Background: an optimization exercise with open tools, aiming at small area, a short achievable clock period and few clock cycles. Do not read the settings as production practice.
RTL that was checked went through simulation tests only; none was proved equivalent to the original.
Some runs may be left out. An edit can pass the tests and still lose a function that they never use.
Function not checked in runs 2 to 9: the RTL went through the layout flow alone.

==> flow/design.v <==
module huffman(clk, reset, gray_valid, CNT_valid,  gray_data, CNT1, CNT2, CNT3, CNT4, CNT5, CNT6,
    code_valid, HC1, HC2, HC3, HC4, HC5, HC6, M1, M2, M3, M4, M5, M6);
input clk;
input reset;
input gray_valid;
input [7:0] gray_data;
output reg CNT_valid;
output reg [7:0] CNT1, CNT2, CNT3, CNT4, CNT5, CNT6;
output reg code_valid;
output reg [7:0] HC1, HC2, HC3, HC4, HC5, HC6;
output reg [7:0] M1, M2, M3, M4, M5, M6;
reg [7:0] SET[0:5];
reg [5:0] SET_flag[0:5];
reg [2:0] num;
reg [2:0] times;
reg [2:0] count;
reg [6:0] amount; 
reg [2:0] endpoint;
reg [2:0] bitpos[0:5];
reg [2:0] state;
reg [2:0] nextstate;
parameter Initialization = 3'd0;
parameter OutputCNT = 3'd1;
parameter Sort = 3'd2;
parameter Encode = 3'd3;
parameter FinalStage = 3'd4;
parameter Finish = 3'd5;
always@(posedge clk) begin
	if(reset) state <= Initialization;
	else state <= nextstate;
end
always@(*) begin
	case(state)
		Initialization: begin
			if(amount==7'd100) nextstate = OutputCNT;
			else nextstate = Initialization;
		end
		OutputCNT: nextstate = Sort;
		Sort: begin
			if(times==3'd7) nextstate = Encode;
			else nextstate = Sort;
		end
		Encode: begin
			if(endpoint==3'd1) nextstate = FinalStage;
			else nextstate = Sort;
		end
		FinalStage: nextstate = Finish;
		default: nextstate = Finish;
	endcase
end
always@(posedge clk) begin
	if(reset) begin
		CNT1 <= 8'd0;
		CNT2 <= 8'd0;
		CNT3 <= 8'd0;
		CNT4 <= 8'd0;
		CNT5 <= 8'd0;
		CNT6 <= 8'd0;
		CNT_valid <= 0;
		amount <= 7'd0;
		count <= 3'd0;
		num <= 3'd0;
		times <= 3'd0;
		SET[0] <= 8'd0;
		SET[1] <= 8'd0;
		SET[2] <= 8'd0;
		SET[3] <= 8'd0;
		SET[4] <= 8'd0;
		SET[5] <= 8'd0;
		SET_flag[0] <= 6'b000001;
		SET_flag[1] <= 6'b000010;
		SET_flag[2] <= 6'b000100;
		SET_flag[3] <= 6'b001000;
		SET_flag[4] <= 6'b010000;
		SET_flag[5] <= 6'b100000;
		endpoint <= 3'd5;
		HC1 <= 8'd0;
		HC2 <= 8'd0;
		HC3 <= 8'd0;
		HC4 <= 8'd0;
		HC5 <= 8'd0;
		HC6 <= 8'd0;
		M1 <= 8'd0;
		M2 <= 8'd0;
		M3 <= 8'd0;
		M4 <= 8'd0;
		M5 <= 8'd0;
		M6 <= 8'd0;
		bitpos[0] <= 3'd0;
		bitpos[1] <= 3'd0;
		bitpos[2] <= 3'd0;
		bitpos[3] <= 3'd0;
		bitpos[4] <= 3'd0;
		bitpos[5] <= 3'd0;
		code_valid <= 0;
	end
	else begin
		case(state)
			Initialization: begin
				if(gray_valid) begin
					case(gray_data)
						8'h01: CNT1 <= CNT1 + 8'd1;
						8'h02: CNT2 <= CNT2 + 8'd1;
						8'h03: CNT3 <= CNT3 + 8'd1;
						8'h04: CNT4 <= CNT4 + 8'd1;
						8'h05: CNT5 <= CNT5 + 8'd1;
						8'h06: CNT6 <= CNT6 + 8'd1;
					endcase
					amount <= amount + 7'd1;
				end
			end
			OutputCNT: begin
				count <= 3'd0;
				num <= 3'd1;
				times <= 3'd2;
				CNT_valid <= 1;
				SET[0] <= CNT1;
				SET[1] <= CNT2;
				SET[2] <= CNT3;
				SET[3] <= CNT4;
				SET[4] <= CNT5;
				SET[5] <= CNT6;			
			end
			Sort: begin
				CNT_valid <= 0;
				if(times!=7) begin
					if(SET[num] > SET[count]) begin
						SET[num] <= SET[count];
						SET[count] <= SET[num];
						SET_flag[num] <= SET_flag[count];
						SET_flag[count] <= SET_flag[num];
						if(count!=0) num <= num - 3'd1;
					end
					if(count==3'd0) begin
						num <= times;
						times <= times + 3'd1;
						count <= times - 3'd1;
					end
					else begin
						count <= count - 3'd1;
					end
				end
			end
			Encode: begin
				endpoint <= endpoint - 3'd1;
				if(SET_flag[endpoint][0]) begin
					M1[bitpos[0]] <= 1;
					HC1[bitpos[0]] <= 1;
					bitpos[0] <= bitpos[0] + 3'd1;
				end
				if(SET_flag[endpoint][1]) begin
					M2[bitpos[1]] <= 1;
					HC2[bitpos[1]] <= 1;
					bitpos[1] <= bitpos[1] + 3'd1;
				end
				if(SET_flag[endpoint][2]) begin
					M3[bitpos[2]] <= 1;
					HC3[bitpos[2]] <= 1;
					bitpos[2] <= bitpos[2] + 3'd1;
				end
				if(SET_flag[endpoint][3]) begin
					M4[bitpos[3]] <= 1;
					HC4[bitpos[3]] <= 1;
					bitpos[3] <= bitpos[3] + 3'd1;
				end
				if(SET_flag[endpoint][4]) begin
					M5[bitpos[4]] <= 1;
					HC5[bitpos[4]] <= 1;
					bitpos[4] <= bitpos[4] + 3'd1;
				end
				if(SET_flag[endpoint][5]) begin
					M6[bitpos[5]] <= 1;
					HC6[bitpos[5]] <= 1;
					bitpos[5] <= bitpos[5] + 3'd1;
				end
				if(SET_flag[endpoint-3'd1][0]) begin
					M1[bitpos[0]] <= 1;
					HC1[bitpos[0]] <= 0;
					bitpos[0] <= bitpos[0] + 3'd1;
				end
				if(SET_flag[endpoint-3'd1][1]) begin
					M2[bitpos[1]] <= 1;
					HC2[bitpos[1]] <= 0;
					bitpos[1] <= bitpos[1] + 3'd1;
				end
				if(SET_flag[endpoint-3'd1][2]) begin
					M3[bitpos[2]] <= 1;
					HC3[bitpos[2]] <= 0;
					bitpos[2] <= bitpos[2] + 3'd1;
				end
				if(SET_flag[endpoint-3'd1][3]) begin
					M4[bitpos[3]] <= 1;
					HC4[bitpos[3]] <= 0;
					bitpos[3] <= bitpos[3] + 3'd1;
				end
				if(SET_flag[endpoint-3'd1][4]) begin
					M5[bitpos[4]] <= 1;
					HC5[bitpos[4]] <= 0;
					bitpos[4] <= bitpos[4] + 3'd1;
				end
				if(SET_flag[endpoint-3'd1][5]) begin
					M6[bitpos[5]] <= 1;
					HC6[bitpos[5]] <= 0;
					bitpos[5] <= bitpos[5] + 3'd1;
				end
				SET[endpoint] <= 8'd0;
				SET_flag[endpoint] <= 6'b000000;
				SET[endpoint-3'd1] <= SET[endpoint] + SET[endpoint-3'd1];
				SET_flag[endpoint-3'd1] <= SET_flag[endpoint] | SET_flag[endpoint-3'd1];
				count <= 3'd0;
				num <= 3'd1;
				times <= 3'd2;
			end
			FinalStage: code_valid <= 1;
			Finish: code_valid <= 0;
		endcase
	end
end
endmodule
==> flow/run.sh <==
#!/bin/bash
# synth_recipe.tcl (not shown) runs the flow's synth.tcl, then flattens the netlist and writes it again
# the make line also repeats each setting of config.mk as NAME=value (left out here)
make -C /OpenROAD-flow-scripts/flow DESIGN_CONFIG=/design/flow/config.mk WORK_HOME=/design/flow/orfs CLKGATE_MAP_FILE= SYNTH_SCRIPT=/design/flow/synth_recipe.tcl finish
==> flow/config.mk <==
export PLATFORM = sky130hd
export DESIGN_NAME = huffman
export DESIGN_NICKNAME = huffman
export VERILOG_FILES = /design/flow/design.v
export SDC_FILE = /design/flow/constraint.sdc
export NUM_CORES = 4
export LEC_CHECK = 0
export CAP_MARGIN = 20
export CORE_MARGIN = 2
export CORE_UTILIZATION = 40
export PLACE_DENSITY = 0.6
export SLEW_MARGIN = 20
==> flow/constraint.sdc <==
create_clock -name core_clock -period 4.5 [get_ports {clk}]
set_input_delay 0.9000 -clock core_clock [delete_from_list [all_inputs] [get_ports {clk}]]
set_output_delay 0.9000 -clock core_clock [all_outputs]
set_load 0.01 [all_outputs]
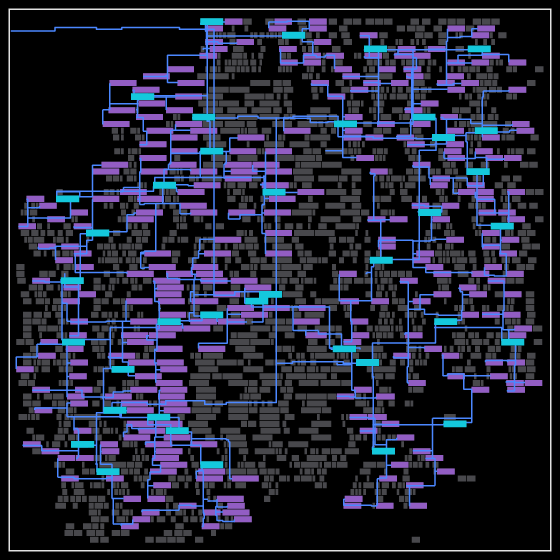
run_1/clk_routes.png
[purple] flip-flops | count: 307
[cyan] clock drivers | count: 38
[blue] clock wires | length: 4470 µm
flops lie	widely spread

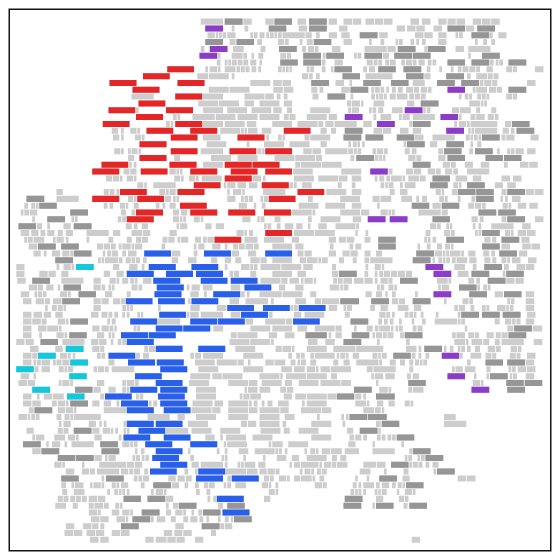
run_1/flops_by_reg.png
colour	signal	sequential cells
cyan	`CNT4`	8
blue	`SET`	64
red	`SET_flag`	48
purple	`bitpos`	18
not coloured	169
FF+latch area: 7270 µm²
Seq/total area: 0.339

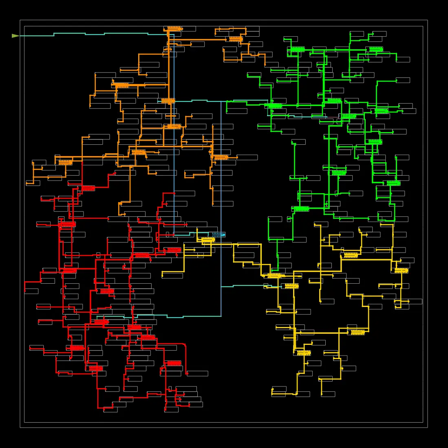
run_1/clock_tree.png
clk sink count: 307
Num CTS Buffers: 38
num sequential: 307

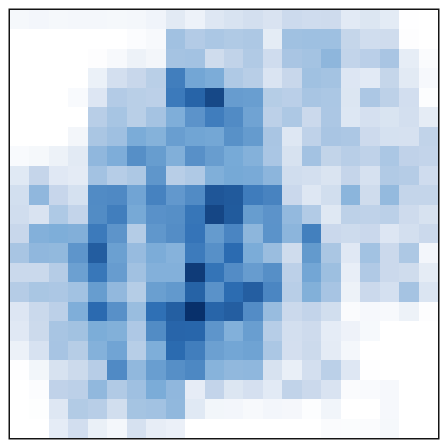
run_1/metal_density.png
The die is cut into 22 by 22 equal tiles; white is low, dark blue is high, scaled to the fullest tile. Values are wire area over tile area, all layers added.
tiles over half the peak	21%
nearly empty tiles	14%
emptiest ninth of the die	lower right
densest ninth of the die	centre
mean over tiles	0.20
fullest tile	0.68
Routed WL per cell: 22.3 µm
Total GRT Usage: 0.239

==> run_results.csv, run 1 <==
group,metric,value,unit
finish,nets,1951,
critical_path,r2r_end,"SET[6][3]",
logic_synthesis,synth_area_leaders,"dfxtp_1 22%, edfxtp_1 19%, mux4_2 14%, a21oi_1 4.8%, nor2_1 4.7%",
routing,drc_errors,0,
run,max-cap-violations,0,
routing,wl_met1,23700,µm
logic_synthesis,synthTopCellsByCount,"224 x nor2_1, 195 x dfxtp_1, 172 x a21oi_1",
critical_path,slowest_delay,680,ps
outcome,status,"timing/DRC/antenna clean",
sta,clock_skew,18.3,ps
die,core_region_area,44100,µm²
logic_synthesis,avgSynthCellArea,10.2,µm²
sta,tightestPinTransition,1240,ps
logic_synthesis,synthesis.area,17900,µm²
routing,vias,14890,
finish,syn_to_final_growth,20.0,%
critical_path,crit_slowest_cell,"or4_4",
finish,fill_cells,4100,
finish,multi_input_area,9990,µm²
finish,largest_register_ff_count,64,
global_route,met2_usage,0.366,
logic_synthesis,ys.flop_type,"dfxtp_1",
sta,slew_headroom,0.169,
routing,vias_per_cell,5.94,
logic_synthesis,synth_area_leader_cell,"dfxtp_1",
cts,h-tree-depth,2,
critical_path,cp.arrival,4480,ps
logic_synthesis,synth_fa_ha_area_frac,0.0396,
logic_synthesis,yosysMostFrequentCell,"nor2_1",
finish,top_register,"SET",
critical_path,crit_end,"SET[6][3]",
critical_path,r2r_cells,11,
cts,cts_max_path_buffers,3,
routing,firstDrtPassIters,5,
logic_synthesis,synthSimpleGateAreaFrac,0.145,
cts,root_buffer,"clkbuf_16",
global_route,grt_most_used_layer,"met2",
cts,clock_latency,570,ps
global_route,grt_max_degree,92,
routing,wl_met3,5710,µm
cts,cts_resized,0,
sta,holdWs,461,ps
logic_synthesis,netlist-cell-type-count,71,
critical_path,crit_fanout,28,
placed_design,dp_hpwl,40900,µm
sta,setup_viol,0,
finish,n_all_inverters,38,
finish,multi_input_area_share,0.465,
logic_synthesis,synth_cells,1754,
logic_synthesis,synth_warnings,2,
critical_path,crit_chain,"buf_12, mux4_2, mux2i_1, inv_1, ha_1, and4_1, nand2b_1, nand3_1, and3_1, or4_4, nand2_1",
finish,final_cells,2506,
die,fp.dieW,215,µm
finish,layout_commonest_cell,"nor2_1",
global_route,grt_use_met3,0.0595,
sta,worst_slack,252,ps
hold_path,hold_class,"flip-flop to flip-flop",
critical_path,reg2reg_slack,250,ps
finish,buffers_excl_clock,215,
finish,nMultiInputCombCells,1284,
routing,top_layer_used,"met4",
logic_synthesis,muxShareOfSynthArea,0.191,
global_route,antenna_found_initial,0,
finish,buffer_area_frac,0.0940,
logic_synthesis,synth-seq-cells,307,
routing,routed_wl,55800,µm
critical_path,path_buf_inv,2,
sta,fmax,235,MHz
finish,mostFrequentLayoutCells,"224 x nor2_1, 191 x dfxtp_1, 172 x a21oi_1",
placed_design,place_area,20200,µm²
cts,ctsHoldBuffers,0,
placed_design,gp_congestion,0.969,
routing,met2_wirelength,24600,µm
critical_path,critical_path.top_delay_family,"simple AND/OR/NAND/NOR gates",
die,dieArea,46400,µm²
routing,first_iter_violations,1803,
finish,diodes,0,
global_route,grt_pass1_wl,86100,µm
logic_synthesis,synth_compound_area_frac,0.147,
placed_design,place_inst,2436,
die,start_util,0.405,
hold_path,hp-start,"M3[7]",
logic_synthesis,synthXorXnorAreaFrac,0.0343,
global_route,use_met1,0.328,
critical_path,cp.depth,11,
finish,final_area,21500,µm²
die,nWellTaps,592,
finish,final-clk-cell-share,0.0606,
sta,rsz0062_at_grt,"false",
sta,fin_crit_sh,0.944,
critical_path,endpoint_kind,"flip-flop",
cts,cts_setup_buffers,0,
logic_synthesis,synth_top_family_by_area,"multiplexers",
placed_design,port_buffers,156,
hold_path,whs_path_depth,2,
sta,hold_viol,0,
sta,fin_crit,4250,ps
sta,final.setup.tns,0,ps
cts,cts_tree,"yes",
cts,clkSlewWorstSetupHoldPaths,60,ps
Testbench counts for the RTL of run 1, summed over its fixed seeds: cycles 60,480.
run_1/cell_density.png
The die is cut into 22 by 22 equal tiles; white is low, dark blue is high, 0 to 100% covered.
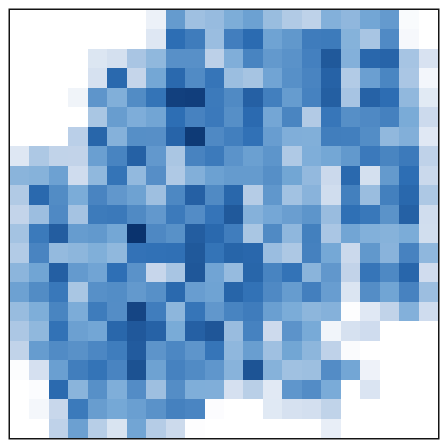

## Run 2: files that changed since run 1, shown whole
==> flow/design.v <==
module huffman(clk, reset, gray_valid, CNT_valid,  gray_data, CNT1, CNT2, CNT3, CNT4, CNT5, CNT6,
    code_valid, HC1, HC2, HC3, HC4, HC5, HC6, M1, M2, M3, M4, M5, M6);
input clk;
input reset;
input gray_valid;
input [7:0] gray_data;
output reg CNT_valid;
output [7:0] CNT1, CNT2, CNT3, CNT4, CNT5, CNT6;
output reg code_valid;
output [7:0] HC1, HC2, HC3, HC4, HC5, HC6;
output [7:0] M1, M2, M3, M4, M5, M6;
reg [6:0] W1, W2, W3, W4, W5;
reg [6:0] V;
reg [6:0] amount;    
reg [2:0] ptr [0:5];
reg [4:0] hc [0:5];
reg [4:0] m [0:5];
assign CNT1 = {1'b0, W5};
assign CNT2 = {1'b0, V};
assign CNT3 = {1'b0, W1};
assign CNT4 = {1'b0, W2};
assign CNT5 = {1'b0, W3};
assign CNT6 = {1'b0, W4};
assign HC1 = {3'b0, hc[0]};
assign HC2 = {3'b0, hc[1]};
assign HC3 = {3'b0, hc[2]};
assign HC4 = {3'b0, hc[3]};
assign HC5 = {3'b0, hc[4]};
assign HC6 = {3'b0, hc[5]};
assign M1 = {3'b0, m[0]};
assign M2 = {3'b0, m[1]};
assign M3 = {3'b0, m[2]};
assign M4 = {3'b0, m[3]};
assign M5 = {3'b0, m[4]};
assign M6 = {3'b0, m[5]};
wire counting = (amount < 7'd100);
wire sorting  = (amount >= 7'd100) && (amount <= 7'd104);
wire merging  = (amount >= 7'd105) && (amount <= 7'd109);
wire last_sort = (amount == 7'd104);
wire last_merge = (amount == 7'd109);
wire [5:1] U = {1'b0,
                amount == 7'd100,
                amount <= 7'd101,
                amount <= 7'd102,
                amount <= 7'd103};
wire [6:0] D = 7'd127;    
wire lt1 = W1 < V;
wire lt2 = W2 < V;
wire lt3 = W3 < V;
wire lt4 = W4 < V;
wire lt5 = W5 < V;
wire [6:1] T;
assign T[1] = merging ? lt2 : (lt1 | U[1]);
assign T[2] = merging ? lt3 : (lt2 | U[2]);
assign T[3] = merging ? lt4 : (lt3 | U[3]);
assign T[4] = merging ? lt5 : (lt4 | U[4]);
assign T[5] = merging ? 1'b0 : lt5;
assign T[6] = 1'b0;
wire [2:0] p = {T[4], T[2] & !T[4], (T[1] & !T[2]) | (T[3] & !T[4]) | T[5]};
wire [6:0] Wa1 = merging ? W3 : W2;
wire [6:0] Wa2 = merging ? W4 : W3;
wire [6:0] Wa3 = merging ? W5 : W4;
wire [6:0] Wa4 = merging ? D  : W5;
wire [6:0] Wa5 = D;
wire [6:0] Wb1 = merging ? W2 : W1;
wire [6:0] Wb2 = merging ? W3 : W2;
wire [6:0] Wb3 = merging ? W4 : W3;
wire [6:0] Wb4 = merging ? W5 : W4;
wire [6:0] Wb5 = merging ? D  : W5;
wire step = sorting | merging;
function [6:0] pick;
    input up, here;
    input [6:0] a, v, b;
    pick = up ? a : here ? v : b;
endfunction
wire [2:0] sym = gray_data[2:0];
wire take = counting & gray_valid;
wire [6:0] s1 = W2 + (merging ? W3 : W1);
wire [6:0] s2 = V + (merging ? W2 : W1);
wire sel1 = T[2];
always @(posedge clk) begin
    if (reset) begin
        amount <= 7'd0;
        CNT_valid <= 1'b0;
        code_valid <= 1'b0;
        V <= 7'd0;
        W1 <= 7'd0; W2 <= 7'd0; W3 <= 7'd0; W4 <= 7'd0; W5 <= 7'd0;
    end else begin
        CNT_valid <= take && amount == 7'd99;
        code_valid <= last_merge;
        if (take || (!counting && amount != 7'd110))
            amount <= amount + 7'd1;
        if (take) begin
            if (sym == 3'd1) W5 <= W5 + 7'd1;
            if (sym == 3'd2) V  <= V  + 7'd1;
            if (sym == 3'd3) W1 <= W1 + 7'd1;
            if (sym == 3'd4) W2 <= W2 + 7'd1;
            if (sym == 3'd5) W3 <= W3 + 7'd1;
            if (sym == 3'd6) W4 <= W4 + 7'd1;
        end
        if (step) begin
            W1 <= pick(T[2], T[1],          Wa1, V, Wb1);
            W2 <= pick(T[3], T[2] & !T[3],  Wa2, V, Wb2);
            W3 <= pick(T[4], T[3] & !T[4],  Wa3, V, Wb3);
            W4 <= pick(T[5], T[4] & !T[5],  Wa4, V, Wb4);
            W5 <= pick(1'b0, T[5],          Wa5, V, Wb5);
            if (sorting && !last_sort) V <= W1;
            else V <= sel1 ? s1 : s2;
        end
    end
end
wire [2:0] dst0 = p;
wire [2:0] dst1 = merging ? p : (T[1] ? 3'd0 : 3'd1);
wire [2:0] dst2 = merging ? (T[1] ? 3'd0 : 3'd1) : (T[2] ? 3'd1 : 3'd2);
wire [2:0] dst3 = merging ? (T[2] ? 3'd1 : 3'd2) : (T[3] ? 3'd2 : 3'd3);
wire [2:0] dst4 = merging ? (T[3] ? 3'd2 : 3'd3) : (T[4] ? 3'd3 : 3'd4);
wire [2:0] dst5 = merging ? (T[4] ? 3'd3 : 3'd4) : (T[5] ? 3'd4 : 3'd5);
function [2:0] dst;
    input [2:0] j;
    input [2:0] d0, d1, d2, d3, d4, d5;
    case (j)
        3'd0: dst = d0;
        3'd1: dst = d1;
        3'd2: dst = d2;
        3'd3: dst = d3;
        3'd4: dst = d4;
        default: dst = d5;
    endcase
endfunction
integer s;
always @(posedge clk) begin
    if (reset) begin
        ptr[0] <= 3'd5;
        ptr[1] <= 3'd0;
        ptr[2] <= 3'd1;
        ptr[3] <= 3'd2;
        ptr[4] <= 3'd3;
        ptr[5] <= 3'd4;
    end else if (step) begin
        for (s = 0; s < 6; s = s + 1)
            ptr[s] <= dst(ptr[s], dst0, dst1, dst2, dst3, dst4, dst5);
    end
end
always @(posedge clk) begin
    if (reset) begin
        for (s = 0; s < 6; s = s + 1) begin
            hc[s] <= 5'd0;
            m[s] <= 5'd0;
        end
    end else if (merging) begin
        for (s = 0; s < 6; s = s + 1) begin
            if (ptr[s] <= 3'd1) begin
                m[s] <= {m[s][3:0], 1'b1};
                hc[s] <= hc[s] | (({m[s][3:0], 1'b1} & ~m[s]) & {5{ptr[s] == 3'd0}});
            end
        end
    end
end
endmodule
==> flow/config.mk <==
export PLATFORM = sky130hd
export DESIGN_NAME = huffman
export DESIGN_NICKNAME = huffman
export VERILOG_FILES = /design/flow/design.v
export SDC_FILE = /design/flow/constraint.sdc
export NUM_CORES = 4
export LEC_CHECK = 0
export CAP_MARGIN = 20
export CORE_MARGIN = 2
export CORE_UTILIZATION = 40
export PLACE_DENSITY = 0.6
export SETUP_SLACK_MARGIN = 1.5
export SLEW_MARGIN = 20
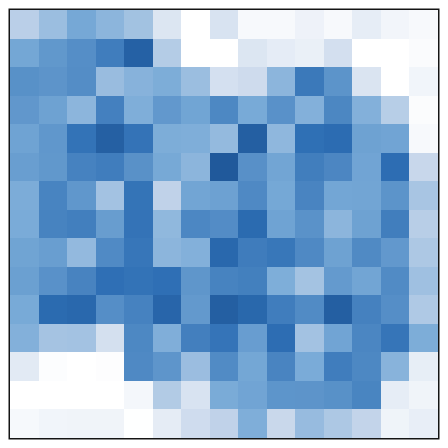
run_2/cell_density.png
The die is cut into 15 by 15 equal tiles; white is low, dark blue is high, 0 to 100% covered.
fullest tile	84%
tiles over 75% full	6.7%
mean over tiles	46%
nearly empty tiles	6.7%
core area: 22500 µm²
Initial Util: 0.405
final core utilization: 0.502

==> run_results.csv, run 2 <==
group,metric,value,unit
outcome,status,"timing/DRC/antenna clean",
logic_synthesis,ys.flop_type,"dfxtp_1",
sta,fmax,331,MHz
critical_path,critPathKind,"flip-flop to flip-flop",
critical_path,crit_end,"V[6]",
routing,wl_per_cell,18.0,µm
finish,seq_share,0.230,
critical_path,path_buf_inv,1,
global_route,met2_usage,0.385,
hold_path,whs_path_depth,2,
routing,vias_per_cell,5.72,
critical_path,r2r_end,"V[6]",
routing,firstDrtPassIters,6,
finish,multi_input_area_share,0.533,
logic_synthesis,synth_warnings,4,
critical_path,crit_fanout,6,
finish,buffer_area_frac,0.133,
global_route,grt_most_used_layer,"met2",
placed_design,dp_hpwl,19300,µm
finish,n_all_inverters,56,
finish,mostFrequentLayoutCells,"181 x nor2_1, 123 x dfxtp_1, 108 x clkdlybuf4s50_1",
logic_synthesis,avgSynthCellArea,7.55,µm²
die,dieArea,24000,µm²
sta,setup_viol,0,
sta,fin_crit_sh,0.672,
finish,layout_commonest_cell,"nor2_1",
finish,fill_cells,2150,
logic_synthesis,synthesis.area,9110,µm²
critical_path,crit_chain,"or3_4, a21o_4, nand2_4, nand2_2, nand2_1, ha_2, inv_2, fa_2, nor2b_2, o21ai_2, nand2b_1, a31oi_2, xor2_1, mux2i_1, nand3_1, a21oi_2",
logic_synthesis,synth_area_leaders,"dfxtp_1 28%, ha_1 7.6%, nor2_1 7.5%, mux2i_1 5.3%, a21oi_1 5.1%",
global_route,track_usage,0.237,
logic_synthesis,muxShareOfSynthArea,0.0577,
cts,ctsHoldBuffers,0,
placed_design,place_area,10300,µm²
sta,tightestPinTransition,1000,ps
logic_synthesis,synth_cells,1207,
hold_path,hp-start,"hc[5][0]",
logic_synthesis,synthXorXnorAreaFrac,0.0269,
logic_synthesis,synth_area_leader_cell,"dfxtp_1",
critical_path,startpoint_type,"flip-flop",
routing,wl_met1,12900,µm
logic_synthesis,yosysMostFrequentCell,"nor2_1",
global_route,grt_max_degree,65,
global_route,grt_use_met3,0.0515,
cts,h-tree-depth,4,
cts,cts_resized,20,
cts,root_buffer,"clkbuf_16",
finish,syn_to_final_growth,24.0,%
finish,buffers_excl_clock,163,
routing,first_iter_violations,779,
cts,cts_setup_buffers,10,
finish,register_area,2590,µm²
critical_path,cp.arrival,3380,ps
hold_path,hold_class,"flip-flop to flip-flop",
routing,routed_wl,28800,µm
logic_synthesis,synthTopCellsByCount,"183 x nor2_1, 129 x dfxtp_1, 93 x a21oi_1",
routing,top_layer_used,"met4",
sta,worst_slack,1470,ps
placed_design,port_buffers,109,
sta,fin_crit,3030,ps
placed_design,gp_congestion,0.880,
cts,cts_max_path_buffers,2,
finish,diodes,0,
critical_path,cp.depth,16,
finish,seq_cells,129,
routing,met2_wirelength,13300,µm
cts,cts_buffers,17,
sta,hold_viol,0,
finish,multi_input_area,6030,µm²
sta,slew_headroom,0.324,
logic_synthesis,netlist-cell-type-count,77,
placed_design,place_inst,1540,
sta,final.setup.tns,0,ps
cts,cts_tree,"yes",
sta,clock_skew,9.84,ps
sta,rsz0062_at_grt,"true",
routing,vias,9167,
global_route,use_met1,0.320,
global_route,antenna_found_initial,0,
cts,clock_latency,430,ps
critical_path,critical_path.top_delay_family,"simple AND/OR/NAND/NOR gates",
finish,final-clk-cell-share,0.0539,
run,max-cap-violations,0,
finish,final_area,11300,µm²
critical_path,reg2reg_slack,1470,ps
logic_synthesis,synth_top_family_by_area,"compound AO/OA/AOI/OAI gates",
logic_synthesis,synthSimpleGateAreaFrac,0.203,
cts,clkSlewWorstSetupHoldPaths,60,ps
die,fp.dieH,155,µm
cts,clkSinkCount,129,
finish,nMultiInputCombCells,938,
routing,drc_errors,0,
critical_path,crit_slowest_cell,"or3_4",
die,nWellTaps,285,
logic_synthesis,async_reset_ff_frac,0,
finish,nets,1373,
logic_synthesis,synth-seq-cells,129,
die,fp.dieW,155,µm
sta,holdWs,468,ps
critical_path,r2r_cells,16,
critical_path,endpoint_kind,"flip-flop",
global_route,grt_pass1_wl,45700,µm
logic_synthesis,synth_compound_area_frac,0.251,
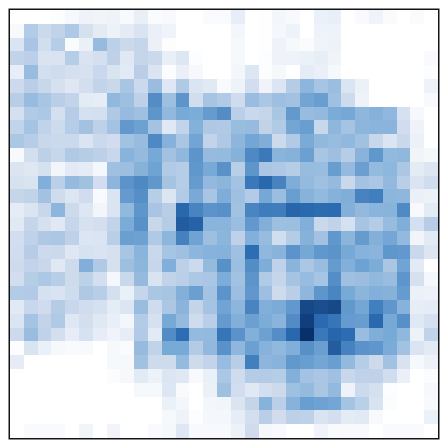
run_2/metal_density.png
The die is cut into 31 by 31 equal tiles; white is low, dark blue is high, scaled to the fullest tile. Values are wire area over tile area, all layers added.
densest ninth of the die	centre
nearly empty tiles	15%
fullest tile	0.71
tiles over half the peak	15%
mean over tiles	0.19
emptiest ninth of the die	lower left

run_2/clock_tree.png
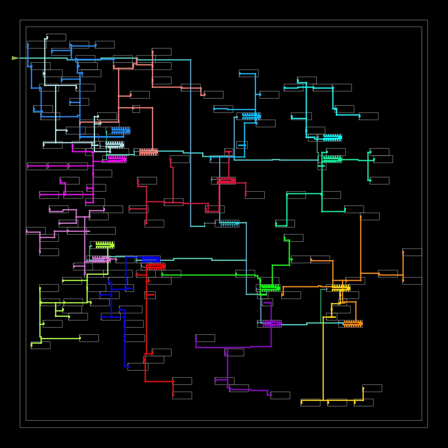

==> run 3, diff against run 2 <==
--- a/flow/config.mk
+++ b/flow/config.mk
@@ -7,2 +7,3 @@
 export LEC_CHECK = 0
+export ABC_CLOCK_PERIOD_IN_PS = 2000
 export CAP_MARGIN = 20
@@ -11,3 +12,3 @@
 export PLACE_DENSITY = 0.6
-export SETUP_SLACK_MARGIN = 1.5
+export SETUP_SLACK_MARGIN = 2.5
 export SLEW_MARGIN = 20
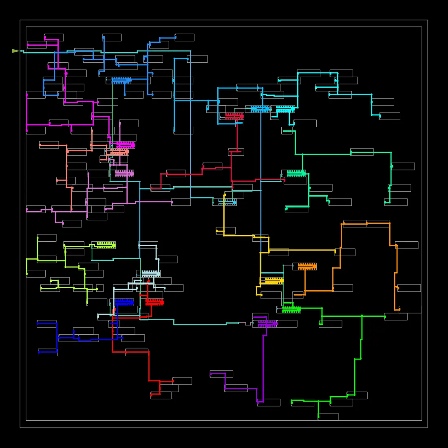
run_3/clock_tree.png
Num CTS Buffers: 17
num sequential: 129

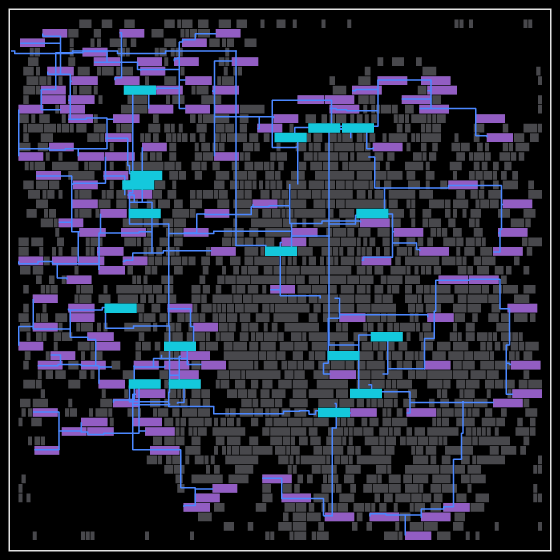
run_3/clk_routes.png
[purple] flip-flops | count: 129
[cyan] clock drivers | count: 17
[blue] clock wires | length: 2130 µm
flops lie	widely spread
routed clock nets	18

==> run_results.csv, run 3 <==
group,metric,value,unit
hold_path,whs_path_depth,2,
cts,root_buffer,"clkbuf_16",
cts,cts_resized,458,
global_route,track_usage,0.267,
die,pin_count,157,
routing,first_iter_violations,1068,
finish,fill_cells,1970,
critical_path,cp.depth,16,
sta,fmax,336,MHz
critical_path,startpoint_type,"flip-flop",
finish,multi_input_area,6810,µm²
sta,clock_skew,9.65,ps
critical_path,endpoint_kind,"flip-flop",
logic_synthesis,synth_warnings,4,
critical_path,critPathKind,"flip-flop to flip-flop",
finish,buffer_area_frac,0.192,
placed_design,gp_congestion,0.887,
die,fp.dieH,155,µm
finish,diodes,0,
placed_design,place_area,10400,µm²
sta,rsz0062_at_grt,"true",
global_route,grt_max_degree,74,
finish,layout_commonest_cell,"nor2_1",
placed_design,port_buffers,109,
finish,n_all_inverters,56,
critical_path,crit_fanout,6,
sta,slew_headroom,0.294,
die,nWellTaps,285,
routing,routed_wl,34500,µm
logic_synthesis,avgSynthCellArea,7.55,µm²
global_route,grt_pass1_wl,51300,µm
die,fp.dieW,155,µm
critical_path,critical_path.top_delay_family,"simple AND/OR/NAND/NOR gates",
critical_path,crit_chain,"or3_4, a21o_4, nand2_8, nand2_4, nand2_4, ha_4, inv_2, fa_2, nor2b_2, o21ai_1, nand2b_1, a31oi_2, xor2_1, mux2i_1, nand3_1, a21oi_1",
placed_design,place_inst,1541,
logic_synthesis,synthesis.area,9110,µm²
routing,drc_errors,0,
outcome,status,"timing/DRC/antenna clean",
global_route,use_met1,0.350,
sta,tightestPinTransition,1060,ps
cts,cts_max_path_buffers,2,
routing,top_layer_used,"met4",
finish,register_area,2760,µm²
die,core_region_area,22500,µm²
critical_path,cp.required,4860,ps
sta,fin_crit,2970,ps
finish,final-clk-cell-share,0.0458,
finish,buffers_excl_clock,276,
cts,clkSinkCount,129,
sta,fin_crit_sh,0.661,
logic_synthesis,synth_top_family_by_area,"compound AO/OA/AOI/OAI gates",
logic_synthesis,synthSimpleGateAreaFrac,0.203,
logic_synthesis,synthXorXnorAreaFrac,0.0269,
logic_synthesis,synth_compound_area_frac,0.251,
die,start_util,0.405,
sta,final.setup.tns,0,ps
logic_synthesis,muxShareOfSynthArea,0.0577,
finish,multi_input_area_share,0.511,
logic_synthesis,synth_area_leaders,"dfxtp_1 28%, ha_1 7.6%, nor2_1 7.5%, mux2i_1 5.3%, a21oi_1 5.1%",
sta,setup_viol,0,
logic_synthesis,synth_cells,1207,
critical_path,cp.arrival,3330,ps
global_route,antenna_found_initial,0,
finish,mostFrequentLayoutCells,"166 x nor2_1, 104 x buf_4, 76 x nand2_1",
routing,vias,10205,
logic_synthesis,async_reset_ff_frac,0,
global_route,met2_usage,0.426,
logic_synthesis,yosysMostFrequentCell,"nor2_1",
finish,final_area,13300,µm²
logic_synthesis,ys.flop_type,"dfxtp_1",
hold_path,hold_class,"flip-flop to flip-flop",
cts,ctsHoldBuffers,0,
routing,wl_met1,13900,µm
sta,hold_viol,0,
finish,nets,1489,
critical_path,r2r_cells,16,
finish,seq_share,0.208,
run,max-cap-violations,0,
critical_path,path_buf_inv,1,
critical_path,r2r_end,"V[6]",
routing,wl_per_cell,20.0,µm
placed_design,dp_hpwl,19300,µm
hold_path,hp-start,"hc[1][4]",
die,dieArea,24000,µm²
critical_path,slowest_delay,410,ps
logic_synthesis,synth_area_leader_cell,"dfxtp_1",
cts,cts_setup_buffers,88,
logic_synthesis,synth-seq-cells,129,
finish,utilization,0.592,
finish,syn_to_final_growth,46.2,%
critical_path,crit_end,"V[6]",
routing,vias_per_cell,5.94,
logic_synthesis,netlist-cell-type-count,77,
routing,firstDrtPassIters,6,
global_route,grt_use_met3,0.0552,
sta,worst_slack,1530,ps
critical_path,reg2reg_slack,1530,ps
sta,holdWs,466,ps
cts,cts_tree,"yes",
cts,clock_latency,440,ps
global_route,grt_most_used_layer,"met2",
logic_synthesis,synthTopCellsByCount,"183 x nor2_1, 129 x dfxtp_1, 93 x a21oi_1",
run_3/flops_by_reg.png
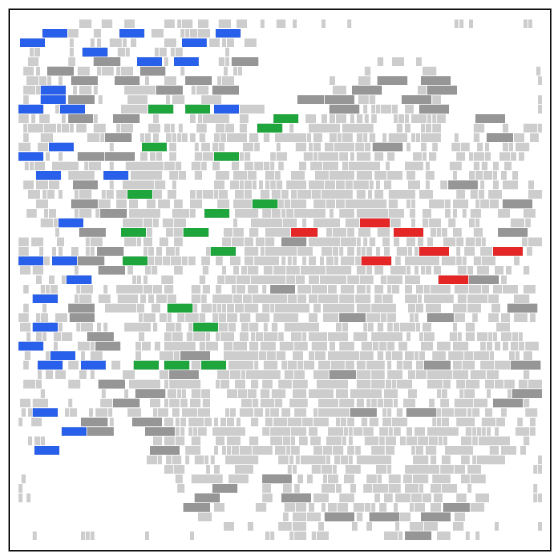

==> run 4, diff against run 3 <==
--- a/flow/design.v
+++ b/flow/design.v
@@ -35,12 +35,6 @@
 assign M6 = {3'b0, m[5]};
-wire counting = (amount < 7'd100);
-wire sorting  = (amount >= 7'd100) && (amount <= 7'd104);
-wire merging  = (amount >= 7'd105) && (amount <= 7'd109);
-wire last_sort = (amount == 7'd104);
-wire last_merge = (amount == 7'd109);
-wire [5:1] U = {1'b0,
-                amount == 7'd100,
-                amount <= 7'd101,
-                amount <= 7'd102,
-                amount <= 7'd103};
+reg counting, sorting, merging;
+reg [4:1] U;
+wire last_sort = sorting & !U[1];
+wire last_merge = merging & !U[1];
 wire [6:0] D = 7'd127;    
@@ -83,2 +77,6 @@
         amount <= 7'd0;
+        counting <= 1'b1;
+        sorting <= 1'b0;
+        merging <= 1'b0;
+        U <= 4'b1111;
         CNT_valid <= 1'b0;
@@ -90,4 +88,13 @@
         code_valid <= last_merge;
-        if (take || (!counting && amount != 7'd110))
-            amount <= amount + 7'd1;
+        if (take) amount <= amount + 7'd1;
+        if (take && amount == 7'd99) begin
+            counting <= 1'b0;
+            sorting <= 1'b1;
+        end
+        if (last_sort) begin
+            sorting <= 1'b0;
+            merging <= 1'b1;
+        end
+        if (last_merge) merging <= 1'b0;
+        if (step) U <= last_sort ? 4'b1111 : {1'b0, U[4:2]};
         if (take) begin
--- a/flow/config.mk
+++ b/flow/config.mk
@@ -7,3 +7,2 @@
 export LEC_CHECK = 0
-export ABC_CLOCK_PERIOD_IN_PS = 2000
 export CAP_MARGIN = 20
@@ -12,3 +11,3 @@
 export PLACE_DENSITY = 0.6
-export SETUP_SLACK_MARGIN = 2.5
+export SETUP_SLACK_MARGIN = 1.5
 export SLEW_MARGIN = 20
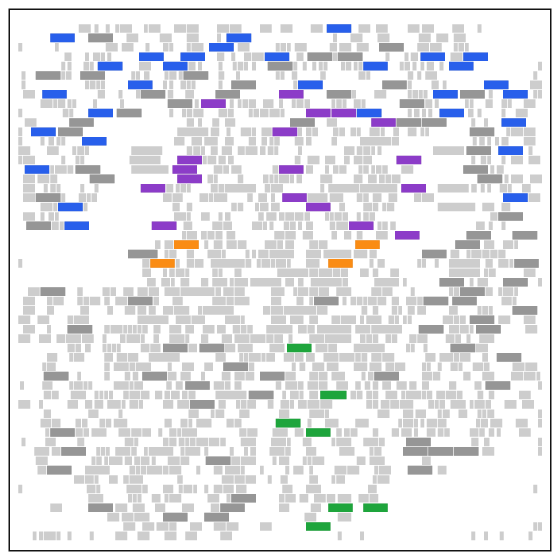
run_4/flops_by_reg.png
colour	signal	sequential cells
green	`W3`	7
purple	`ptr`	18
blue	`hc`	30
orange	`U`	4
not coloured	77

==> run_results.csv, run 4 <==
group,metric,value,unit
finish,buffer_area_frac,0.125,
critical_path,cp.depth,11,
finish,multi_input_area_share,0.529,
finish,nets,1358,
logic_synthesis,synth_area_leaders,"dfxtp_1 29%, nor2_1 6.8%, ha_1 6.6%, a21oi_1 5.2%, nand2_1 3.9%",
logic_synthesis,async_reset_ff_frac,0,
finish,seq_cells,136,
finish,utilization,0.499,
critical_path,r2r_cells,11,
placed_design,dp_hpwl,19700,µm
hold_path,holdPathEnd,"hc[3][0]",
sta,setup_viol,0,
sta,fin_crit_sh,0.646,
sta,fin_crit,2910,ps
finish,largest_class,"multi-input combinational cells",
logic_synthesis,synthXorXnorAreaFrac,0.0472,
routing,vias,9135,
logic_synthesis,synth_top_family_by_area,"compound AO/OA/AOI/OAI gates",
cts,clock_latency,430,ps
routing,antenna_left,0,
die,dieArea,24400,µm²
logic_synthesis,synth_warnings,4,
routing,met2_wirelength,13000,µm
global_route,grt_use_met3,0.0443,
logic_synthesis,synth.top_cell.area_share,0.293,
global_route,grt_most_used_layer,"met2",
logic_synthesis,synth_area_leader_cell,"dfxtp_1",
routing,wl_met3,1880,µm
sta,slew_headroom,0.337,
logic_synthesis,ys.flop_type,"dfxtp_1",
die,nWellTaps,285,
critical_path,crit_fanout,8,
cts,root_buffer,"clkbuf_16",
finish,buffers_excl_clock,152,
finish,final_area,11300,µm²
cts,cts_tree,"yes",
critical_path,startpoint_type,"flip-flop",
routing,first_iter_violations,667,
global_route,overflow,0,
critical_path,path_buf_inv,3,
global_route,grt_max_degree,58,
sta,tightestPinTransition,986,ps
critical_path,crit_start,"V[6]",
die,pin_count,157,
logic_synthesis,synth_edf_count,0,
logic_synthesis,muxShareOfSynthArea,0.0527,
finish,diodes,0,
hold_path,hold_class,"flip-flop to flip-flop",
outcome,status,"timing/DRC/antenna clean",
die,fp.dieH,156,µm
critical_path,reg2reg_slack,1590,ps
sta,slew_violations,0,
logic_synthesis,synthSimpleGateAreaFrac,0.185,
sta,holdWs,467,ps
global_route,antenna_found_initial,0,
die,placementRows,55,
hold_path,hp-start,"hc[3][0]",
critical_path,crit_end,"W3[3]",
logic_synthesis,yosysSeqAreaShare,0.293,
die,fp.dieW,156,µm
finish,seq_share,0.241,
critical_path,r2r_end,"W3[3]",
global_route,use_met1,0.326,
finish,reg.largest.list,"hc (30), m (30), ptr (18)",
hold_path,whs_path_depth,2,
placed_design,place_inst,1544,
finish,final-clk-cell-share,0.0543,
logic_synthesis,synth-seq-cells,136,
cts,clkSinkCount,136,
critical_path,crit_slowest_cell,"a221o_1",
finish,syn_to_final_growth,22.2,%
routing,firstDrtPassIters,7,
placed_design,place_area,10500,µm²
finish,n_all_inverters,57,
sta,fmax,344,MHz
critical_path,cp.arrival,3190,ps
critical_path,critPathKind,"flip-flop to flip-flop",
finish,multi_input_area,6000,µm²
finish,register_area,2730,µm²
cts,cts_buffers,17,
placed_design,gp_congestion,0.880,
logic_synthesis,synthesis.area,9280,µm²
global_route,track_usage,0.232,
sta,hold_viol,0,
cts,clkSlewWorstSetupHoldPaths,70,ps
critical_path,cp.required,4780,ps
global_route,grt_pass1_wl,45100,µm
cts,cts_setup_buffers,0,
critical_path,cpMostUsedCell,"buf_4",
logic_synthesis,netlist-cell-type-count,74,
die,start_util,0.409,
sta,final.setup.tns,0,ps
logic_synthesis,synth_cells,1203,
run,max-cap-violations,0,
routing,vias_per_cell,5.73,
cts,ctsHoldBuffers,0,
routing,routed_wl,28700,µm
logic_synthesis,yosysMostFrequentCell,"nor2_1",
routing,wl_met1,13400,µm
logic_synthesis,synthTopCellsByCount,"167 x nor2_1, 136 x dfxtp_1, 96 x a21oi_1, 96 x nand2_1, 61 x o21ai_0",
critical_path,critical_path.top_delay_family,"compound AO/OA/AOI/OAI gates",
sta,worst_slack,1590,ps
routing,drc_errors,0,
critical_path,r2r-start,"V[6]",
sta,rsz0062_at_grt,"false",
cts,cts_resized,4,
critical_path,slowest_delay,400,ps
die,core_region_area,22700,µm²
logic_synthesis,avgSynthCellArea,7.71,µm²
finish,drive_gt1_frac,0.0979,
finish,clock_buffer_count,17,
logic_synthesis,synth_compound_area_frac,0.259,
finish,mostFrequentLayoutCells,"165 x nor2_1, 134 x dfxtp_1, 108 x clkdlybuf4s50_1",
finish,layout_commonest_cell,"nor2_1",
finish,fill_cells,2242,
critical_path,endpoint_kind,"flip-flop",
logic_synthesis,synth_fa_ha_area_frac,0.0704,
cts,h-tree-depth,4,
routing,wl_per_cell,18.0,µm
sta,clock_skew,10.3,ps
global_route,met2_usage,0.366,
placed_design,port_buffers,109,
critical_path,crit_chain,"clkinvlp_4, ha_4, and2_1, a221o_1, a31oi_4, buf_4, o22ai_4, buf_4, mux2i_1, a211oi_2, a211oi_1",
finish,nMultiInputCombCells,932,
cts,cts_max_path_buffers,2,
routing,top_layer_used,"met4",
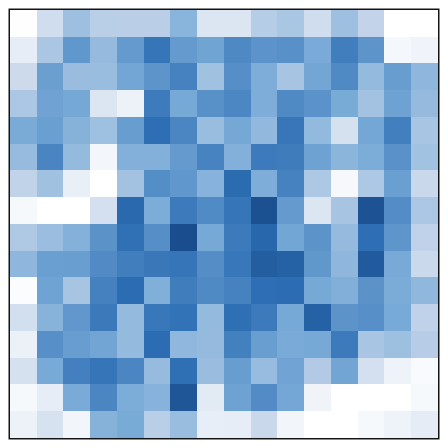
run_4/cell_density.png
The die is cut into 16 by 16 equal tiles; white is low, dark blue is high, 0 to 100% covered.
nearly empty tiles	4.3%
emptiest ninth of the die	lower right
densest ninth of the die	centre

run_4/clk_routes.png
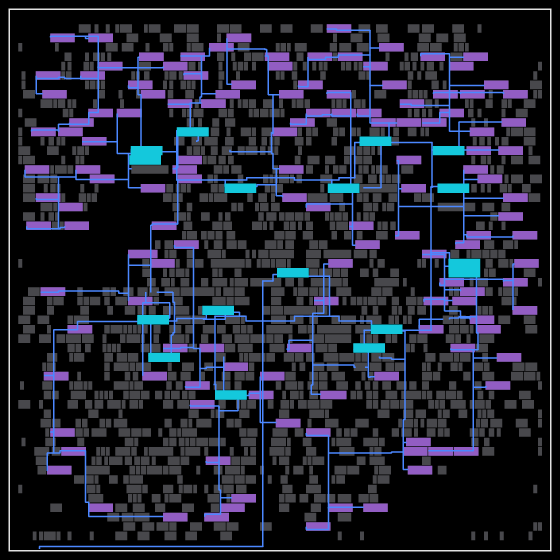

==> run 5, diff against run 4 <==
--- a/flow/design.v
+++ b/flow/design.v
@@ -40,7 +40,17 @@
 wire [6:0] D = 7'd127;    
-wire lt1 = W1 < V;
-wire lt2 = W2 < V;
-wire lt3 = W3 < V;
-wire lt4 = W4 < V;
-wire lt5 = W5 < V;
+function lt7;
+    input [6:0] a, b;
+    reg [6:0] l, e;
+    begin
+        l = ~a & b;
+        e = ~(a ^ b);
+        lt7 = l[6] | e[6] & (l[5] | e[5] & (l[4] | e[4] & (l[3] | e[3] &
+              (l[2] | e[2] & (l[1] | e[1] & l[0])))));
+    end
+endfunction
+wire lt1 = lt7(W1, V);
+wire lt2 = lt7(W2, V);
+wire lt3 = lt7(W3, V);
+wire lt4 = lt7(W4, V);
+wire lt5 = lt7(W5, V);
 wire [6:1] T;
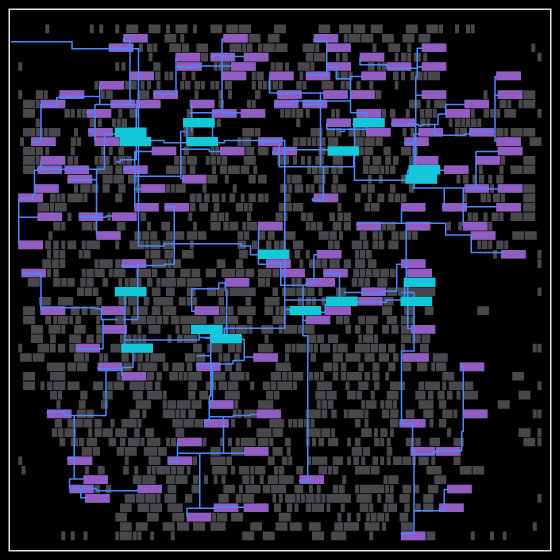
run_5/clk_routes.png
[purple] flip-flops | count: 136
[cyan] clock drivers | count: 17
[blue] clock wires | length: 2080 µm
flops lie	widely spread

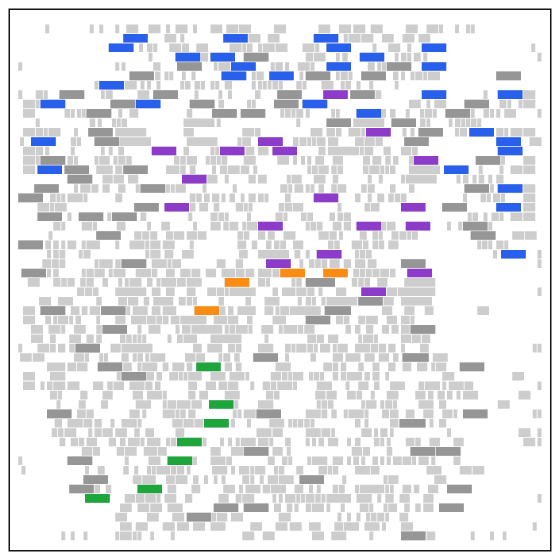
run_5/flops_by_reg.png
colour	signal	sequential cells
orange	`U`	4
purple	`ptr`	18
blue	`hc`	30
green	`W3`	7

==> run_results.csv, run 5 <==
group,metric,value,unit
logic_synthesis,synthSimpleGateAreaFrac,0.218,
logic_synthesis,synthXorXnorAreaFrac,0.0424,
finish,reg.largest.list,"hc (30), m (30), ptr (18)",
finish,buffers_excl_clock,136,
outcome,status,"timing/DRC/antenna clean",
routing,firstDrtPassIters,7,
logic_synthesis,avgSynthCellArea,7.51,µm²
sta,fmax,345,MHz
routing,vias_per_cell,5.67,
cts,cts_resized,3,
sta,fin_crit,2900,ps
logic_synthesis,synth.top_cell.area_share,0.293,
logic_synthesis,synth_cells,1237,
logic_synthesis,yosysMostFrequentCell,"nor2_1",
sta,setup_viol,0,
sta,fin_crit_sh,0.645,
logic_synthesis,synth-seq-cells,136,
cts,root_buffer,"clkbuf_16",
critical_path,crit_slowest_cell,"dfxtp_1",
global_route,grt_pass1_wl,45500,µm
die,fp.dieH,156,µm
run,max-cap-violations,0,
routing,first_iter_violations,756,
critical_path,cp.depth,9,
sta,tightestPinTransition,1050,ps
sta,final.setup.tns,0,ps
critical_path,crit_chain,"inv_1, ha_1, a21oi_1, nand3b_1, o211ai_2, and2_2, o211ai_1, a31o_2, o211ai_1",
placed_design,gp_congestion,0.854,
critical_path,reg2reg_slack,1600,ps
finish,diodes,0,
logic_synthesis,synth_warnings,4,
placed_design,port_buffers,109,
finish,mostFrequentLayoutCells,"166 x nor2_1, 132 x dfxtp_1, 108 x clkdlybuf4s50_1",
critical_path,crit_end,"ptr[3][0]",
logic_synthesis,ys.flop_type,"dfxtp_1",
finish,register_area,2730,µm²
cts,clkSinkCount,136,
critical_path,crit_start,"W5[5]",
logic_synthesis,async_reset_ff_frac,0,
critical_path,r2r_cells,9,
logic_synthesis,synth_fa_ha_area_frac,0.0703,
critical_path,endpoint_kind,"flip-flop",
critical_path,slowest_delay,580,ps
critical_path,cp.required,4840,ps
global_route,antenna_found_initial,0,
logic_synthesis,yosysSeqAreaShare,0.293,
logic_synthesis,synth_top_family_by_area,"compound AO/OA/AOI/OAI gates",
finish,final-clk-cell-share,0.0511,
finish,fill_cells,2263,
routing,met2_wirelength,13300,µm
hold_path,hold_class,"flip-flop to flip-flop",
critical_path,critical_path.top_delay_family,"compound AO/OA/AOI/OAI gates",
finish,buffer_area_frac,0.117,
sta,worst_slack,1600,ps
critical_path,critPathKind,"flip-flop to flip-flop",
placed_design,place_inst,1574,
die,start_util,0.409,
cts,cts_tree,"yes",
finish,n_all_inverters,81,
critical_path,cp.arrival,3240,ps
routing,top_layer_used,"met4",
sta,holdWs,466,ps
critical_path,crit_fanout,10,
die,fp.dieW,156,µm
sta,clock_skew,12.7,ps
cts,cts_buffers,17,
routing,antenna_left,0,
global_route,grt_most_used_layer,"met2",
run_5/clock_tree.png
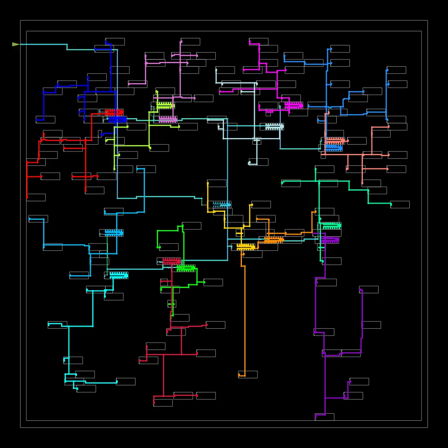

==> run 6, diff against run 5 <==
--- a/flow/config.mk
+++ b/flow/config.mk
@@ -11,3 +11,3 @@
 export PLACE_DENSITY = 0.6
-export SETUP_SLACK_MARGIN = 1.5
+export SETUP_SLACK_MARGIN = 2.5
 export SLEW_MARGIN = 20
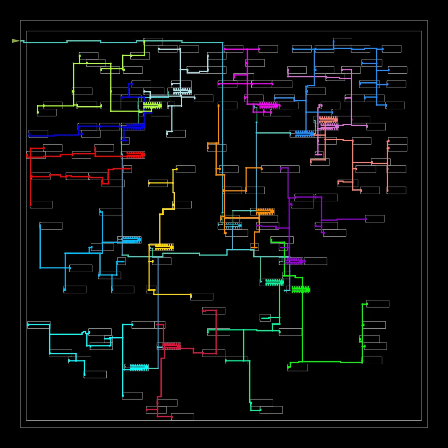
run_6/clock_tree.png
clk sink count: 136
number of H-tree levels: 4
Clock Tree Root: clkbuf_16
num sequential: 136

==> run_results.csv, run 6 <==
group,metric,value,unit
outcome,status,"timing/DRC/antenna clean",
finish,buffer_area_frac,0.181,
finish,register_area,2890,µm²
logic_synthesis,synth_top_family_by_area,"compound AO/OA/AOI/OAI gates",
global_route,grt_pass1_wl,51600,µm
global_route,use_met1,0.362,
sta,holdWs,460,ps
finish,diodes,0,
placed_design,place_inst,1561,
critical_path,critPathKind,"flip-flop to flip-flop",
finish,seq_share,0.212,
cts,cts_buffers,17,
die,fp.dieH,156,µm
finish,buffers_excl_clock,262,
placed_design,port_buffers,109,
die,start_util,0.409,
cts,cts_max_path_buffers,2,
global_route,grt_pass1_vias,9216,
critical_path,critical_path.top_delay_family,"simple AND/OR/NAND/NOR gates",
die,fp.dieW,156,µm
placed_design,preCtsSetupSlack,1280,ps
critical_path,crit_end,"ptr[1][0]",
critical_path,endpoint_kind,"flip-flop",
logic_synthesis,yosysMostFrequentCell,"nor2_1",
critical_path,cp.required,4800,ps
logic_synthesis,synth.top_cell.area_share,0.293,
finish,reg.largest.list,"hc (30), m (30), ptr (18)",
sta,fin_crit,2510,ps
critical_path,crit_fanout,6,
placed_design,place_area,10800,µm²
critical_path,reg2reg_slack,1990,ps
routing,met2_wirelength,15800,µm
placed_design,gp_congestion,0.848,
routing,vias_per_cell,5.87,
logic_synthesis,avgSynthCellArea,7.51,µm²
critical_path,cp.depth,10,
critical_path,cp.arrival,2810,ps
sta,hold_viol,0,
finish,fill_cells,1960,
routing,firstDrtPassIters,6,
critical_path,r2r_end,"ptr[1][0]",
sta,fin_crit_sh,0.557,
critical_path,crit_start,"V[6]",
critical_path,r2r_cells,10,
logic_synthesis,synth_fa_ha_area_frac,0.0703,
sta,final.setup.tns,0,ps
logic_synthesis,synth_warnings,4,
logic_synthesis,synthXorXnorAreaFrac,0.0424,
finish,mostFrequentLayoutCells,"156 x nor2_1, 99 x nand2_1, 95 x buf_4",
routing,top_layer_used,"met4",
logic_synthesis,async_reset_ff_frac,0,
routing,antenna_left,0,
global_route,grt_most_used_layer,"met2",
logic_synthesis,yosysSeqAreaShare,0.293,
logic_synthesis,ys.flop_type,"dfxtp_1",
finish,final-clk-cell-share,0.0408,
critical_path,crit_chain,"ha_4, a21oi_4, nand3_2, or4_4, buf_12, buf_6, and2_4, o22a_1, o21ai_1, o211ai_1",
finish,n_all_inverters,81,
die,pin_count,157,
logic_synthesis,synth-seq-cells,136,
global_route,antenna_found_initial,0,
hold_path,hp-start,"hc[2][4]",
cts,cts_tree,"yes",
routing,first_iter_violations,1092,
cts,cts_resized,343,
critical_path,slowest_delay,580,ps
sta,slew_violations,0,
global_route,overflow,0,
sta,fmax,399,MHz
sta,worst_slack,1990,ps
logic_synthesis,synth_cells,1237,
hold_path,hold_class,"flip-flop to flip-flop",
sta,clock_skew,8.04,ps
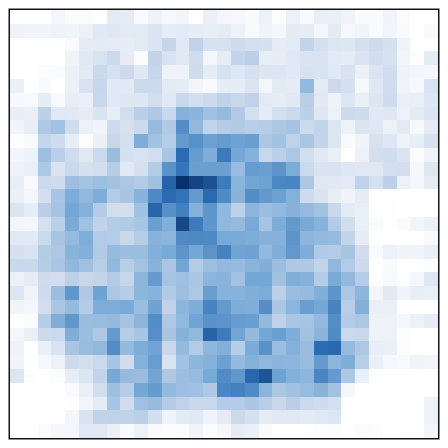
run_6/metal_density.png
The die is cut into 31 by 31 equal tiles; white is low, dark blue is high, scaled to the fullest tile. Values are wire area over tile area, all layers added.
fullest tile	0.95
tiles over half the peak	12%
nearly empty tiles	12%
densest ninth of the die	centre
mean over tiles	0.24

run_6/flops_by_reg.png
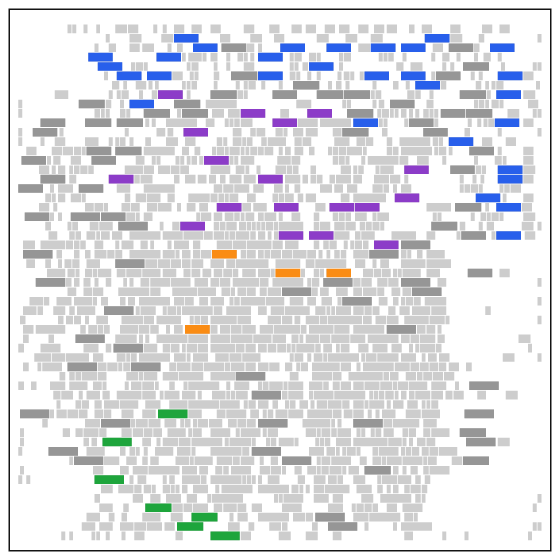

==> run 7, diff against run 6 <==
==> flow/flow/run.sh (new file) <==
#!/bin/bash
# Standard layout, but with the smallest buffer on the ports.
set -euo pipefail
sed 's|"\${@:-finish}"|BUFFER_PORTS_ARGS="-buffer_cell sky130_fd_sc_hd__buf_1" "${@:-finish}"|' standard.sh > my_standard.sh
bash my_standard.sh > flow.log 2>&1
==> flow/standard.sh (new file) <==
#!/bin/bash
# synth_recipe.tcl (not shown) runs the flow's synth.tcl, then flattens the netlist and writes it again
# the make line also repeats each setting of config.mk as NAME=value (left out here)
make -C /OpenROAD-flow-scripts/flow DESIGN_CONFIG=/design/flow/config.mk WORK_HOME=/design/flow/orfs CLKGATE_MAP_FILE= SYNTH_SCRIPT=/design/flow/synth_recipe.tcl "${@:-finish}"
--- a/flow/config.mk
+++ b/flow/config.mk
@@ -10,4 +10,5 @@
 export CORE_UTILIZATION = 40
+export CTS_BUF_LIST = sky130_fd_sc_hd__clkbuf_8
 export PLACE_DENSITY = 0.6
-export SETUP_SLACK_MARGIN = 2.5
+export SETUP_SLACK_MARGIN = 1.5
 export SLEW_MARGIN = 20
removed: flow/run.sh
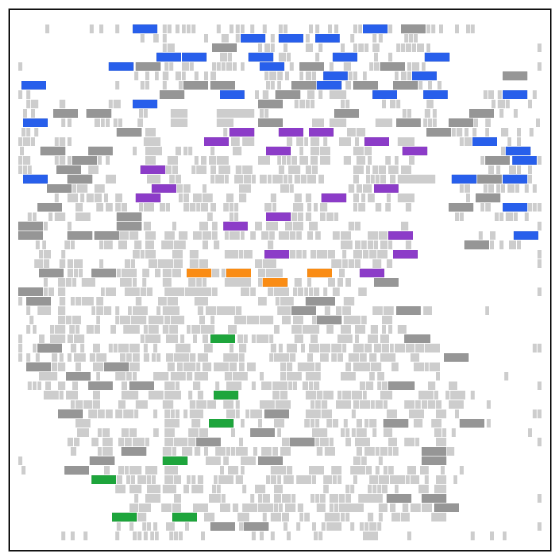
run_7/flops_by_reg.png
colour	signal	sequential cells
purple	`ptr`	18
orange	`U`	4
green	`W3`	7
blue	`hc`	30
not coloured	77
FF+latch area: 2730 µm²
Seq/total area: 0.267
final core utilization: 0.449

==> run_results.csv, run 7 <==
group,metric,value,unit
finish,mostFrequentLayoutCells,"167 x nor2_1, 133 x dfxtp_1, 108 x buf_1",
critical_path,cp.arrival,3260,ps
cts,cts_resized,6,
hold_path,hold_class,"flip-flop to flip-flop",
finish,buffer_area_frac,0.0581,
logic_synthesis,yosysSeqAreaShare,0.293,
logic_synthesis,synth.top_cell.area_share,0.293,
die,start_util,0.409,
sta,worst_slack,1630,ps
routing,vias_per_cell,5.70,
finish,buffers_excl_clock,133,
global_route,use_met1,0.323,
sta,final.setup.tns,0,ps
routing,antenna_left,0,
cts,cts_tree,"yes",
logic_synthesis,synth_top_family_by_area,"compound AO/OA/AOI/OAI gates",
routing,first_iter_violations,771,
logic_synthesis,synth_cells,1237,
global_route,overflow,0,
global_route,antenna_found_initial,0,
logic_synthesis,avgSynthCellArea,7.51,µm²
sta,fin_crit,2870,ps
critical_path,cp.required,4880,ps
cts,root_buffer,"clkbuf_8",
critical_path,crit_chain,"buf_4, ha_1, a21oi_1, a21oi_2, or4_4, nand2_4, nor2_1, o311a_1, a211oi_2",
logic_synthesis,synthXorXnorAreaFrac,0.0424,
placed_design,preCtsSetupSlack,1440,ps
cts,h-tree-depth,4,
hold_path,hp-start,"hc[4][4]",
finish,n_all_inverters,81,
sta,fmax,348,MHz
critical_path,critPathKind,"flip-flop to flip-flop",
finish,final-clk-cell-share,0.0406,
critical_path,critical_path.top_delay_family,"simple AND/OR/NAND/NOR gates",
logic_synthesis,synth_warnings,4,
sta,holdWs,469,ps
logic_synthesis,synth_fa_ha_area_frac,0.0703,
critical_path,endpoint_kind,"flip-flop",
die,fp.dieW,156,µm
die,fp.dieH,156,µm
finish,diodes,0,
cts,cts_max_path_buffers,2,
cts,clkSinkCount,136,
critical_path,crit_end,"W2[6]",
placed_design,port_buffers,109,
global_route,grt_most_used_layer,"met2",
global_route,grt_pass1_vias,8176,
critical_path,cp.depth,9,
placed_design,gp_congestion,0.854,
routing,top_layer_used,"met4",
die,pin_count,157,
critical_path,crit_start,"V[2]",
logic_synthesis,yosysMostFrequentCell,"nor2_1",
outcome,status,"timing/DRC/antenna clean",
placed_design,place_area,9720,µm²
critical_path,r2r_end,"W2[6]",
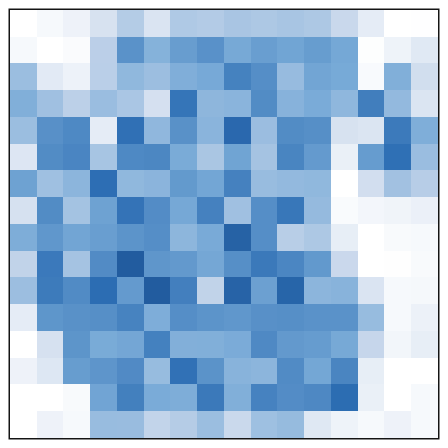
run_7/cell_density.png
The die is cut into 16 by 16 equal tiles; white is low, dark blue is high, 0 to 100% covered.
tiles over 75% full	3.5%
nearly empty tiles	6.2%
mean over tiles	40%
fullest tile	82%
emptiest ninth of the die	middle right

run_7/clock_tree.png
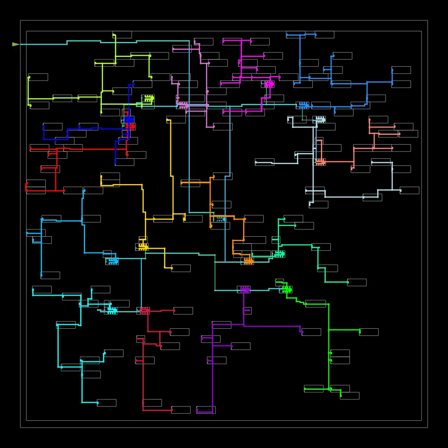

==> run 8, diff against run 7 <==
--- a/flow/design.v
+++ b/flow/design.v
@@ -29,8 +29,8 @@
 assign HC6 = {3'b0, hc[5]};
-assign M1 = {3'b0, m[0]};
-assign M2 = {3'b0, m[1]};
-assign M3 = {3'b0, m[2]};
-assign M4 = {3'b0, m[3]};
-assign M5 = {3'b0, m[4]};
-assign M6 = {3'b0, m[5]};
+assign M1 = {3'b0, m[0][4:1], 1'b1};
+assign M2 = {3'b0, m[1][4:1], 1'b1};
+assign M3 = {3'b0, m[2][4:1], 1'b1};
+assign M4 = {3'b0, m[3][4:1], 1'b1};
+assign M5 = {3'b0, m[4][4:1], 1'b1};
+assign M6 = {3'b0, m[5][4:1], 1'b1};
 reg counting, sorting, merging;
@@ -39,11 +39,11 @@
 wire last_merge = merging & !U[1];
-wire [6:0] D = 7'd127;    
+wire step = sorting | merging;
 function lt7;
     input [6:0] a, b;
-    reg [6:0] l, e;
+    reg [6:0] l, g;
     begin
         l = ~a & b;
-        e = ~(a ^ b);
-        lt7 = l[6] | e[6] & (l[5] | e[5] & (l[4] | e[4] & (l[3] | e[3] &
-              (l[2] | e[2] & (l[1] | e[1] & l[0])))));
+        g = a & ~b;
+        lt7 = l[6] | ~g[6] & (l[5] | ~g[5] & (l[4] | ~g[4] & (l[3] | ~g[3] &
+              (l[2] | ~g[2] & (l[1] | ~g[1] & l[0])))));
     end
@@ -60,20 +60,10 @@
 assign T[4] = merging ? lt5 : (lt4 | U[4]);
-assign T[5] = merging ? 1'b0 : lt5;
+assign T[5] = !merging & lt5;
 assign T[6] = 1'b0;
 wire [2:0] p = {T[4], T[2] & !T[4], (T[1] & !T[2]) | (T[3] & !T[4]) | T[5]};
-wire [6:0] Wa1 = merging ? W3 : W2;
-wire [6:0] Wa2 = merging ? W4 : W3;
-wire [6:0] Wa3 = merging ? W5 : W4;
-wire [6:0] Wa4 = merging ? D  : W5;
-wire [6:0] Wa5 = D;
-wire [6:0] Wb1 = merging ? W2 : W1;
-wire [6:0] Wb2 = merging ? W3 : W2;
-wire [6:0] Wb3 = merging ? W4 : W3;
-wire [6:0] Wb4 = merging ? W5 : W4;
-wire [6:0] Wb5 = merging ? D  : W5;
-wire step = sorting | merging;
+wire [6:0] D = 7'd127;    
 function [6:0] pick;
-    input up, here;
-    input [6:0] a, v, b;
-    pick = up ? a : here ? v : b;
+    input mrg, up, here;
+    input [6:0] w2, w1, w0, v;
+    pick = here ? v : up ? (mrg ? w2 : w1) : (mrg ? w1 : w0);
 endfunction
@@ -83,3 +73,2 @@
 wire [6:0] s2 = V + (merging ? W2 : W1);
-wire sel1 = T[2];
 always @(posedge clk) begin
@@ -118,9 +107,9 @@
         if (step) begin
-            W1 <= pick(T[2], T[1],          Wa1, V, Wb1);
-            W2 <= pick(T[3], T[2] & !T[3],  Wa2, V, Wb2);
-            W3 <= pick(T[4], T[3] & !T[4],  Wa3, V, Wb3);
-            W4 <= pick(T[5], T[4] & !T[5],  Wa4, V, Wb4);
-            W5 <= pick(1'b0, T[5],          Wa5, V, Wb5);
+            W1 <= pick(merging, T[2], T[1] & !T[2], W3, W2, W1, V);
+            W2 <= pick(merging, T[3], T[2] & !T[3], W4, W3, W2, V);
+            W3 <= pick(merging, T[4], T[3] & !T[4], W5, W4, W3, V);
+            W4 <= pick(merging, T[5], T[4] & !T[5], D,  W5, W4, V);
+            W5 <= pick(merging, 1'b0, T[5],         D,  D,  W5, V);
             if (sorting && !last_sort) V <= W1;
-            else V <= sel1 ? s1 : s2;
+            else V <= T[2] ? s1 : s2;
         end
==> flow/run.sh (new file) <==
#!/bin/bash
# synth_recipe.tcl (not shown) runs the flow's synth.tcl, then flattens the netlist and writes it again
# the make line also repeats each setting of config.mk as NAME=value (left out here)
make -C /OpenROAD-flow-scripts/flow DESIGN_CONFIG=/design/flow/config.mk WORK_HOME=/design/flow/orfs CLKGATE_MAP_FILE= SYNTH_SCRIPT=/design/flow/synth_recipe.tcl finish
--- a/flow/config.mk
+++ b/flow/config.mk
@@ -10,3 +10,2 @@
 export CORE_UTILIZATION = 40
-export CTS_BUF_LIST = sky130_fd_sc_hd__clkbuf_8
 export PLACE_DENSITY = 0.6
removed: flow/flow/run.sh
removed: flow/standard.sh
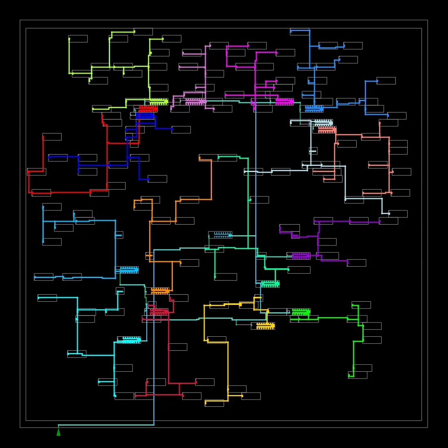
run_8/clock_tree.png

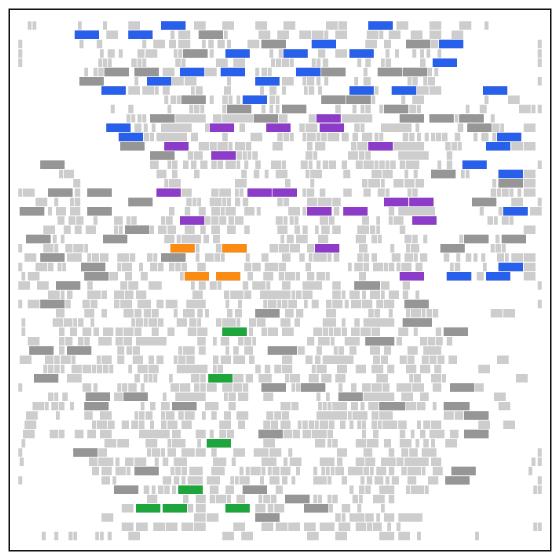
run_8/flops_by_reg.png
colour	signal	sequential cells
blue	`hc`	30
purple	`ptr`	18
orange	`U`	4
green	`W3`	7
Seq/total area: 0.248
FF+latch area: 2740 µm²

==> run_results.csv, run 8 <==
group,metric,value,unit
outcome,status,"timing/DRC/antenna clean",
critical_path,crit_slowest_cell,"xnor2_1",
finish,clock_buffer_count,17,
finish,diodes,0,
critical_path,cp.required,4870,ps
critical_path,endpoint_kind,"flip-flop",
sta,fin_crit,2860,ps
placed_design,preCtsSetupSlack,1110,ps
hold_path,whs_path_depth,2,
critical_path,critPathKind,"flip-flop to flip-flop",
finish,layout_commonest_cell,"nor2_1",
hold_path,hp-start,"hc[4][2]",
sta,worst_slack,1640,ps
logic_synthesis,synth_area_leader_cell,"dfxtp_1",
placed_design,place_area,10400,µm²
global_route,overflow,0,
logic_synthesis,synth_fa_ha_area_frac,0.0314,
sta,final.setup.tns,0,ps
logic_synthesis,synthSimpleGateAreaFrac,0.217,
logic_synthesis,yosysSeqAreaShare,0.286,
critical_path,cp.depth,8,
cts,cts_resized,10,
finish,multi_input_area,5850,µm²
finish,final-clk-cell-share,0.0513,
sta,fmax,350,MHz
critical_path,crit_chain,"nand2b_1, o21ai_1, a21oi_1, and2_2, xnor2_1, o41ai_1, o311ai_0, a22o_1",
die,placementRows,56,
finish,utilization,0.471,
logic_synthesis,synth.top_cell.area_share,0.286,
placed_design,port_buffers,103,
die,fp.dieH,158,µm
global_route,grt_pass1_vias,8461,
critical_path,crit_start,"W5[4]",
placed_design,gp_congestion,0.900,
routing,antenna_left,0,
finish,final_area,11000,µm²
critical_path,path_buf_inv,0,
finish,fill_cells,2389,
routing,top_layer_used,"met4",
global_route,use_met1,0.324,
logic_synthesis,yosysMostFrequentCell,"nor2_1",
finish,buffer_area_frac,0.110,
die,pin_count,157,
critical_path,crit_fanout,11,
logic_synthesis,synth_warnings,4,
global_route,grt_most_used_layer,"met2",
cts,clock_latency,430,ps
critical_path,crit_end,"ptr[4][0]",
critical_path,startpoint_type,"flip-flop",
routing,wl_met1,13500,µm
cts,clkSinkCount,136,
critical_path,critical_path.top_delay_family,"compound AO/OA/AOI/OAI gates",
die,fp.dieW,158,µm
routing,vias_per_cell,5.69,
finish,nets,1354,
cts,h-tree-depth,4,
critical_path,reg2reg_slack,1640,ps
die,core_region_area,23400,µm²
sta,clock_skew,8.62,ps
sta,holdWs,466,ps
logic_synthesis,avgSynthCellArea,7.40,µm²
placed_design,dp_hpwl,20400,µm
die,start_util,0.407,
finish,multi_input_area_share,0.531,
cts,cts_max_path_buffers,2,
hold_path,holdPathEnd,"hc[4][2]",
global_route,antenna_found_initial,0,
logic_synthesis,synth-seq-cells,136,
cts,root_buffer,"clkbuf_16",
sta,hold_viol,0,
finish,buffers_excl_clock,128,
die,nWellTaps,319,
hold_path,hold_class,"flip-flop to flip-flop",
finish,drive_gt1_frac,0.0870,
critical_path,cp.arrival,3230,ps
logic_synthesis,synth_cells,1285,
finish,mostFrequentLayoutCells,"157 x nor2_1, 130 x dfxtp_1, 116 x nand2_1",
logic_synthesis,synth_edf_count,0,
finish,n_all_inverters,67,
routing,routed_wl,29500,µm
logic_synthesis,synthXorXnorAreaFrac,0.0423,
cts,cts_tree,"yes",
logic_synthesis,synth_top_family_by_area,"compound AO/OA/AOI/OAI gates",
sta,setup_viol,0,
sta,fin_crit_sh,0.635,
routing,vias,9399,
critical_path,r2r_end,"ptr[4][0]",
routing,drc_errors,0,
routing,first_iter_violations,839,
run_8/cell_density.png
The die is cut into 16 by 16 equal tiles; white is low, dark blue is high, 0 to 100% covered.
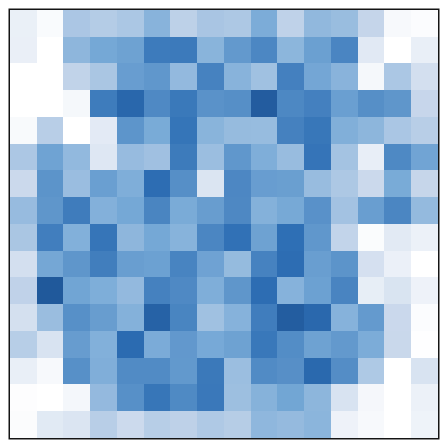

==> run 9, diff against run 8 <==
--- a/flow/design.v
+++ b/flow/design.v
@@ -39,3 +39,6 @@
 wire last_merge = merging & !U[1];
-wire step = sorting | merging;
+reg ph;              
+reg [5:1] Tr;
+wire step = (sorting | merging) & (ph | last_merge);
+wire cmp_cycle = (sorting | merging) & !ph & !last_merge;
 function lt7;
@@ -55,9 +58,9 @@
 wire lt5 = lt7(W5, V);
-wire [6:1] T;
-assign T[1] = merging ? lt2 : (lt1 | U[1]);
-assign T[2] = merging ? lt3 : (lt2 | U[2]);
-assign T[3] = merging ? lt4 : (lt3 | U[3]);
-assign T[4] = merging ? lt5 : (lt4 | U[4]);
-assign T[5] = !merging & lt5;
-assign T[6] = 1'b0;
+wire [5:1] Tc;
+assign Tc[1] = merging ? lt2 : (lt1 | U[1]);
+assign Tc[2] = merging ? lt3 : (lt2 | U[2]);
+assign Tc[3] = merging ? lt4 : (lt3 | U[3]);
+assign Tc[4] = merging ? lt5 : (lt4 | U[4]);
+assign Tc[5] = !merging & lt5;
+wire [6:1] T = {1'b0, Tr};
 wire [2:0] p = {T[4], T[2] & !T[4], (T[1] & !T[2]) | (T[3] & !T[4]) | T[5]};
@@ -80,2 +83,4 @@
         U <= 4'b1111;
+        ph <= 1'b0;
+        Tr <= 5'd0;
         CNT_valid <= 1'b0;
@@ -92,3 +97,3 @@
         end
-        if (last_sort) begin
+        if (step & last_sort) begin
             sorting <= 1'b0;
@@ -97,2 +102,5 @@
         if (last_merge) merging <= 1'b0;
+        if (cmp_cycle) Tr <= Tc;
+        if (cmp_cycle) ph <= 1'b1;
+        if (step) ph <= 1'b0;
         if (step) U <= last_sort ? 4'b1111 : {1'b0, U[4:2]};
@@ -155,3 +163,3 @@
         end
-    end else if (merging) begin
+    end else if (merging & step) begin
         for (s = 0; s < 6; s = s + 1) begin
--- a/flow/config.mk
+++ b/flow/config.mk
@@ -11,3 +11,3 @@
 export PLACE_DENSITY = 0.6
-export SETUP_SLACK_MARGIN = 1.5
+export SETUP_SLACK_MARGIN = 2.5
 export SLEW_MARGIN = 20
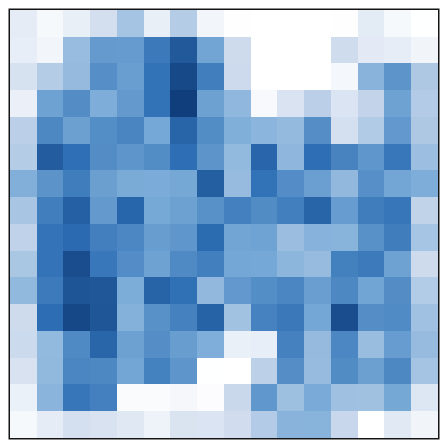
run_9/cell_density.png
The die is cut into 16 by 16 equal tiles; white is low, dark blue is high, 0 to 100% covered.
emptiest ninth of the die	upper right
mean over tiles	45%
nearly empty tiles	6.2%

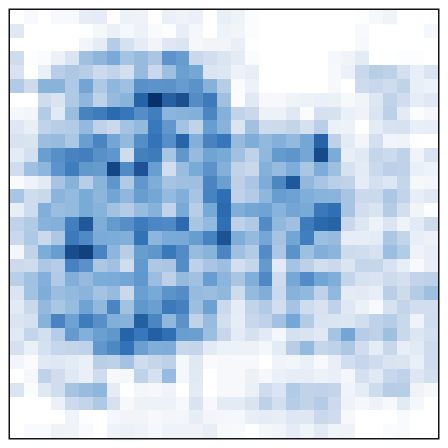
run_9/metal_density.png
The die is cut into 31 by 31 equal tiles; white is low, dark blue is high, scaled to the fullest tile. Values are wire area over tile area, all layers added.
fullest tile	0.67
nearly empty tiles	12%
mean over tiles	0.18
emptiest ninth of the die	upper right
tiles over half the peak	17%
Routed WL per cell: 17.1 µm
final wirelength: 27800 µm
via count: 9085
Total GRT Usage: 0.226

==> run_results.csv, run 9 <==
group,metric,value,unit
outcome,status,"timing/DRC/antenna clean",
sta,holdWs,459,ps
cts,clkSinkCount,142,
cts,root_buffer,"clkbuf_16",
logic_synthesis,synth_warnings,4,
finish,fill_cells,2264,
die,fp.dieW,156,µm
sta,setup_viol,0,
finish,nets,1355,
finish,final-clk-cell-share,0.0495,
critical_path,r2r_end,"V[6]",
cts,cts_resized,293,
placed_design,place_area,10100,µm²
logic_synthesis,synth_cells,1249,
routing,antenna_left,0,
logic_synthesis,yosysSeqAreaShare,0.306,
sta,worst_slack,2170,ps
logic_synthesis,synthXorXnorAreaFrac,0.0396,
finish,diodes,0,
critical_path,cp.required,4830,ps
logic_synthesis,synth_edf_count,0,
hold_path,holdPathEnd,"hc[5][2]",
die,core_region_area,22700,µm²
finish,drive_gt1_frac,0.222,
finish,final_area,11500,µm²
global_route,use_met1,0.297,
placed_design,gp_congestion,0.844,
global_route,overflow,0,
logic_synthesis,yosysMostFrequentCell,"nor2_1",
finish,clock_buffer_count,18,
logic_synthesis,synthSimpleGateAreaFrac,0.196,
critical_path,crit_fanout,7,
logic_synthesis,synth-seq-cells,142,
critical_path,startpoint_type,"flip-flop",
placed_design,port_buffers,103,
sta,fin_crit,2330,ps
placed_design,dp_hpwl,17800,µm
logic_synthesis,avgSynthCellArea,7.44,µm²
critical_path,crit_slowest_cell,"dfxtp_4",
critical_path,cp.arrival,2660,ps
cts,cts_max_path_buffers,2,
routing,vias_per_cell,5.60,
hold_path,hp-start,"hc[5][2]",
finish,seq_share,0.263,
routing,first_iter_violations,635,
logic_synthesis,synth.top_cell.area_share,0.306,
critical_path,crit_end,"V[6]",
hold_path,hold_class,"flip-flop to flip-flop",
logic_synthesis,synth_area_leader_cell,"dfxtp_1",
global_route,antenna_found_initial,0,
finish,utilization,0.504,
critical_path,path_buf_inv,1,
die,pin_count,157,
run_9/clk_routes.png
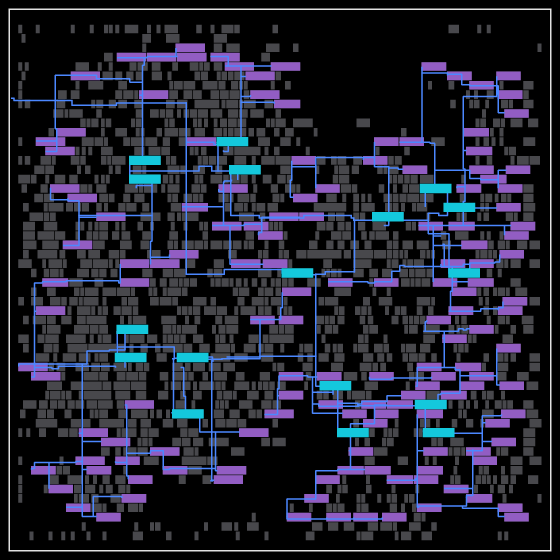

==> run 10, diff against run 9 <==
--- a/flow/design.v
+++ b/flow/design.v
@@ -37,8 +37,9 @@
 reg [4:1] U;
+reg ph;              
+reg [5:1] Tr;
 wire last_sort = sorting & !U[1];
 wire last_merge = merging & !U[1];
-reg ph;              
-reg [5:1] Tr;
-wire step = (sorting | merging) & (ph | last_merge);
-wire cmp_cycle = (sorting | merging) & !ph & !last_merge;
+wire cmp_cycle = (sorting | merging) & !ph;
+wire ins_cycle = (sorting | merging) & ph;
+wire drop = merging & cmp_cycle;
 function lt7;
@@ -68,5 +69,5 @@
 function [6:0] pick;
-    input mrg, up, here;
-    input [6:0] w2, w1, w0, v;
-    pick = here ? v : up ? (mrg ? w2 : w1) : (mrg ? w1 : w0);
+    input up, here;
+    input [6:0] w1, w0, v;
+    pick = here ? v : up ? w1 : w0;
 endfunction
@@ -74,4 +75,4 @@
 wire take = counting & gray_valid;
-wire [6:0] s1 = W2 + (merging ? W3 : W1);
-wire [6:0] s2 = V + (merging ? W2 : W1);
+wire [6:0] s1 = W1 + W2;
+wire [6:0] s2 = V + W1;
 always @(posedge clk) begin
@@ -84,3 +85,2 @@
         ph <= 1'b0;
-        Tr <= 5'd0;
         CNT_valid <= 1'b0;
@@ -97,3 +97,3 @@
         end
-        if (step & last_sort) begin
+        if (ins_cycle & last_sort) begin
             sorting <= 1'b0;
@@ -102,6 +102,4 @@
         if (last_merge) merging <= 1'b0;
-        if (cmp_cycle) Tr <= Tc;
-        if (cmp_cycle) ph <= 1'b1;
-        if (step) ph <= 1'b0;
-        if (step) U <= last_sort ? 4'b1111 : {1'b0, U[4:2]};
+        ph <= cmp_cycle & !last_merge;
+        if (ins_cycle) U <= last_sort ? 4'b1111 : {1'b0, U[4:2]};
         if (take) begin
@@ -114,8 +112,11 @@
         end
-        if (step) begin
-            W1 <= pick(merging, T[2], T[1] & !T[2], W3, W2, W1, V);
-            W2 <= pick(merging, T[3], T[2] & !T[3], W4, W3, W2, V);
-            W3 <= pick(merging, T[4], T[3] & !T[4], W5, W4, W3, V);
-            W4 <= pick(merging, T[5], T[4] & !T[5], D,  W5, W4, V);
-            W5 <= pick(merging, 1'b0, T[5],         D,  D,  W5, V);
+        if (drop) begin
+            W1 <= W2; W2 <= W3; W3 <= W4; W4 <= W5; W5 <= D;
+        end
+        if (ins_cycle) begin
+            W1 <= pick(T[2], T[1] & !T[2], W2, W1, V);
+            W2 <= pick(T[3], T[2] & !T[3], W3, W2, V);
+            W3 <= pick(T[4], T[3] & !T[4], W4, W3, V);
+            W4 <= pick(T[5], T[4] & !T[5], W5, W4, V);
+            W5 <= pick(1'b0, T[5],         D,  W5, V);
             if (sorting && !last_sort) V <= W1;
@@ -125,8 +126,10 @@
 end
+always @(posedge clk)
+    if (cmp_cycle) Tr <= Tc;
 wire [2:0] dst0 = p;
-wire [2:0] dst1 = merging ? p : (T[1] ? 3'd0 : 3'd1);
-wire [2:0] dst2 = merging ? (T[1] ? 3'd0 : 3'd1) : (T[2] ? 3'd1 : 3'd2);
-wire [2:0] dst3 = merging ? (T[2] ? 3'd1 : 3'd2) : (T[3] ? 3'd2 : 3'd3);
-wire [2:0] dst4 = merging ? (T[3] ? 3'd2 : 3'd3) : (T[4] ? 3'd3 : 3'd4);
-wire [2:0] dst5 = merging ? (T[4] ? 3'd3 : 3'd4) : (T[5] ? 3'd4 : 3'd5);
+wire [2:0] dst1 = T[1] ? 3'd0 : 3'd1;
+wire [2:0] dst2 = T[2] ? 3'd1 : 3'd2;
+wire [2:0] dst3 = T[3] ? 3'd2 : 3'd3;
+wire [2:0] dst4 = T[4] ? 3'd3 : 3'd4;
+wire [2:0] dst5 = T[5] ? 3'd4 : 3'd5;
 function [2:0] dst;
@@ -152,3 +155,6 @@
         ptr[5] <= 3'd4;
-    end else if (step) begin
+    end else if (drop) begin
+        for (s = 0; s < 6; s = s + 1)
+            if (ptr[s] != 3'd0) ptr[s] <= ptr[s] - 3'd1;
+    end else if (ins_cycle) begin
         for (s = 0; s < 6; s = s + 1)
@@ -163,3 +169,3 @@
         end
-    end else if (merging & step) begin
+    end else if (drop) begin
         for (s = 0; s < 6; s = s + 1) begin
==> flow/flow/run.sh (new file) <==
#!/bin/bash
# Standard layout, but with the smallest buffer on the ports.
set -euo pipefail
sed 's|"\${@:-finish}"|BUFFER_PORTS_ARGS="-buffer_cell sky130_fd_sc_hd__buf_1" "${@:-finish}"|' standard.sh > my_standard.sh
bash my_standard.sh > flow.log 2>&1
==> flow/standard.sh (new file) <==
#!/bin/bash
# synth_recipe.tcl (not shown) runs the flow's synth.tcl, then flattens the netlist and writes it again
# the make line also repeats each setting of config.mk as NAME=value (left out here)
make -C /OpenROAD-flow-scripts/flow DESIGN_CONFIG=/design/flow/config.mk WORK_HOME=/design/flow/orfs CLKGATE_MAP_FILE= SYNTH_SCRIPT=/design/flow/synth_recipe.tcl "${@:-finish}"
--- a/flow/config.mk
+++ b/flow/config.mk
@@ -10,2 +10,3 @@
 export CORE_UTILIZATION = 40
+export CTS_BUF_LIST = sky130_fd_sc_hd__clkbuf_8
 export PLACE_DENSITY = 0.6
removed: flow/run.sh
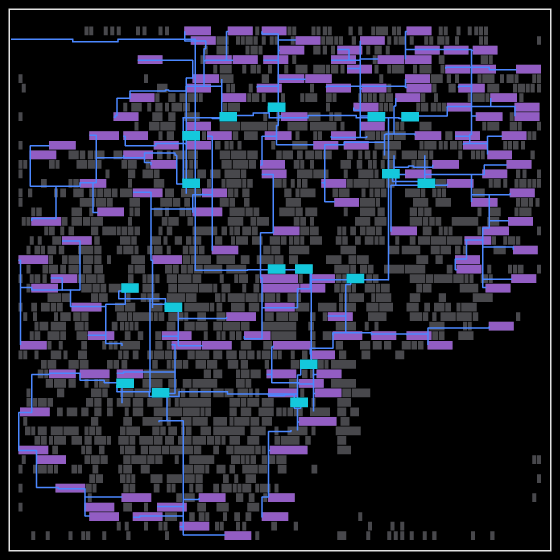
run_10/clk_routes.png
[cyan] clock drivers | count: 17
[purple] flip-flops | count: 142
[blue] clock wires | length: 2090 µm
flops lie	widely spread
skew final: 22.0 ps
latest clock arrival within the worst-skew pair: 480 ps

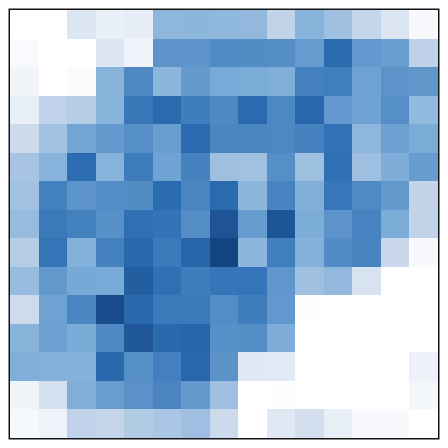
run_10/cell_density.png
The die is cut into 15 by 15 equal tiles; white is low, dark blue is high, 0 to 100% covered.
nearly empty tiles	13%
mean over tiles	44%
densest ninth of the die	centre

==> run_results.csv, run 10 <==
group,metric,value,unit
outcome,status,"timing/DRC/antenna clean",
global_route,track_usage,0.222,
critical_path,r2r-start,"Tr[2]",
finish,syn_to_final_growth,19.2,%
finish,drive_gt1_frac,0.209,
critical_path,crit_end,"V[6]",
routing,antenna_left,0,
logic_synthesis,avgSynthCellArea,7.87,µm²
hold_path,hold_class,"flip-flop to flip-flop",
finish,clock_buffer_count,17,
cts,ctsHoldBuffers,0,
global_route,met2_usage,0.358,
placed_design,place_inst,1453,
logic_synthesis,synthTopCellsByCount,"142 x nor2_1, 137 x dfxtp_1, 87 x a21oi_1",
finish,largest_class,"multi-input combinational cells",
cts,cts_setup_buffers,30,
routing,met2_wirelength,12600,µm
critical_path,cp.required,4860,ps
cts,cts_buffers,17,
logic_synthesis,synth_compound_area_frac,0.242,
critical_path,cp.depth,12,
logic_synthesis,muxShareOfSynthArea,0.0356,
finish,final-clk-cell-share,0.0395,
logic_synthesis,yosysSeqAreaShare,0.320,
sta,fmax,422,MHz
sta,tightestPinTransition,690,ps
critical_path,cp.arrival,2730,ps
finish,utilization,0.490,
die,core_region_area,22000,µm²
routing,vias_per_cell,5.68,
finish,fill_cells,2088,
logic_synthesis,synth_cells,1147,
critical_path,startpoint_type,"flip-flop",
finish,nets,1300,
die,dieArea,23800,µm²
logic_synthesis,ys.flop_type,"dfxtp_1",
global_route,grt_most_used_layer,"met2",
finish,diodes,0,
critical_path,reg2reg_slack,2130,ps
placed_design,dp_hpwl,17600,µm
finish,mostFrequentLayoutCells,"138 x nor2_1, 91 x buf_1, 80 x a21oi_1",
logic_synthesis,synth_edf_count,5,
critical_path,crit_fanout,6,
global_route,grt_pass1_wl,42500,µm
routing,wl_met1,11800,µm
routing,firstDrtPassIters,8,
routing,drc_errors,0,
routing,top_layer_used,"met4",
die,placementRows,54,
cts,cts_tree,"yes",
critical_path,crit_slowest_cell,"edfxtp_1",
cts,clkSlewWorstSetupHoldPaths,90,ps
global_route,use_met1,0.298,
logic_synthesis,synth-seq-cells,142,
logic_synthesis,synth_area_leaders,"dfxtp_1 30%, ha_1 6.8%, buf_4 6.1%, nor2_1 5.9%, a21oi_1 4.8%",
logic_synthesis,synth_warnings,4,
hold_path,hp-start,"hc[5][0]",
finish,n_all_inverters,83,
routing,vias,8709,
logic_synthesis,synth_top_family_by_area,"compound AO/OA/AOI/OAI gates",
logic_synthesis,synth_area_leader_cell,"dfxtp_1",
sta,worst_slack,2130,ps
sta,slew_violations,0,
global_route,overflow,0,
sta,holdWs,474,ps
critical_path,path_buf_inv,3,
critical_path,crit_chain,"buf_6, buf_12, buf_4, nand2_1, o21ai_1, ha_1, o211ai_1, a21oi_2, a211oi_2, xor2_1, a41o_1, nor3_2",
die,pin_count,157,
finish,final_area,10800,µm²
critical_path,crit_start,"Tr[2]",
sta,slew_headroom,0.540,
hold_path,whs_path_depth,2,
sta,fin_crit_sh,0.526,
global_route,grt_max_degree,71,
placed_design,gp_congestion,0.892,
routing,routed_wl,27000,µm
hold_path,holdPathEnd,"hc[5][0]",
finish,nMultiInputCombCells,831,
logic_synthesis,netlist-cell-type-count,78,
critical_path,critPathKind,"flip-flop to flip-flop",
finish,multi_input_area,5610,µm²
finish,layout_commonest_cell,"nor2_1",
placed_design,preCtsSetupSlack,1810,ps
cts,cts_resized,107,
finish,register_area,3050,µm²
sta,hold_viol,0,
sta,fin_crit,2370,ps
placed_design,place_area,9300,µm²
critical_path,r2r_cells,12,
finish,final_cells,1532,
critical_path,endpoint_kind,"flip-flop",
sta,rsz0062_at_grt,"true",
global_route,grt_use_met3,0.0431,
cts,cts_max_path_buffers,2,
sta,setup_viol,0,
logic_synthesis,synthXorXnorAreaFrac,0.0233,
logic_synthesis,synthSimpleGateAreaFrac,0.176,
routing,wl_per_cell,17.6,µm
routing,first_iter_violations,800,
die,nWellTaps,280,
logic_synthesis,synth.top_cell.area_share,0.304,
critical_path,r2r_end,"V[6]",
die,fp.dieH,154,µm
cts,root_buffer,"clkbuf_8",
cts,clkSinkCount,142,
die,start_util,0.411,
placed_design,port_buffers,103,
cts,h-tree-depth,4,
global_route,antenna_found_initial,0,
routing,wl_met3,1940,µm
finish,seq_share,0.283,
die,fp.dieW,154,µm
sta,final.setup.tns,0,ps
logic_synthesis,yosysMostFrequentCell,"nor2_1",
logic_synthesis,async_reset_ff_frac,0,
Testbench counts for the RTL of run 10, summed over its fixed seeds: cycles 38,400.
run_10/metal_density.png
The die is cut into 31 by 31 equal tiles; white is low, dark blue is high, scaled to the fullest tile. Values are wire area over tile area, all layers added.
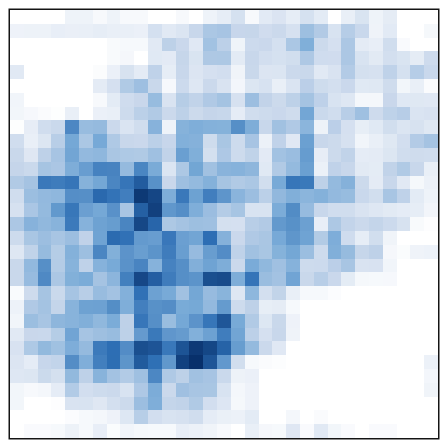

==> run 11, diff against run 10 <==
--- a/flow/config.mk
+++ b/flow/config.mk
@@ -12,3 +12,3 @@
 export PLACE_DENSITY = 0.6
-export SETUP_SLACK_MARGIN = 2.5
+export SETUP_SLACK_MARGIN = 2.9
 export SLEW_MARGIN = 20
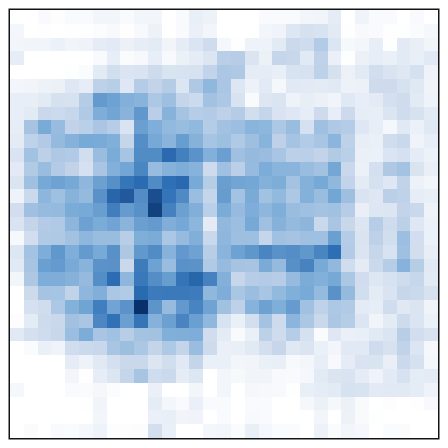
run_11/metal_density.png
The die is cut into 31 by 31 equal tiles; white is low, dark blue is high, scaled to the fullest tile. Values are wire area over tile area, all layers added.
mean over tiles	0.23
fullest tile	0.93
tiles over half the peak	12%
nearly empty tiles	11%
densest ninth of the die	centre

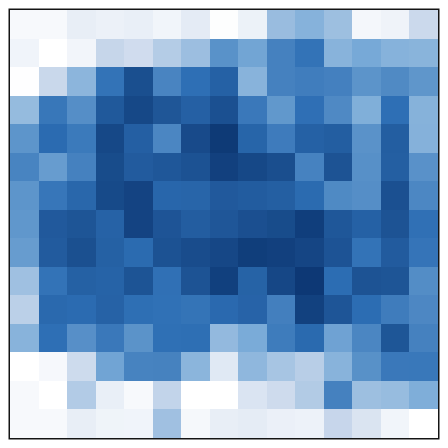
run_11/cell_density.png
The die is cut into 15 by 15 equal tiles; white is low, dark blue is high, 0 to 100% covered.
nearly empty tiles	3.6%
fullest tile	97%
emptiest ninth of the die	lower left
mean over tiles	58%
densest ninth of the die	centre
Initial Util: 0.411
final core utilization: 0.642
core area: 22000 µm²

==> run_results.csv, run 11 <==
group,metric,value,unit
sta,fin_crit,2320,ps
sta,slew_violations,0,
die,fp.dieH,154,µm
critical_path,r2r-start,"Tr[2]",
global_route,use_met1,0.334,
logic_synthesis,synth_top_family_by_area,"compound AO/OA/AOI/OAI gates",
sta,slew_headroom,0.488,
logic_synthesis,yosysSeqAreaShare,0.320,
finish,clock_buffer_count,18,
routing,antenna_left,0,
logic_synthesis,synth_edf_count,5,
critical_path,r2r_cells,11,
logic_synthesis,synth_warnings,4,
finish,diodes,0,
finish,multi_input_area,6460,µm²
cts,cts_setup_buffers,158,
routing,first_iter_violations,942,
finish,drive_gt1_frac,0.489,
cts,clkSlewWorstSetupHoldPaths,90,ps
logic_synthesis,ys.flop_type,"dfxtp_1",
critical_path,path_buf_inv,2,
finish,final_cells,1699,
logic_synthesis,synthTopCellsByCount,"142 x nor2_1, 137 x dfxtp_1, 87 x a21oi_1",
critical_path,endpoint_kind,"flip-flop",
hold_path,holdPathEnd,"hc[2][4]",
sta,holdWs,477,ps
finish,mostFrequentLayoutCells,"158 x buf_4, 132 x buf_6, 131 x nor2_1",
finish,final-clk-cell-share,0.0279,
logic_synthesis,synthSimpleGateAreaFrac,0.176,
routing,drc_errors,0,
die,placementRows,54,
hold_path,whs_path_depth,2,
finish,nMultiInputCombCells,833,
routing,firstDrtPassIters,8,
finish,n_all_inverters,83,
placed_design,gp_congestion,0.860,
routing,vias,9911,
finish,layout_commonest_cell,"buf_4",
die,pin_count,157,
hold_path,hold_class,"flip-flop to flip-flop",
sta,tightestPinTransition,765,ps
critical_path,crit_fanout,12,
sta,setup_viol,0,
global_route,antenna_found_initial,0,
outcome,status,"timing/DRC/antenna clean",
critical_path,cp.required,4910,ps
logic_synthesis,synth_area_leaders,"dfxtp_1 30%, ha_1 6.8%, buf_4 6.1%, nor2_1 5.9%, a21oi_1 4.8%",
cts,cts_max_path_buffers,2,
placed_design,preCtsSetupSlack,1660,ps
critical_path,reg2reg_slack,2180,ps
die,fp.dieW,154,µm
critical_path,crit_slowest_cell,"edfxtp_1",
logic_synthesis,async_reset_ff_frac,0,
cts,clkSinkCount,142,
placed_design,port_buffers,103,
critical_path,cp.depth,11,
die,dieArea,23800,µm²
hold_path,hp-start,"hc[2][4]",
placed_design,place_inst,1448,
global_route,grt_pass1_wl,49300,µm
routing,wl_per_cell,19.4,µm
finish,syn_to_final_growth,56.1,%
critical_path,crit_end,"V[6]",
sta,fin_crit_sh,0.515,
critical_path,critPathKind,"flip-flop to flip-flop",
logic_synthesis,netlist-cell-type-count,78,
logic_synthesis,avgSynthCellArea,7.87,µm²
cts,cts_tree,"yes",
run_11/flops_by_reg.png
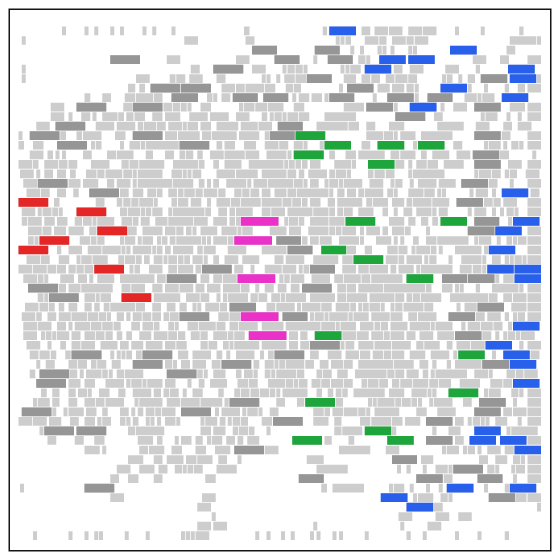

==> run 12, diff against run 11 <==
--- a/flow/config.mk
+++ b/flow/config.mk
@@ -12,3 +12,3 @@
 export PLACE_DENSITY = 0.6
-export SETUP_SLACK_MARGIN = 2.9
+export SETUP_SLACK_MARGIN = 2.0
 export SLEW_MARGIN = 20
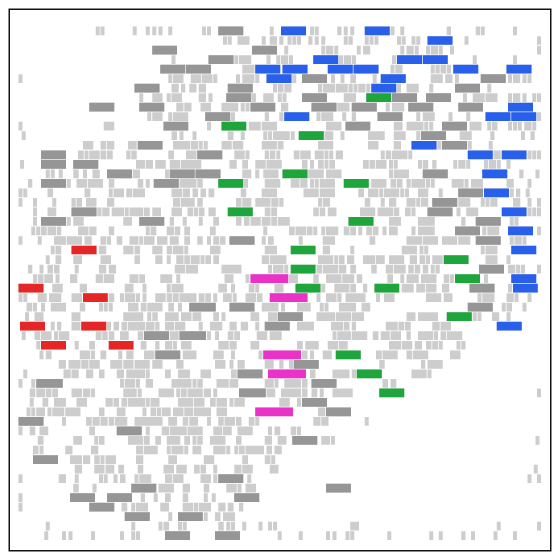
run_12/flops_by_reg.png
colour	signal	sequential cells
green	`ptr`	18
magenta	`Tr`	5
blue	`hc`	30
red	`W3`	7
not coloured	82
final core utilization: 0.447
Seq/total area: 0.295
FF+latch area: 2900 µm²

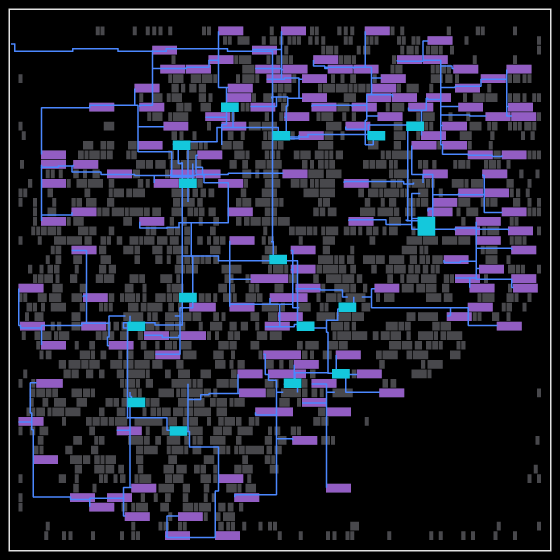
run_12/clk_routes.png
[cyan] clock drivers | count: 17
[purple] flip-flops | count: 142
[blue] clock wires | length: 2060 µm
routed clock nets	18

==> run_results.csv, run 12 <==
group,metric,value,unit
outcome,status,"timing/DRC/antenna clean",
finish,diodes,0,
logic_synthesis,synth.top_cell.area_share,0.304,
critical_path,path_buf_inv,1,
logic_synthesis,netlist-cell-type-count,78,
finish,buffer_area_frac,0.0566,
cts,root_buffer,"clkbuf_8",
finish,syn_to_final_growth,8.65,%
hold_path,hold_class,"flip-flop to flip-flop",
routing,wl_per_cell,17.5,µm
finish,nMultiInputCombCells,830,
routing,wl_met1,11600,µm
critical_path,endpoint_kind,"flip-flop",
routing,drc_errors,0,
sta,fmax,405,MHz
cts,cts_resized,5,
routing,met2_wirelength,12200,µm
critical_path,cp.required,4860,ps
die,pin_count,157,
placed_design,port_buffers,103,
placed_design,place_area,9250,µm²
finish,final-clk-cell-share,0.0431,
cts,clkSinkCount,142,
critical_path,crit_slowest_cell,"dfxtp_1",
critical_path,startpoint_type,"flip-flop",
global_route,antenna_found_initial,0,
global_route,grt_pass1_wl,41600,µm
sta,fin_crit_sh,0.549,
routing,routed_wl,26000,µm
logic_synthesis,synth_fa_ha_area_frac,0.0771,
sta,setup_viol,0,
routing,vias,8493,
cts,h-tree-depth,4,
finish,drive_gt1_frac,0.0826,
routing,first_iter_violations,892,
finish,reg.largest.list,"hc (30), m (30), ptr (18)",
critical_path,crit_start,"sorting",
sta,fin_crit,2470,ps
logic_synthesis,synth_area_leaders,"dfxtp_1 30%, ha_1 6.8%, buf_4 6.1%, nor2_1 5.9%, a21oi_1 4.8%",
hold_path,whs_path_depth,2,
sta,rsz0062_at_grt,"true",
die,core_region_area,22000,µm²
critical_path,reg2reg_slack,2030,ps
finish,mostFrequentLayoutCells,"142 x nor2_1, 133 x dfxtp_1, 102 x buf_1",
hold_path,hp-start,"hc[1][2]",
finish,multi_input_area_share,0.536,
placed_design,preCtsSetupSlack,1400,ps
sta,final.setup.tns,0,ps
die,nWellTaps,280,
placed_design,dp_hpwl,17900,µm
finish,multi_input_area,5260,µm²
routing,antenna_left,0,
cts,ctsHoldBuffers,0,
critical_path,crit_chain,"o21ai_4, buf_4, nor2_1, a21oi_1, nor2_1, nor2_1, o31a_1",
finish,final_cells,1491,
finish,clock_buffer_count,17,
logic_synthesis,synth_top_family_by_area,"compound AO/OA/AOI/OAI gates",
routing,wl_met3,1740,µm
cts,cts_setup_buffers,1,
finish,fill_cells,2246,
sta,slew_headroom,0.335,
die,placementRows,54,
cts,cts_tree,"yes",
logic_synthesis,muxShareOfSynthArea,0.0356,
critical_path,cpMostUsedCell,"nor2_1",
critical_path,cp.arrival,2830,ps
global_route,grt_use_met3,0.0373,
logic_synthesis,synth_area_leader_cell,"dfxtp_1",
finish,n_all_inverters,83,
logic_synthesis,yosysSeqAreaShare,0.320,
routing,firstDrtPassIters,8,
global_route,grt_max_degree,81,
cts,clock_latency,470,ps
placed_design,gp_congestion,0.886,
sta,tightestPinTransition,998,ps
critical_path,cp.depth,7,
critical_path,slowest_delay,800,ps
die,dieArea,23800,µm²
logic_synthesis,synthSimpleGateAreaFrac,0.176,
die,start_util,0.411,
cts,cts_buffers,17,
sta,hold_viol,0,
run,max-cap-violations,0,
finish,seq_cells,142,
hold_path,holdPathEnd,"hc[1][2]",
critical_path,r2r-start,"sorting",
sta,slew_violations,0,
critical_path,critPathKind,"flip-flop to flip-flop",
global_route,overflow,0,
critical_path,r2r_end,"W3[4]",
sta,worst_slack,2030,ps
finish,buffers_excl_clock,124,
finish,largest_class,"multi-input combinational cells",
routing,top_layer_used,"met4",
cts,clkSlewWorstSetupHoldPaths,100,ps
global_route,grt_pass1_vias,7780,
logic_synthesis,synth_warnings,4,
critical_path,crit_end,"W3[4]",
global_route,grt_most_used_layer,"met2",
logic_synthesis,synthTopCellsByCount,"142 x nor2_1, 137 x dfxtp_1, 87 x a21oi_1",
logic_synthesis,synth_cells,1147,
logic_synthesis,synth-seq-cells,142,
global_route,use_met1,0.291,
logic_synthesis,synth_edf_count,5,
logic_synthesis,async_reset_ff_frac,0,
logic_synthesis,ys.flop_type,"dfxtp_1",
die,fp.dieW,154,µm
finish,nets,1259,
cts,cts_max_path_buffers,2,
logic_synthesis,synthesis.area,9030,µm²
logic_synthesis,yosysMostFrequentCell,"nor2_1",
finish,layout_commonest_cell,"nor2_1",
sta,holdWs,475,ps
logic_synthesis,avgSynthCellArea,7.87,µm²
critical_path,r2r_cells,7,
critical_path,crit_fanout,19,
placed_design,place_inst,1454,
die,fp.dieH,154,µm
run_12/cell_density.png
The die is cut into 15 by 15 equal tiles; white is low, dark blue is high, 0 to 100% covered.
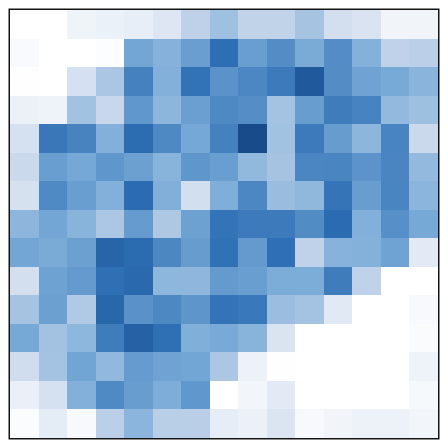

==> run 13, diff against run 12 <==
--- a/flow/config.mk
+++ b/flow/config.mk
@@ -9,5 +9,5 @@
 export CORE_MARGIN = 2
-export CORE_UTILIZATION = 40
+export CORE_UTILIZATION = 60
 export CTS_BUF_LIST = sky130_fd_sc_hd__clkbuf_8
-export PLACE_DENSITY = 0.6
+export PLACE_DENSITY = 0.75
 export SETUP_SLACK_MARGIN = 2.0
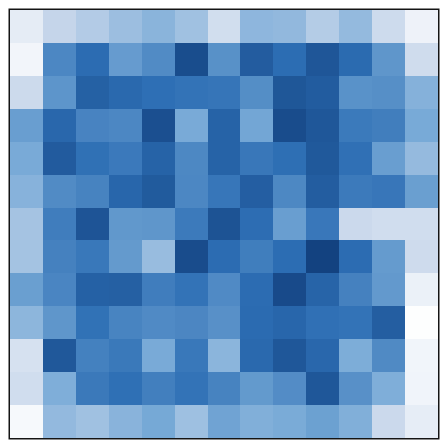
run_13/cell_density.png
The die is cut into 13 by 13 equal tiles; white is low, dark blue is high, 0 to 100% covered.
tiles over 75% full	26%
densest ninth of the die	centre
mean over tiles	59%
nearly empty tiles	0.60%

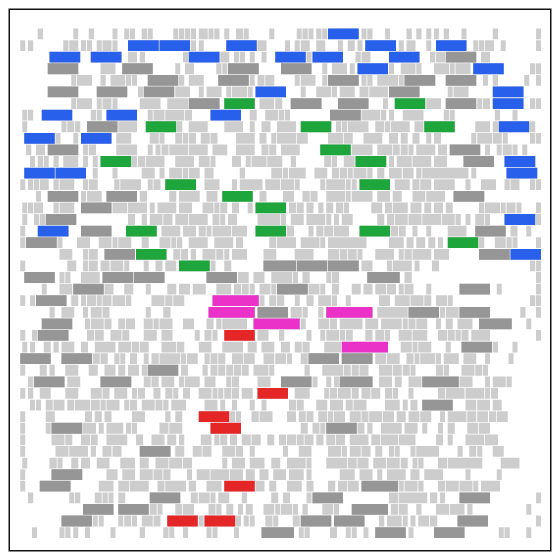
run_13/flops_by_reg.png
colour	signal	sequential cells
green	`ptr`	18
red	`W3`	7
blue	`hc`	30
magenta	`Tr`	5

==> run_results.csv, run 13 <==
group,metric,value,unit
finish,buffer_area_frac,0.0626,
cts,ctsHoldBuffers,0,
finish,buffers_excl_clock,128,
finish,nets,1263,
finish,seq_share,0.300,
run,max-cap-violations,0,
routing,met2_wirelength,10400,µm
cts,root_buffer,"clkbuf_8",
critical_path,crit_start,"V[1]",
logic_synthesis,muxShareOfSynthArea,0.0356,
die,nWellTaps,184,
logic_synthesis,synth.top_cell.area_share,0.304,
placed_design,place_inst,1355,
die,start_util,0.616,
placed_design,gp_congestion,0.880,
global_route,grt_most_used_layer,"met2",
finish,utilization,0.663,
logic_synthesis,yosysSeqAreaShare,0.320,
critical_path,cp.arrival,2800,ps
cts,cts_buffers,17,
finish,reg.largest.list,"hc (30), m (30), ptr (18)",
critical_path,crit_fanout,16,
cts,clock_latency,480,ps
cts,cts_resized,11,
finish,clock_buffer_count,20,
cts,h-tree-depth,4,
logic_synthesis,synth_cells,1147,
logic_synthesis,avgSynthCellArea,7.87,µm²
cts,cts_max_path_buffers,2,
die,fp.dieW,127,µm
critical_path,path_buf_inv,0,
cts,cts_tree,"yes",
finish,register_area,2910,µm²
global_route,overflow,0,
routing,wl_met3,2140,µm
finish,final-clk-cell-share,0.0411,
logic_synthesis,synth_area_leader_cell,"dfxtp_1",
critical_path,crit_slowest_cell,"or4_1",
hold_path,holdPathEnd,"hc[5][0]",
die,pin_count,157,
critical_path,r2r_end,"V[4]",
routing,wl_per_cell,16.8,µm
hold_path,hp-start,"hc[5][0]",
critical_path,cp.depth,6,
logic_synthesis,ys.flop_type,"dfxtp_1",
finish,mostFrequentLayoutCells,"142 x nor2_1, 129 x dfxtp_1, 102 x buf_1",
sta,fmax,412,MHz
cts,clkSinkCount,142,
logic_synthesis,synth_fa_ha_area_frac,0.0771,
routing,drc_errors,0,
global_route,grt_max_degree,73,
die,core_region_area,14600,µm²
hold_path,whs_path_depth,2,
critical_path,crit_chain,"ha_1, or3b_2, or4_1, xnor2_1, nor2_1, a311oi_1",
logic_synthesis,synth_edf_count,5,
critical_path,r2r-start,"V[1]",
critical_path,critPathKind,"flip-flop to flip-flop",
finish,n_all_inverters,83,
critical_path,slowest_delay,520,ps
finish,largest_class,"multi-input combinational cells",
sta,worst_slack,2070,ps
routing,wl_met1,10400,µm
logic_synthesis,synth_warnings,4,
sta,final.setup.tns,0,ps
die,fp.dieH,127,µm
logic_synthesis,synthSimpleGateAreaFrac,0.176,
logic_synthesis,async_reset_ff_frac,0,
finish,multi_input_area,5250,µm²
sta,tightestPinTransition,942,ps
die,dieArea,16000,µm²
sta,setup_viol,0,
finish,syn_to_final_growth,7.62,%
logic_synthesis,netlist-cell-type-count,78,
routing,top_layer_used,"met4",
sta,slew_violations,0,
sta,fin_crit,2430,ps
outcome,status,"timing/DRC/antenna clean",
logic_synthesis,synthesis.area,9030,µm²
global_route,antenna_found_initial,0,
cts,cts_setup_buffers,1,
run_13/clk_routes.png
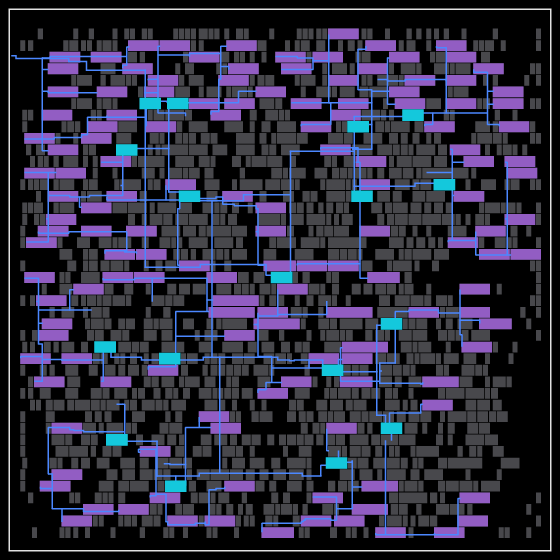

==> run 14, diff against run 13 <==
--- a/flow/config.mk
+++ b/flow/config.mk
@@ -12,3 +12,3 @@
 export PLACE_DENSITY = 0.75
-export SETUP_SLACK_MARGIN = 2.0
+export SETUP_SLACK_MARGIN = 2.5
 export SLEW_MARGIN = 20
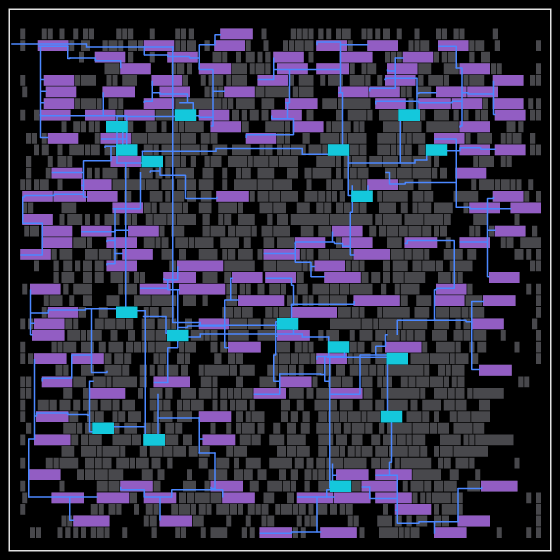
run_14/clk_routes.png
[purple] flip-flops | count: 142
[blue] clock wires | length: 1780 µm
[cyan] clock drivers | count: 17
routed clock nets	18

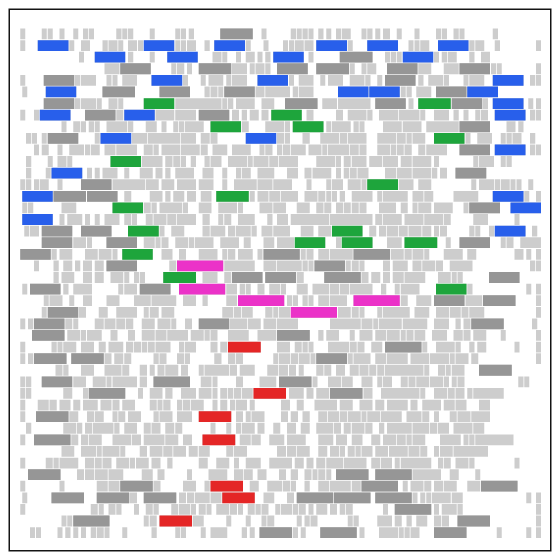
run_14/flops_by_reg.png
colour	signal	sequential cells
magenta	`Tr`	5
blue	`hc`	30
green	`ptr`	18
red	`W3`	7
not coloured	82
final core utilization: 0.707
Seq/total area: 0.290
FF+latch area: 3000 µm²

==> run_results.csv, run 14 <==
group,metric,value,unit
cts,clkSinkCount,142,
sta,worst_slack,2070,ps
global_route,overflow,0,
logic_synthesis,netlist-cell-type-count,78,
routing,top_layer_used,"met4",
logic_synthesis,synth_warnings,4,
routing,wl_met1,10700,µm
hold_path,hp-start,"hc[1][4]",
global_route,grt_max_degree,78,
die,core_region_area,14600,µm²
critical_path,crit_slowest_cell,"edfxtp_1",
routing,wl_met3,2200,µm
critical_path,endpoint_kind,"flip-flop",
run,max-cap-violations,0,
finish,multi_input_area,5580,µm²
cts,clock_latency,460,ps
critical_path,startpoint_type,"flip-flop",
finish,mostFrequentLayoutCells,"139 x nor2_1, 97 x buf_1, 84 x dfxtp_1",
finish,clock_buffer_count,17,
cts,root_buffer,"clkbuf_8",
sta,final.setup.tns,0,ps
critical_path,critPathKind,"flip-flop to flip-flop",
logic_synthesis,synth_fa_ha_area_frac,0.0771,
logic_synthesis,async_reset_ff_frac,0,
finish,multi_input_area_share,0.538,
logic_synthesis,synth_edf_count,5,
routing,met2_wirelength,11400,µm
sta,fmax,411,MHz
logic_synthesis,synth.top_cell.area_share,0.304,
outcome,status,"timing/DRC/antenna clean",
die,dieArea,16000,µm²
placed_design,gp_congestion,0.896,
cts,cts_tree,"yes",
critical_path,cp.depth,10,
logic_synthesis,synth-seq-cells,142,
hold_path,holdPathEnd,"hc[1][4]",
logic_synthesis,synthSimpleGateAreaFrac,0.176,
global_route,antenna_found_initial,0,
cts,cts_resized,84,
finish,largest_class,"multi-input combinational cells",
sta,tightestPinTransition,758,ps
routing,drc_errors,0,
cts,h-tree-depth,4,
logic_synthesis,ys.flop_type,"dfxtp_1",
critical_path,path_buf_inv,2,
critical_path,slowest_delay,530,ps
sta,slew_violations,0,
logic_synthesis,yosysMostFrequentCell,"nor2_1",
sta,fin_crit,2430,ps
critical_path,r2r_end,"V[6]",
global_route,grt_most_used_layer,"met2",
placed_design,place_inst,1352,
finish,buffers_excl_clock,144,
logic_synthesis,synthTopCellsByCount,"142 x nor2_1, 137 x dfxtp_1, 87 x a21oi_1",
cts,cts_setup_buffers,18,
die,nWellTaps,184,
die,fp.dieH,127,µm
die,fp.dieW,127,µm
logic_synthesis,muxShareOfSynthArea,0.0356,
sta,hold_viol,0,
logic_synthesis,avgSynthCellArea,7.87,µm²
critical_path,r2r-start,"Tr[2]",
finish,n_all_inverters,83,
cts,cts_buffers,17,
logic_synthesis,yosysSeqAreaShare,0.320,
logic_synthesis,synth_cells,1147,
finish,reg.largest.list,"hc (30), m (30), ptr (18)",
critical_path,crit_start,"Tr[2]",
logic_synthesis,synth_area_leader_cell,"dfxtp_1",
cts,ctsHoldBuffers,0,
hold_path,whs_path_depth,2,
sta,setup_viol,0,
die,start_util,0.616,
die,pin_count,157,
routing,firstDrtPassIters,6,
finish,final-clk-cell-share,0.0368,
finish,buffer_area_frac,0.0818,
critical_path,crit_fanout,6,
finish,nets,1281,
critical_path,cp.arrival,2800,ps
cts,cts_max_path_buffers,2,
finish,syn_to_final_growth,14.7,%
routing,wl_per_cell,17.5,µm
logic_synthesis,synthesis.area,9030,µm²
critical_path,crit_chain,"buf_12, buf_4, o21ai_0, ha_1, o211ai_1, a21oi_2, a211oi_2, xor2_1, a41o_1, nor3_2",

==> notes/layouts.md <==
Pictures saved along the way, in no particular order.

Local utilization.
(a)
The die is cut into 16 by 16 equal tiles; white is low, dark blue is high, 0 to 100% covered.
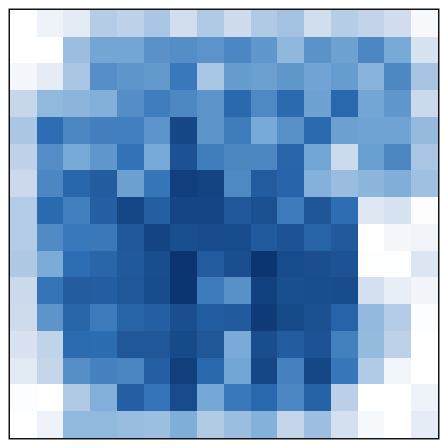
(b)
The die is cut into 16 by 16 equal tiles; white is low, dark blue is high, 0 to 100% covered.
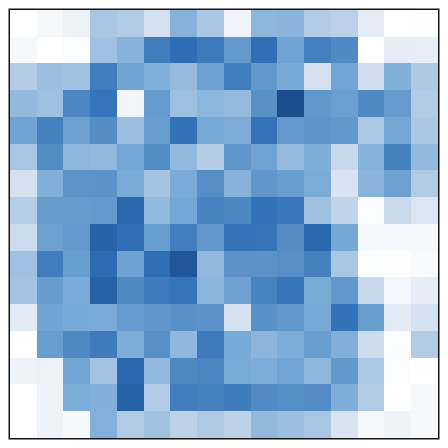
(c)
The die is cut into 13 by 13 equal tiles; white is low, dark blue is high, 0 to 100% covered.
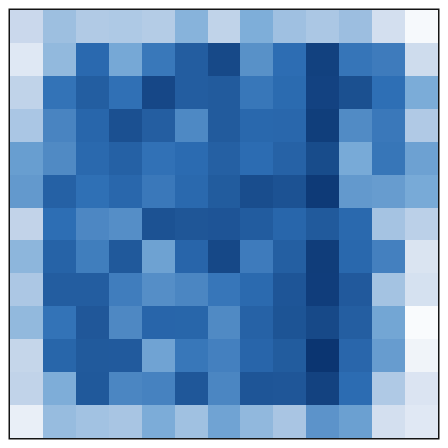
(d)
The die is cut into 15 by 15 equal tiles; white is low, dark blue is high, 0 to 100% covered.
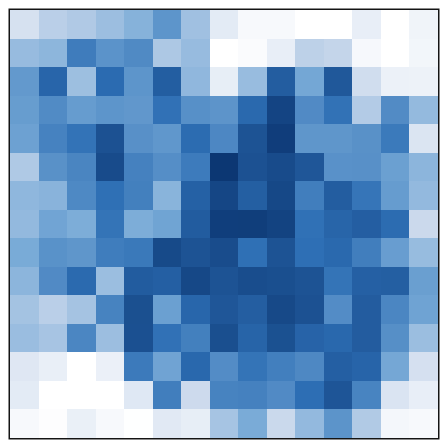
(c) -> run 14
(d) -> run 3
(b) -> run 5
(a) -> run 6
- highest utilization: (c)

re-timing with driven ports:
How much do the figures lean on ideal ports? The routed layouts below were timed once more, with nothing changed but the port constraints.
Step 1 (the two cells are an assumption about what drives the block):
set clk [get_ports {clk}]
set_driving_cell -lib_cell sky130_fd_sc_hd__clkbuf_16 $clk
set_driving_cell -lib_cell sky130_fd_sc_hd__buf_2 [delete_from_list [all_inputs] $clk]
Step 2 moves the port delays by t, midway between the first and last clock arrival at a register: inputs arrive t later, outputs are due t later. That takes back most of the time a late clock gives input paths.
Slacks: ideal ports / drivers / drivers and shift; pairs: ideal ports / drivers.
| run | shift t [ns] | setup WS [ns] | hold slack, ns | worst setup path at the end | latest minus earliest clock arrival (ns) |
|---|---|---|---|---|---|
| run 1 | 0.617 | 0.252 / 0.252 / 0.252 | 0.461 / 0.461 / 0.461 | register to register | 0.018 / 0.018 |
| run 2 | 0.475 | 1.475 / 1.475 / 1.153 | 0.468 / 0.468 / 0.468 | input to register | 0.010 / 0.010 |
| run 3 | 0.480 | 1.527 / 1.527 / 1.271 | 0.466 / 0.466 / 0.466 | input to register | 0.009 / 0.010 |
| run 4 | 0.473 | 1.594 / 1.594 / 1.316 | 0.467 / 0.467 / 0.467 | input to register | 0.011 / 0.010 |
| run 5 | 0.458 | 1.599 / 1.599 / 1.278 | 0.466 / 0.466 / 0.466 | input to register | 0.013 / 0.012 |
| run 6 | 0.473 | 1.993 / 1.993 / 1.724 | 0.460 / 0.460 / 0.460 | input to register | 0.009 / 0.009 |
| run 7 | 0.493 | 1.626 / 1.626 / 1.625 | 0.469 / 0.469 / 0.469 | input to register | 0.013 / 0.013 |
| run 8 | 0.466 | 1.642 / 1.642 / 1.311 | 0.466 / 0.466 / 0.466 | input to register | 0.009 / 0.008 |
| run 9 | 0.475 | 2.167 / 2.167 / 2.005 | 0.459 / 0.459 / 0.459 | input to register | 0.013 / 0.014 |
| run 10 | 0.504 | 2.132 / 2.132 / 1.835 | 0.474 / 0.474 / 0.474 | input to register | 0.023 / 0.022 |
| run 11 | 0.521 | 2.180 / 2.180 / 1.872 | 0.477 / 0.477 / 0.477 | input to register | 0.021 / 0.020 |
| run 12 | 0.506 | 2.030 / 2.030 / 1.785 | 0.475 / 0.475 / 0.475 | input to register | 0.018 / 0.017 |
| run 13 | 0.516 | 2.072 / 2.072 / 1.623 | 0.471 / 0.471 / 0.471 | input to register | 0.008 / 0.008 |
| run 14 | 0.497 | 2.067 / 2.067 / 1.802 | 0.474 / 0.474 / 0.474 | input to register | 0.018 / 0.018 |
After both steps setup and hold are still met in every run listed. For run 13, which loses most, drivers alone change the setup slack by 0.000 ns; drivers and shift together by -0.449 ns.
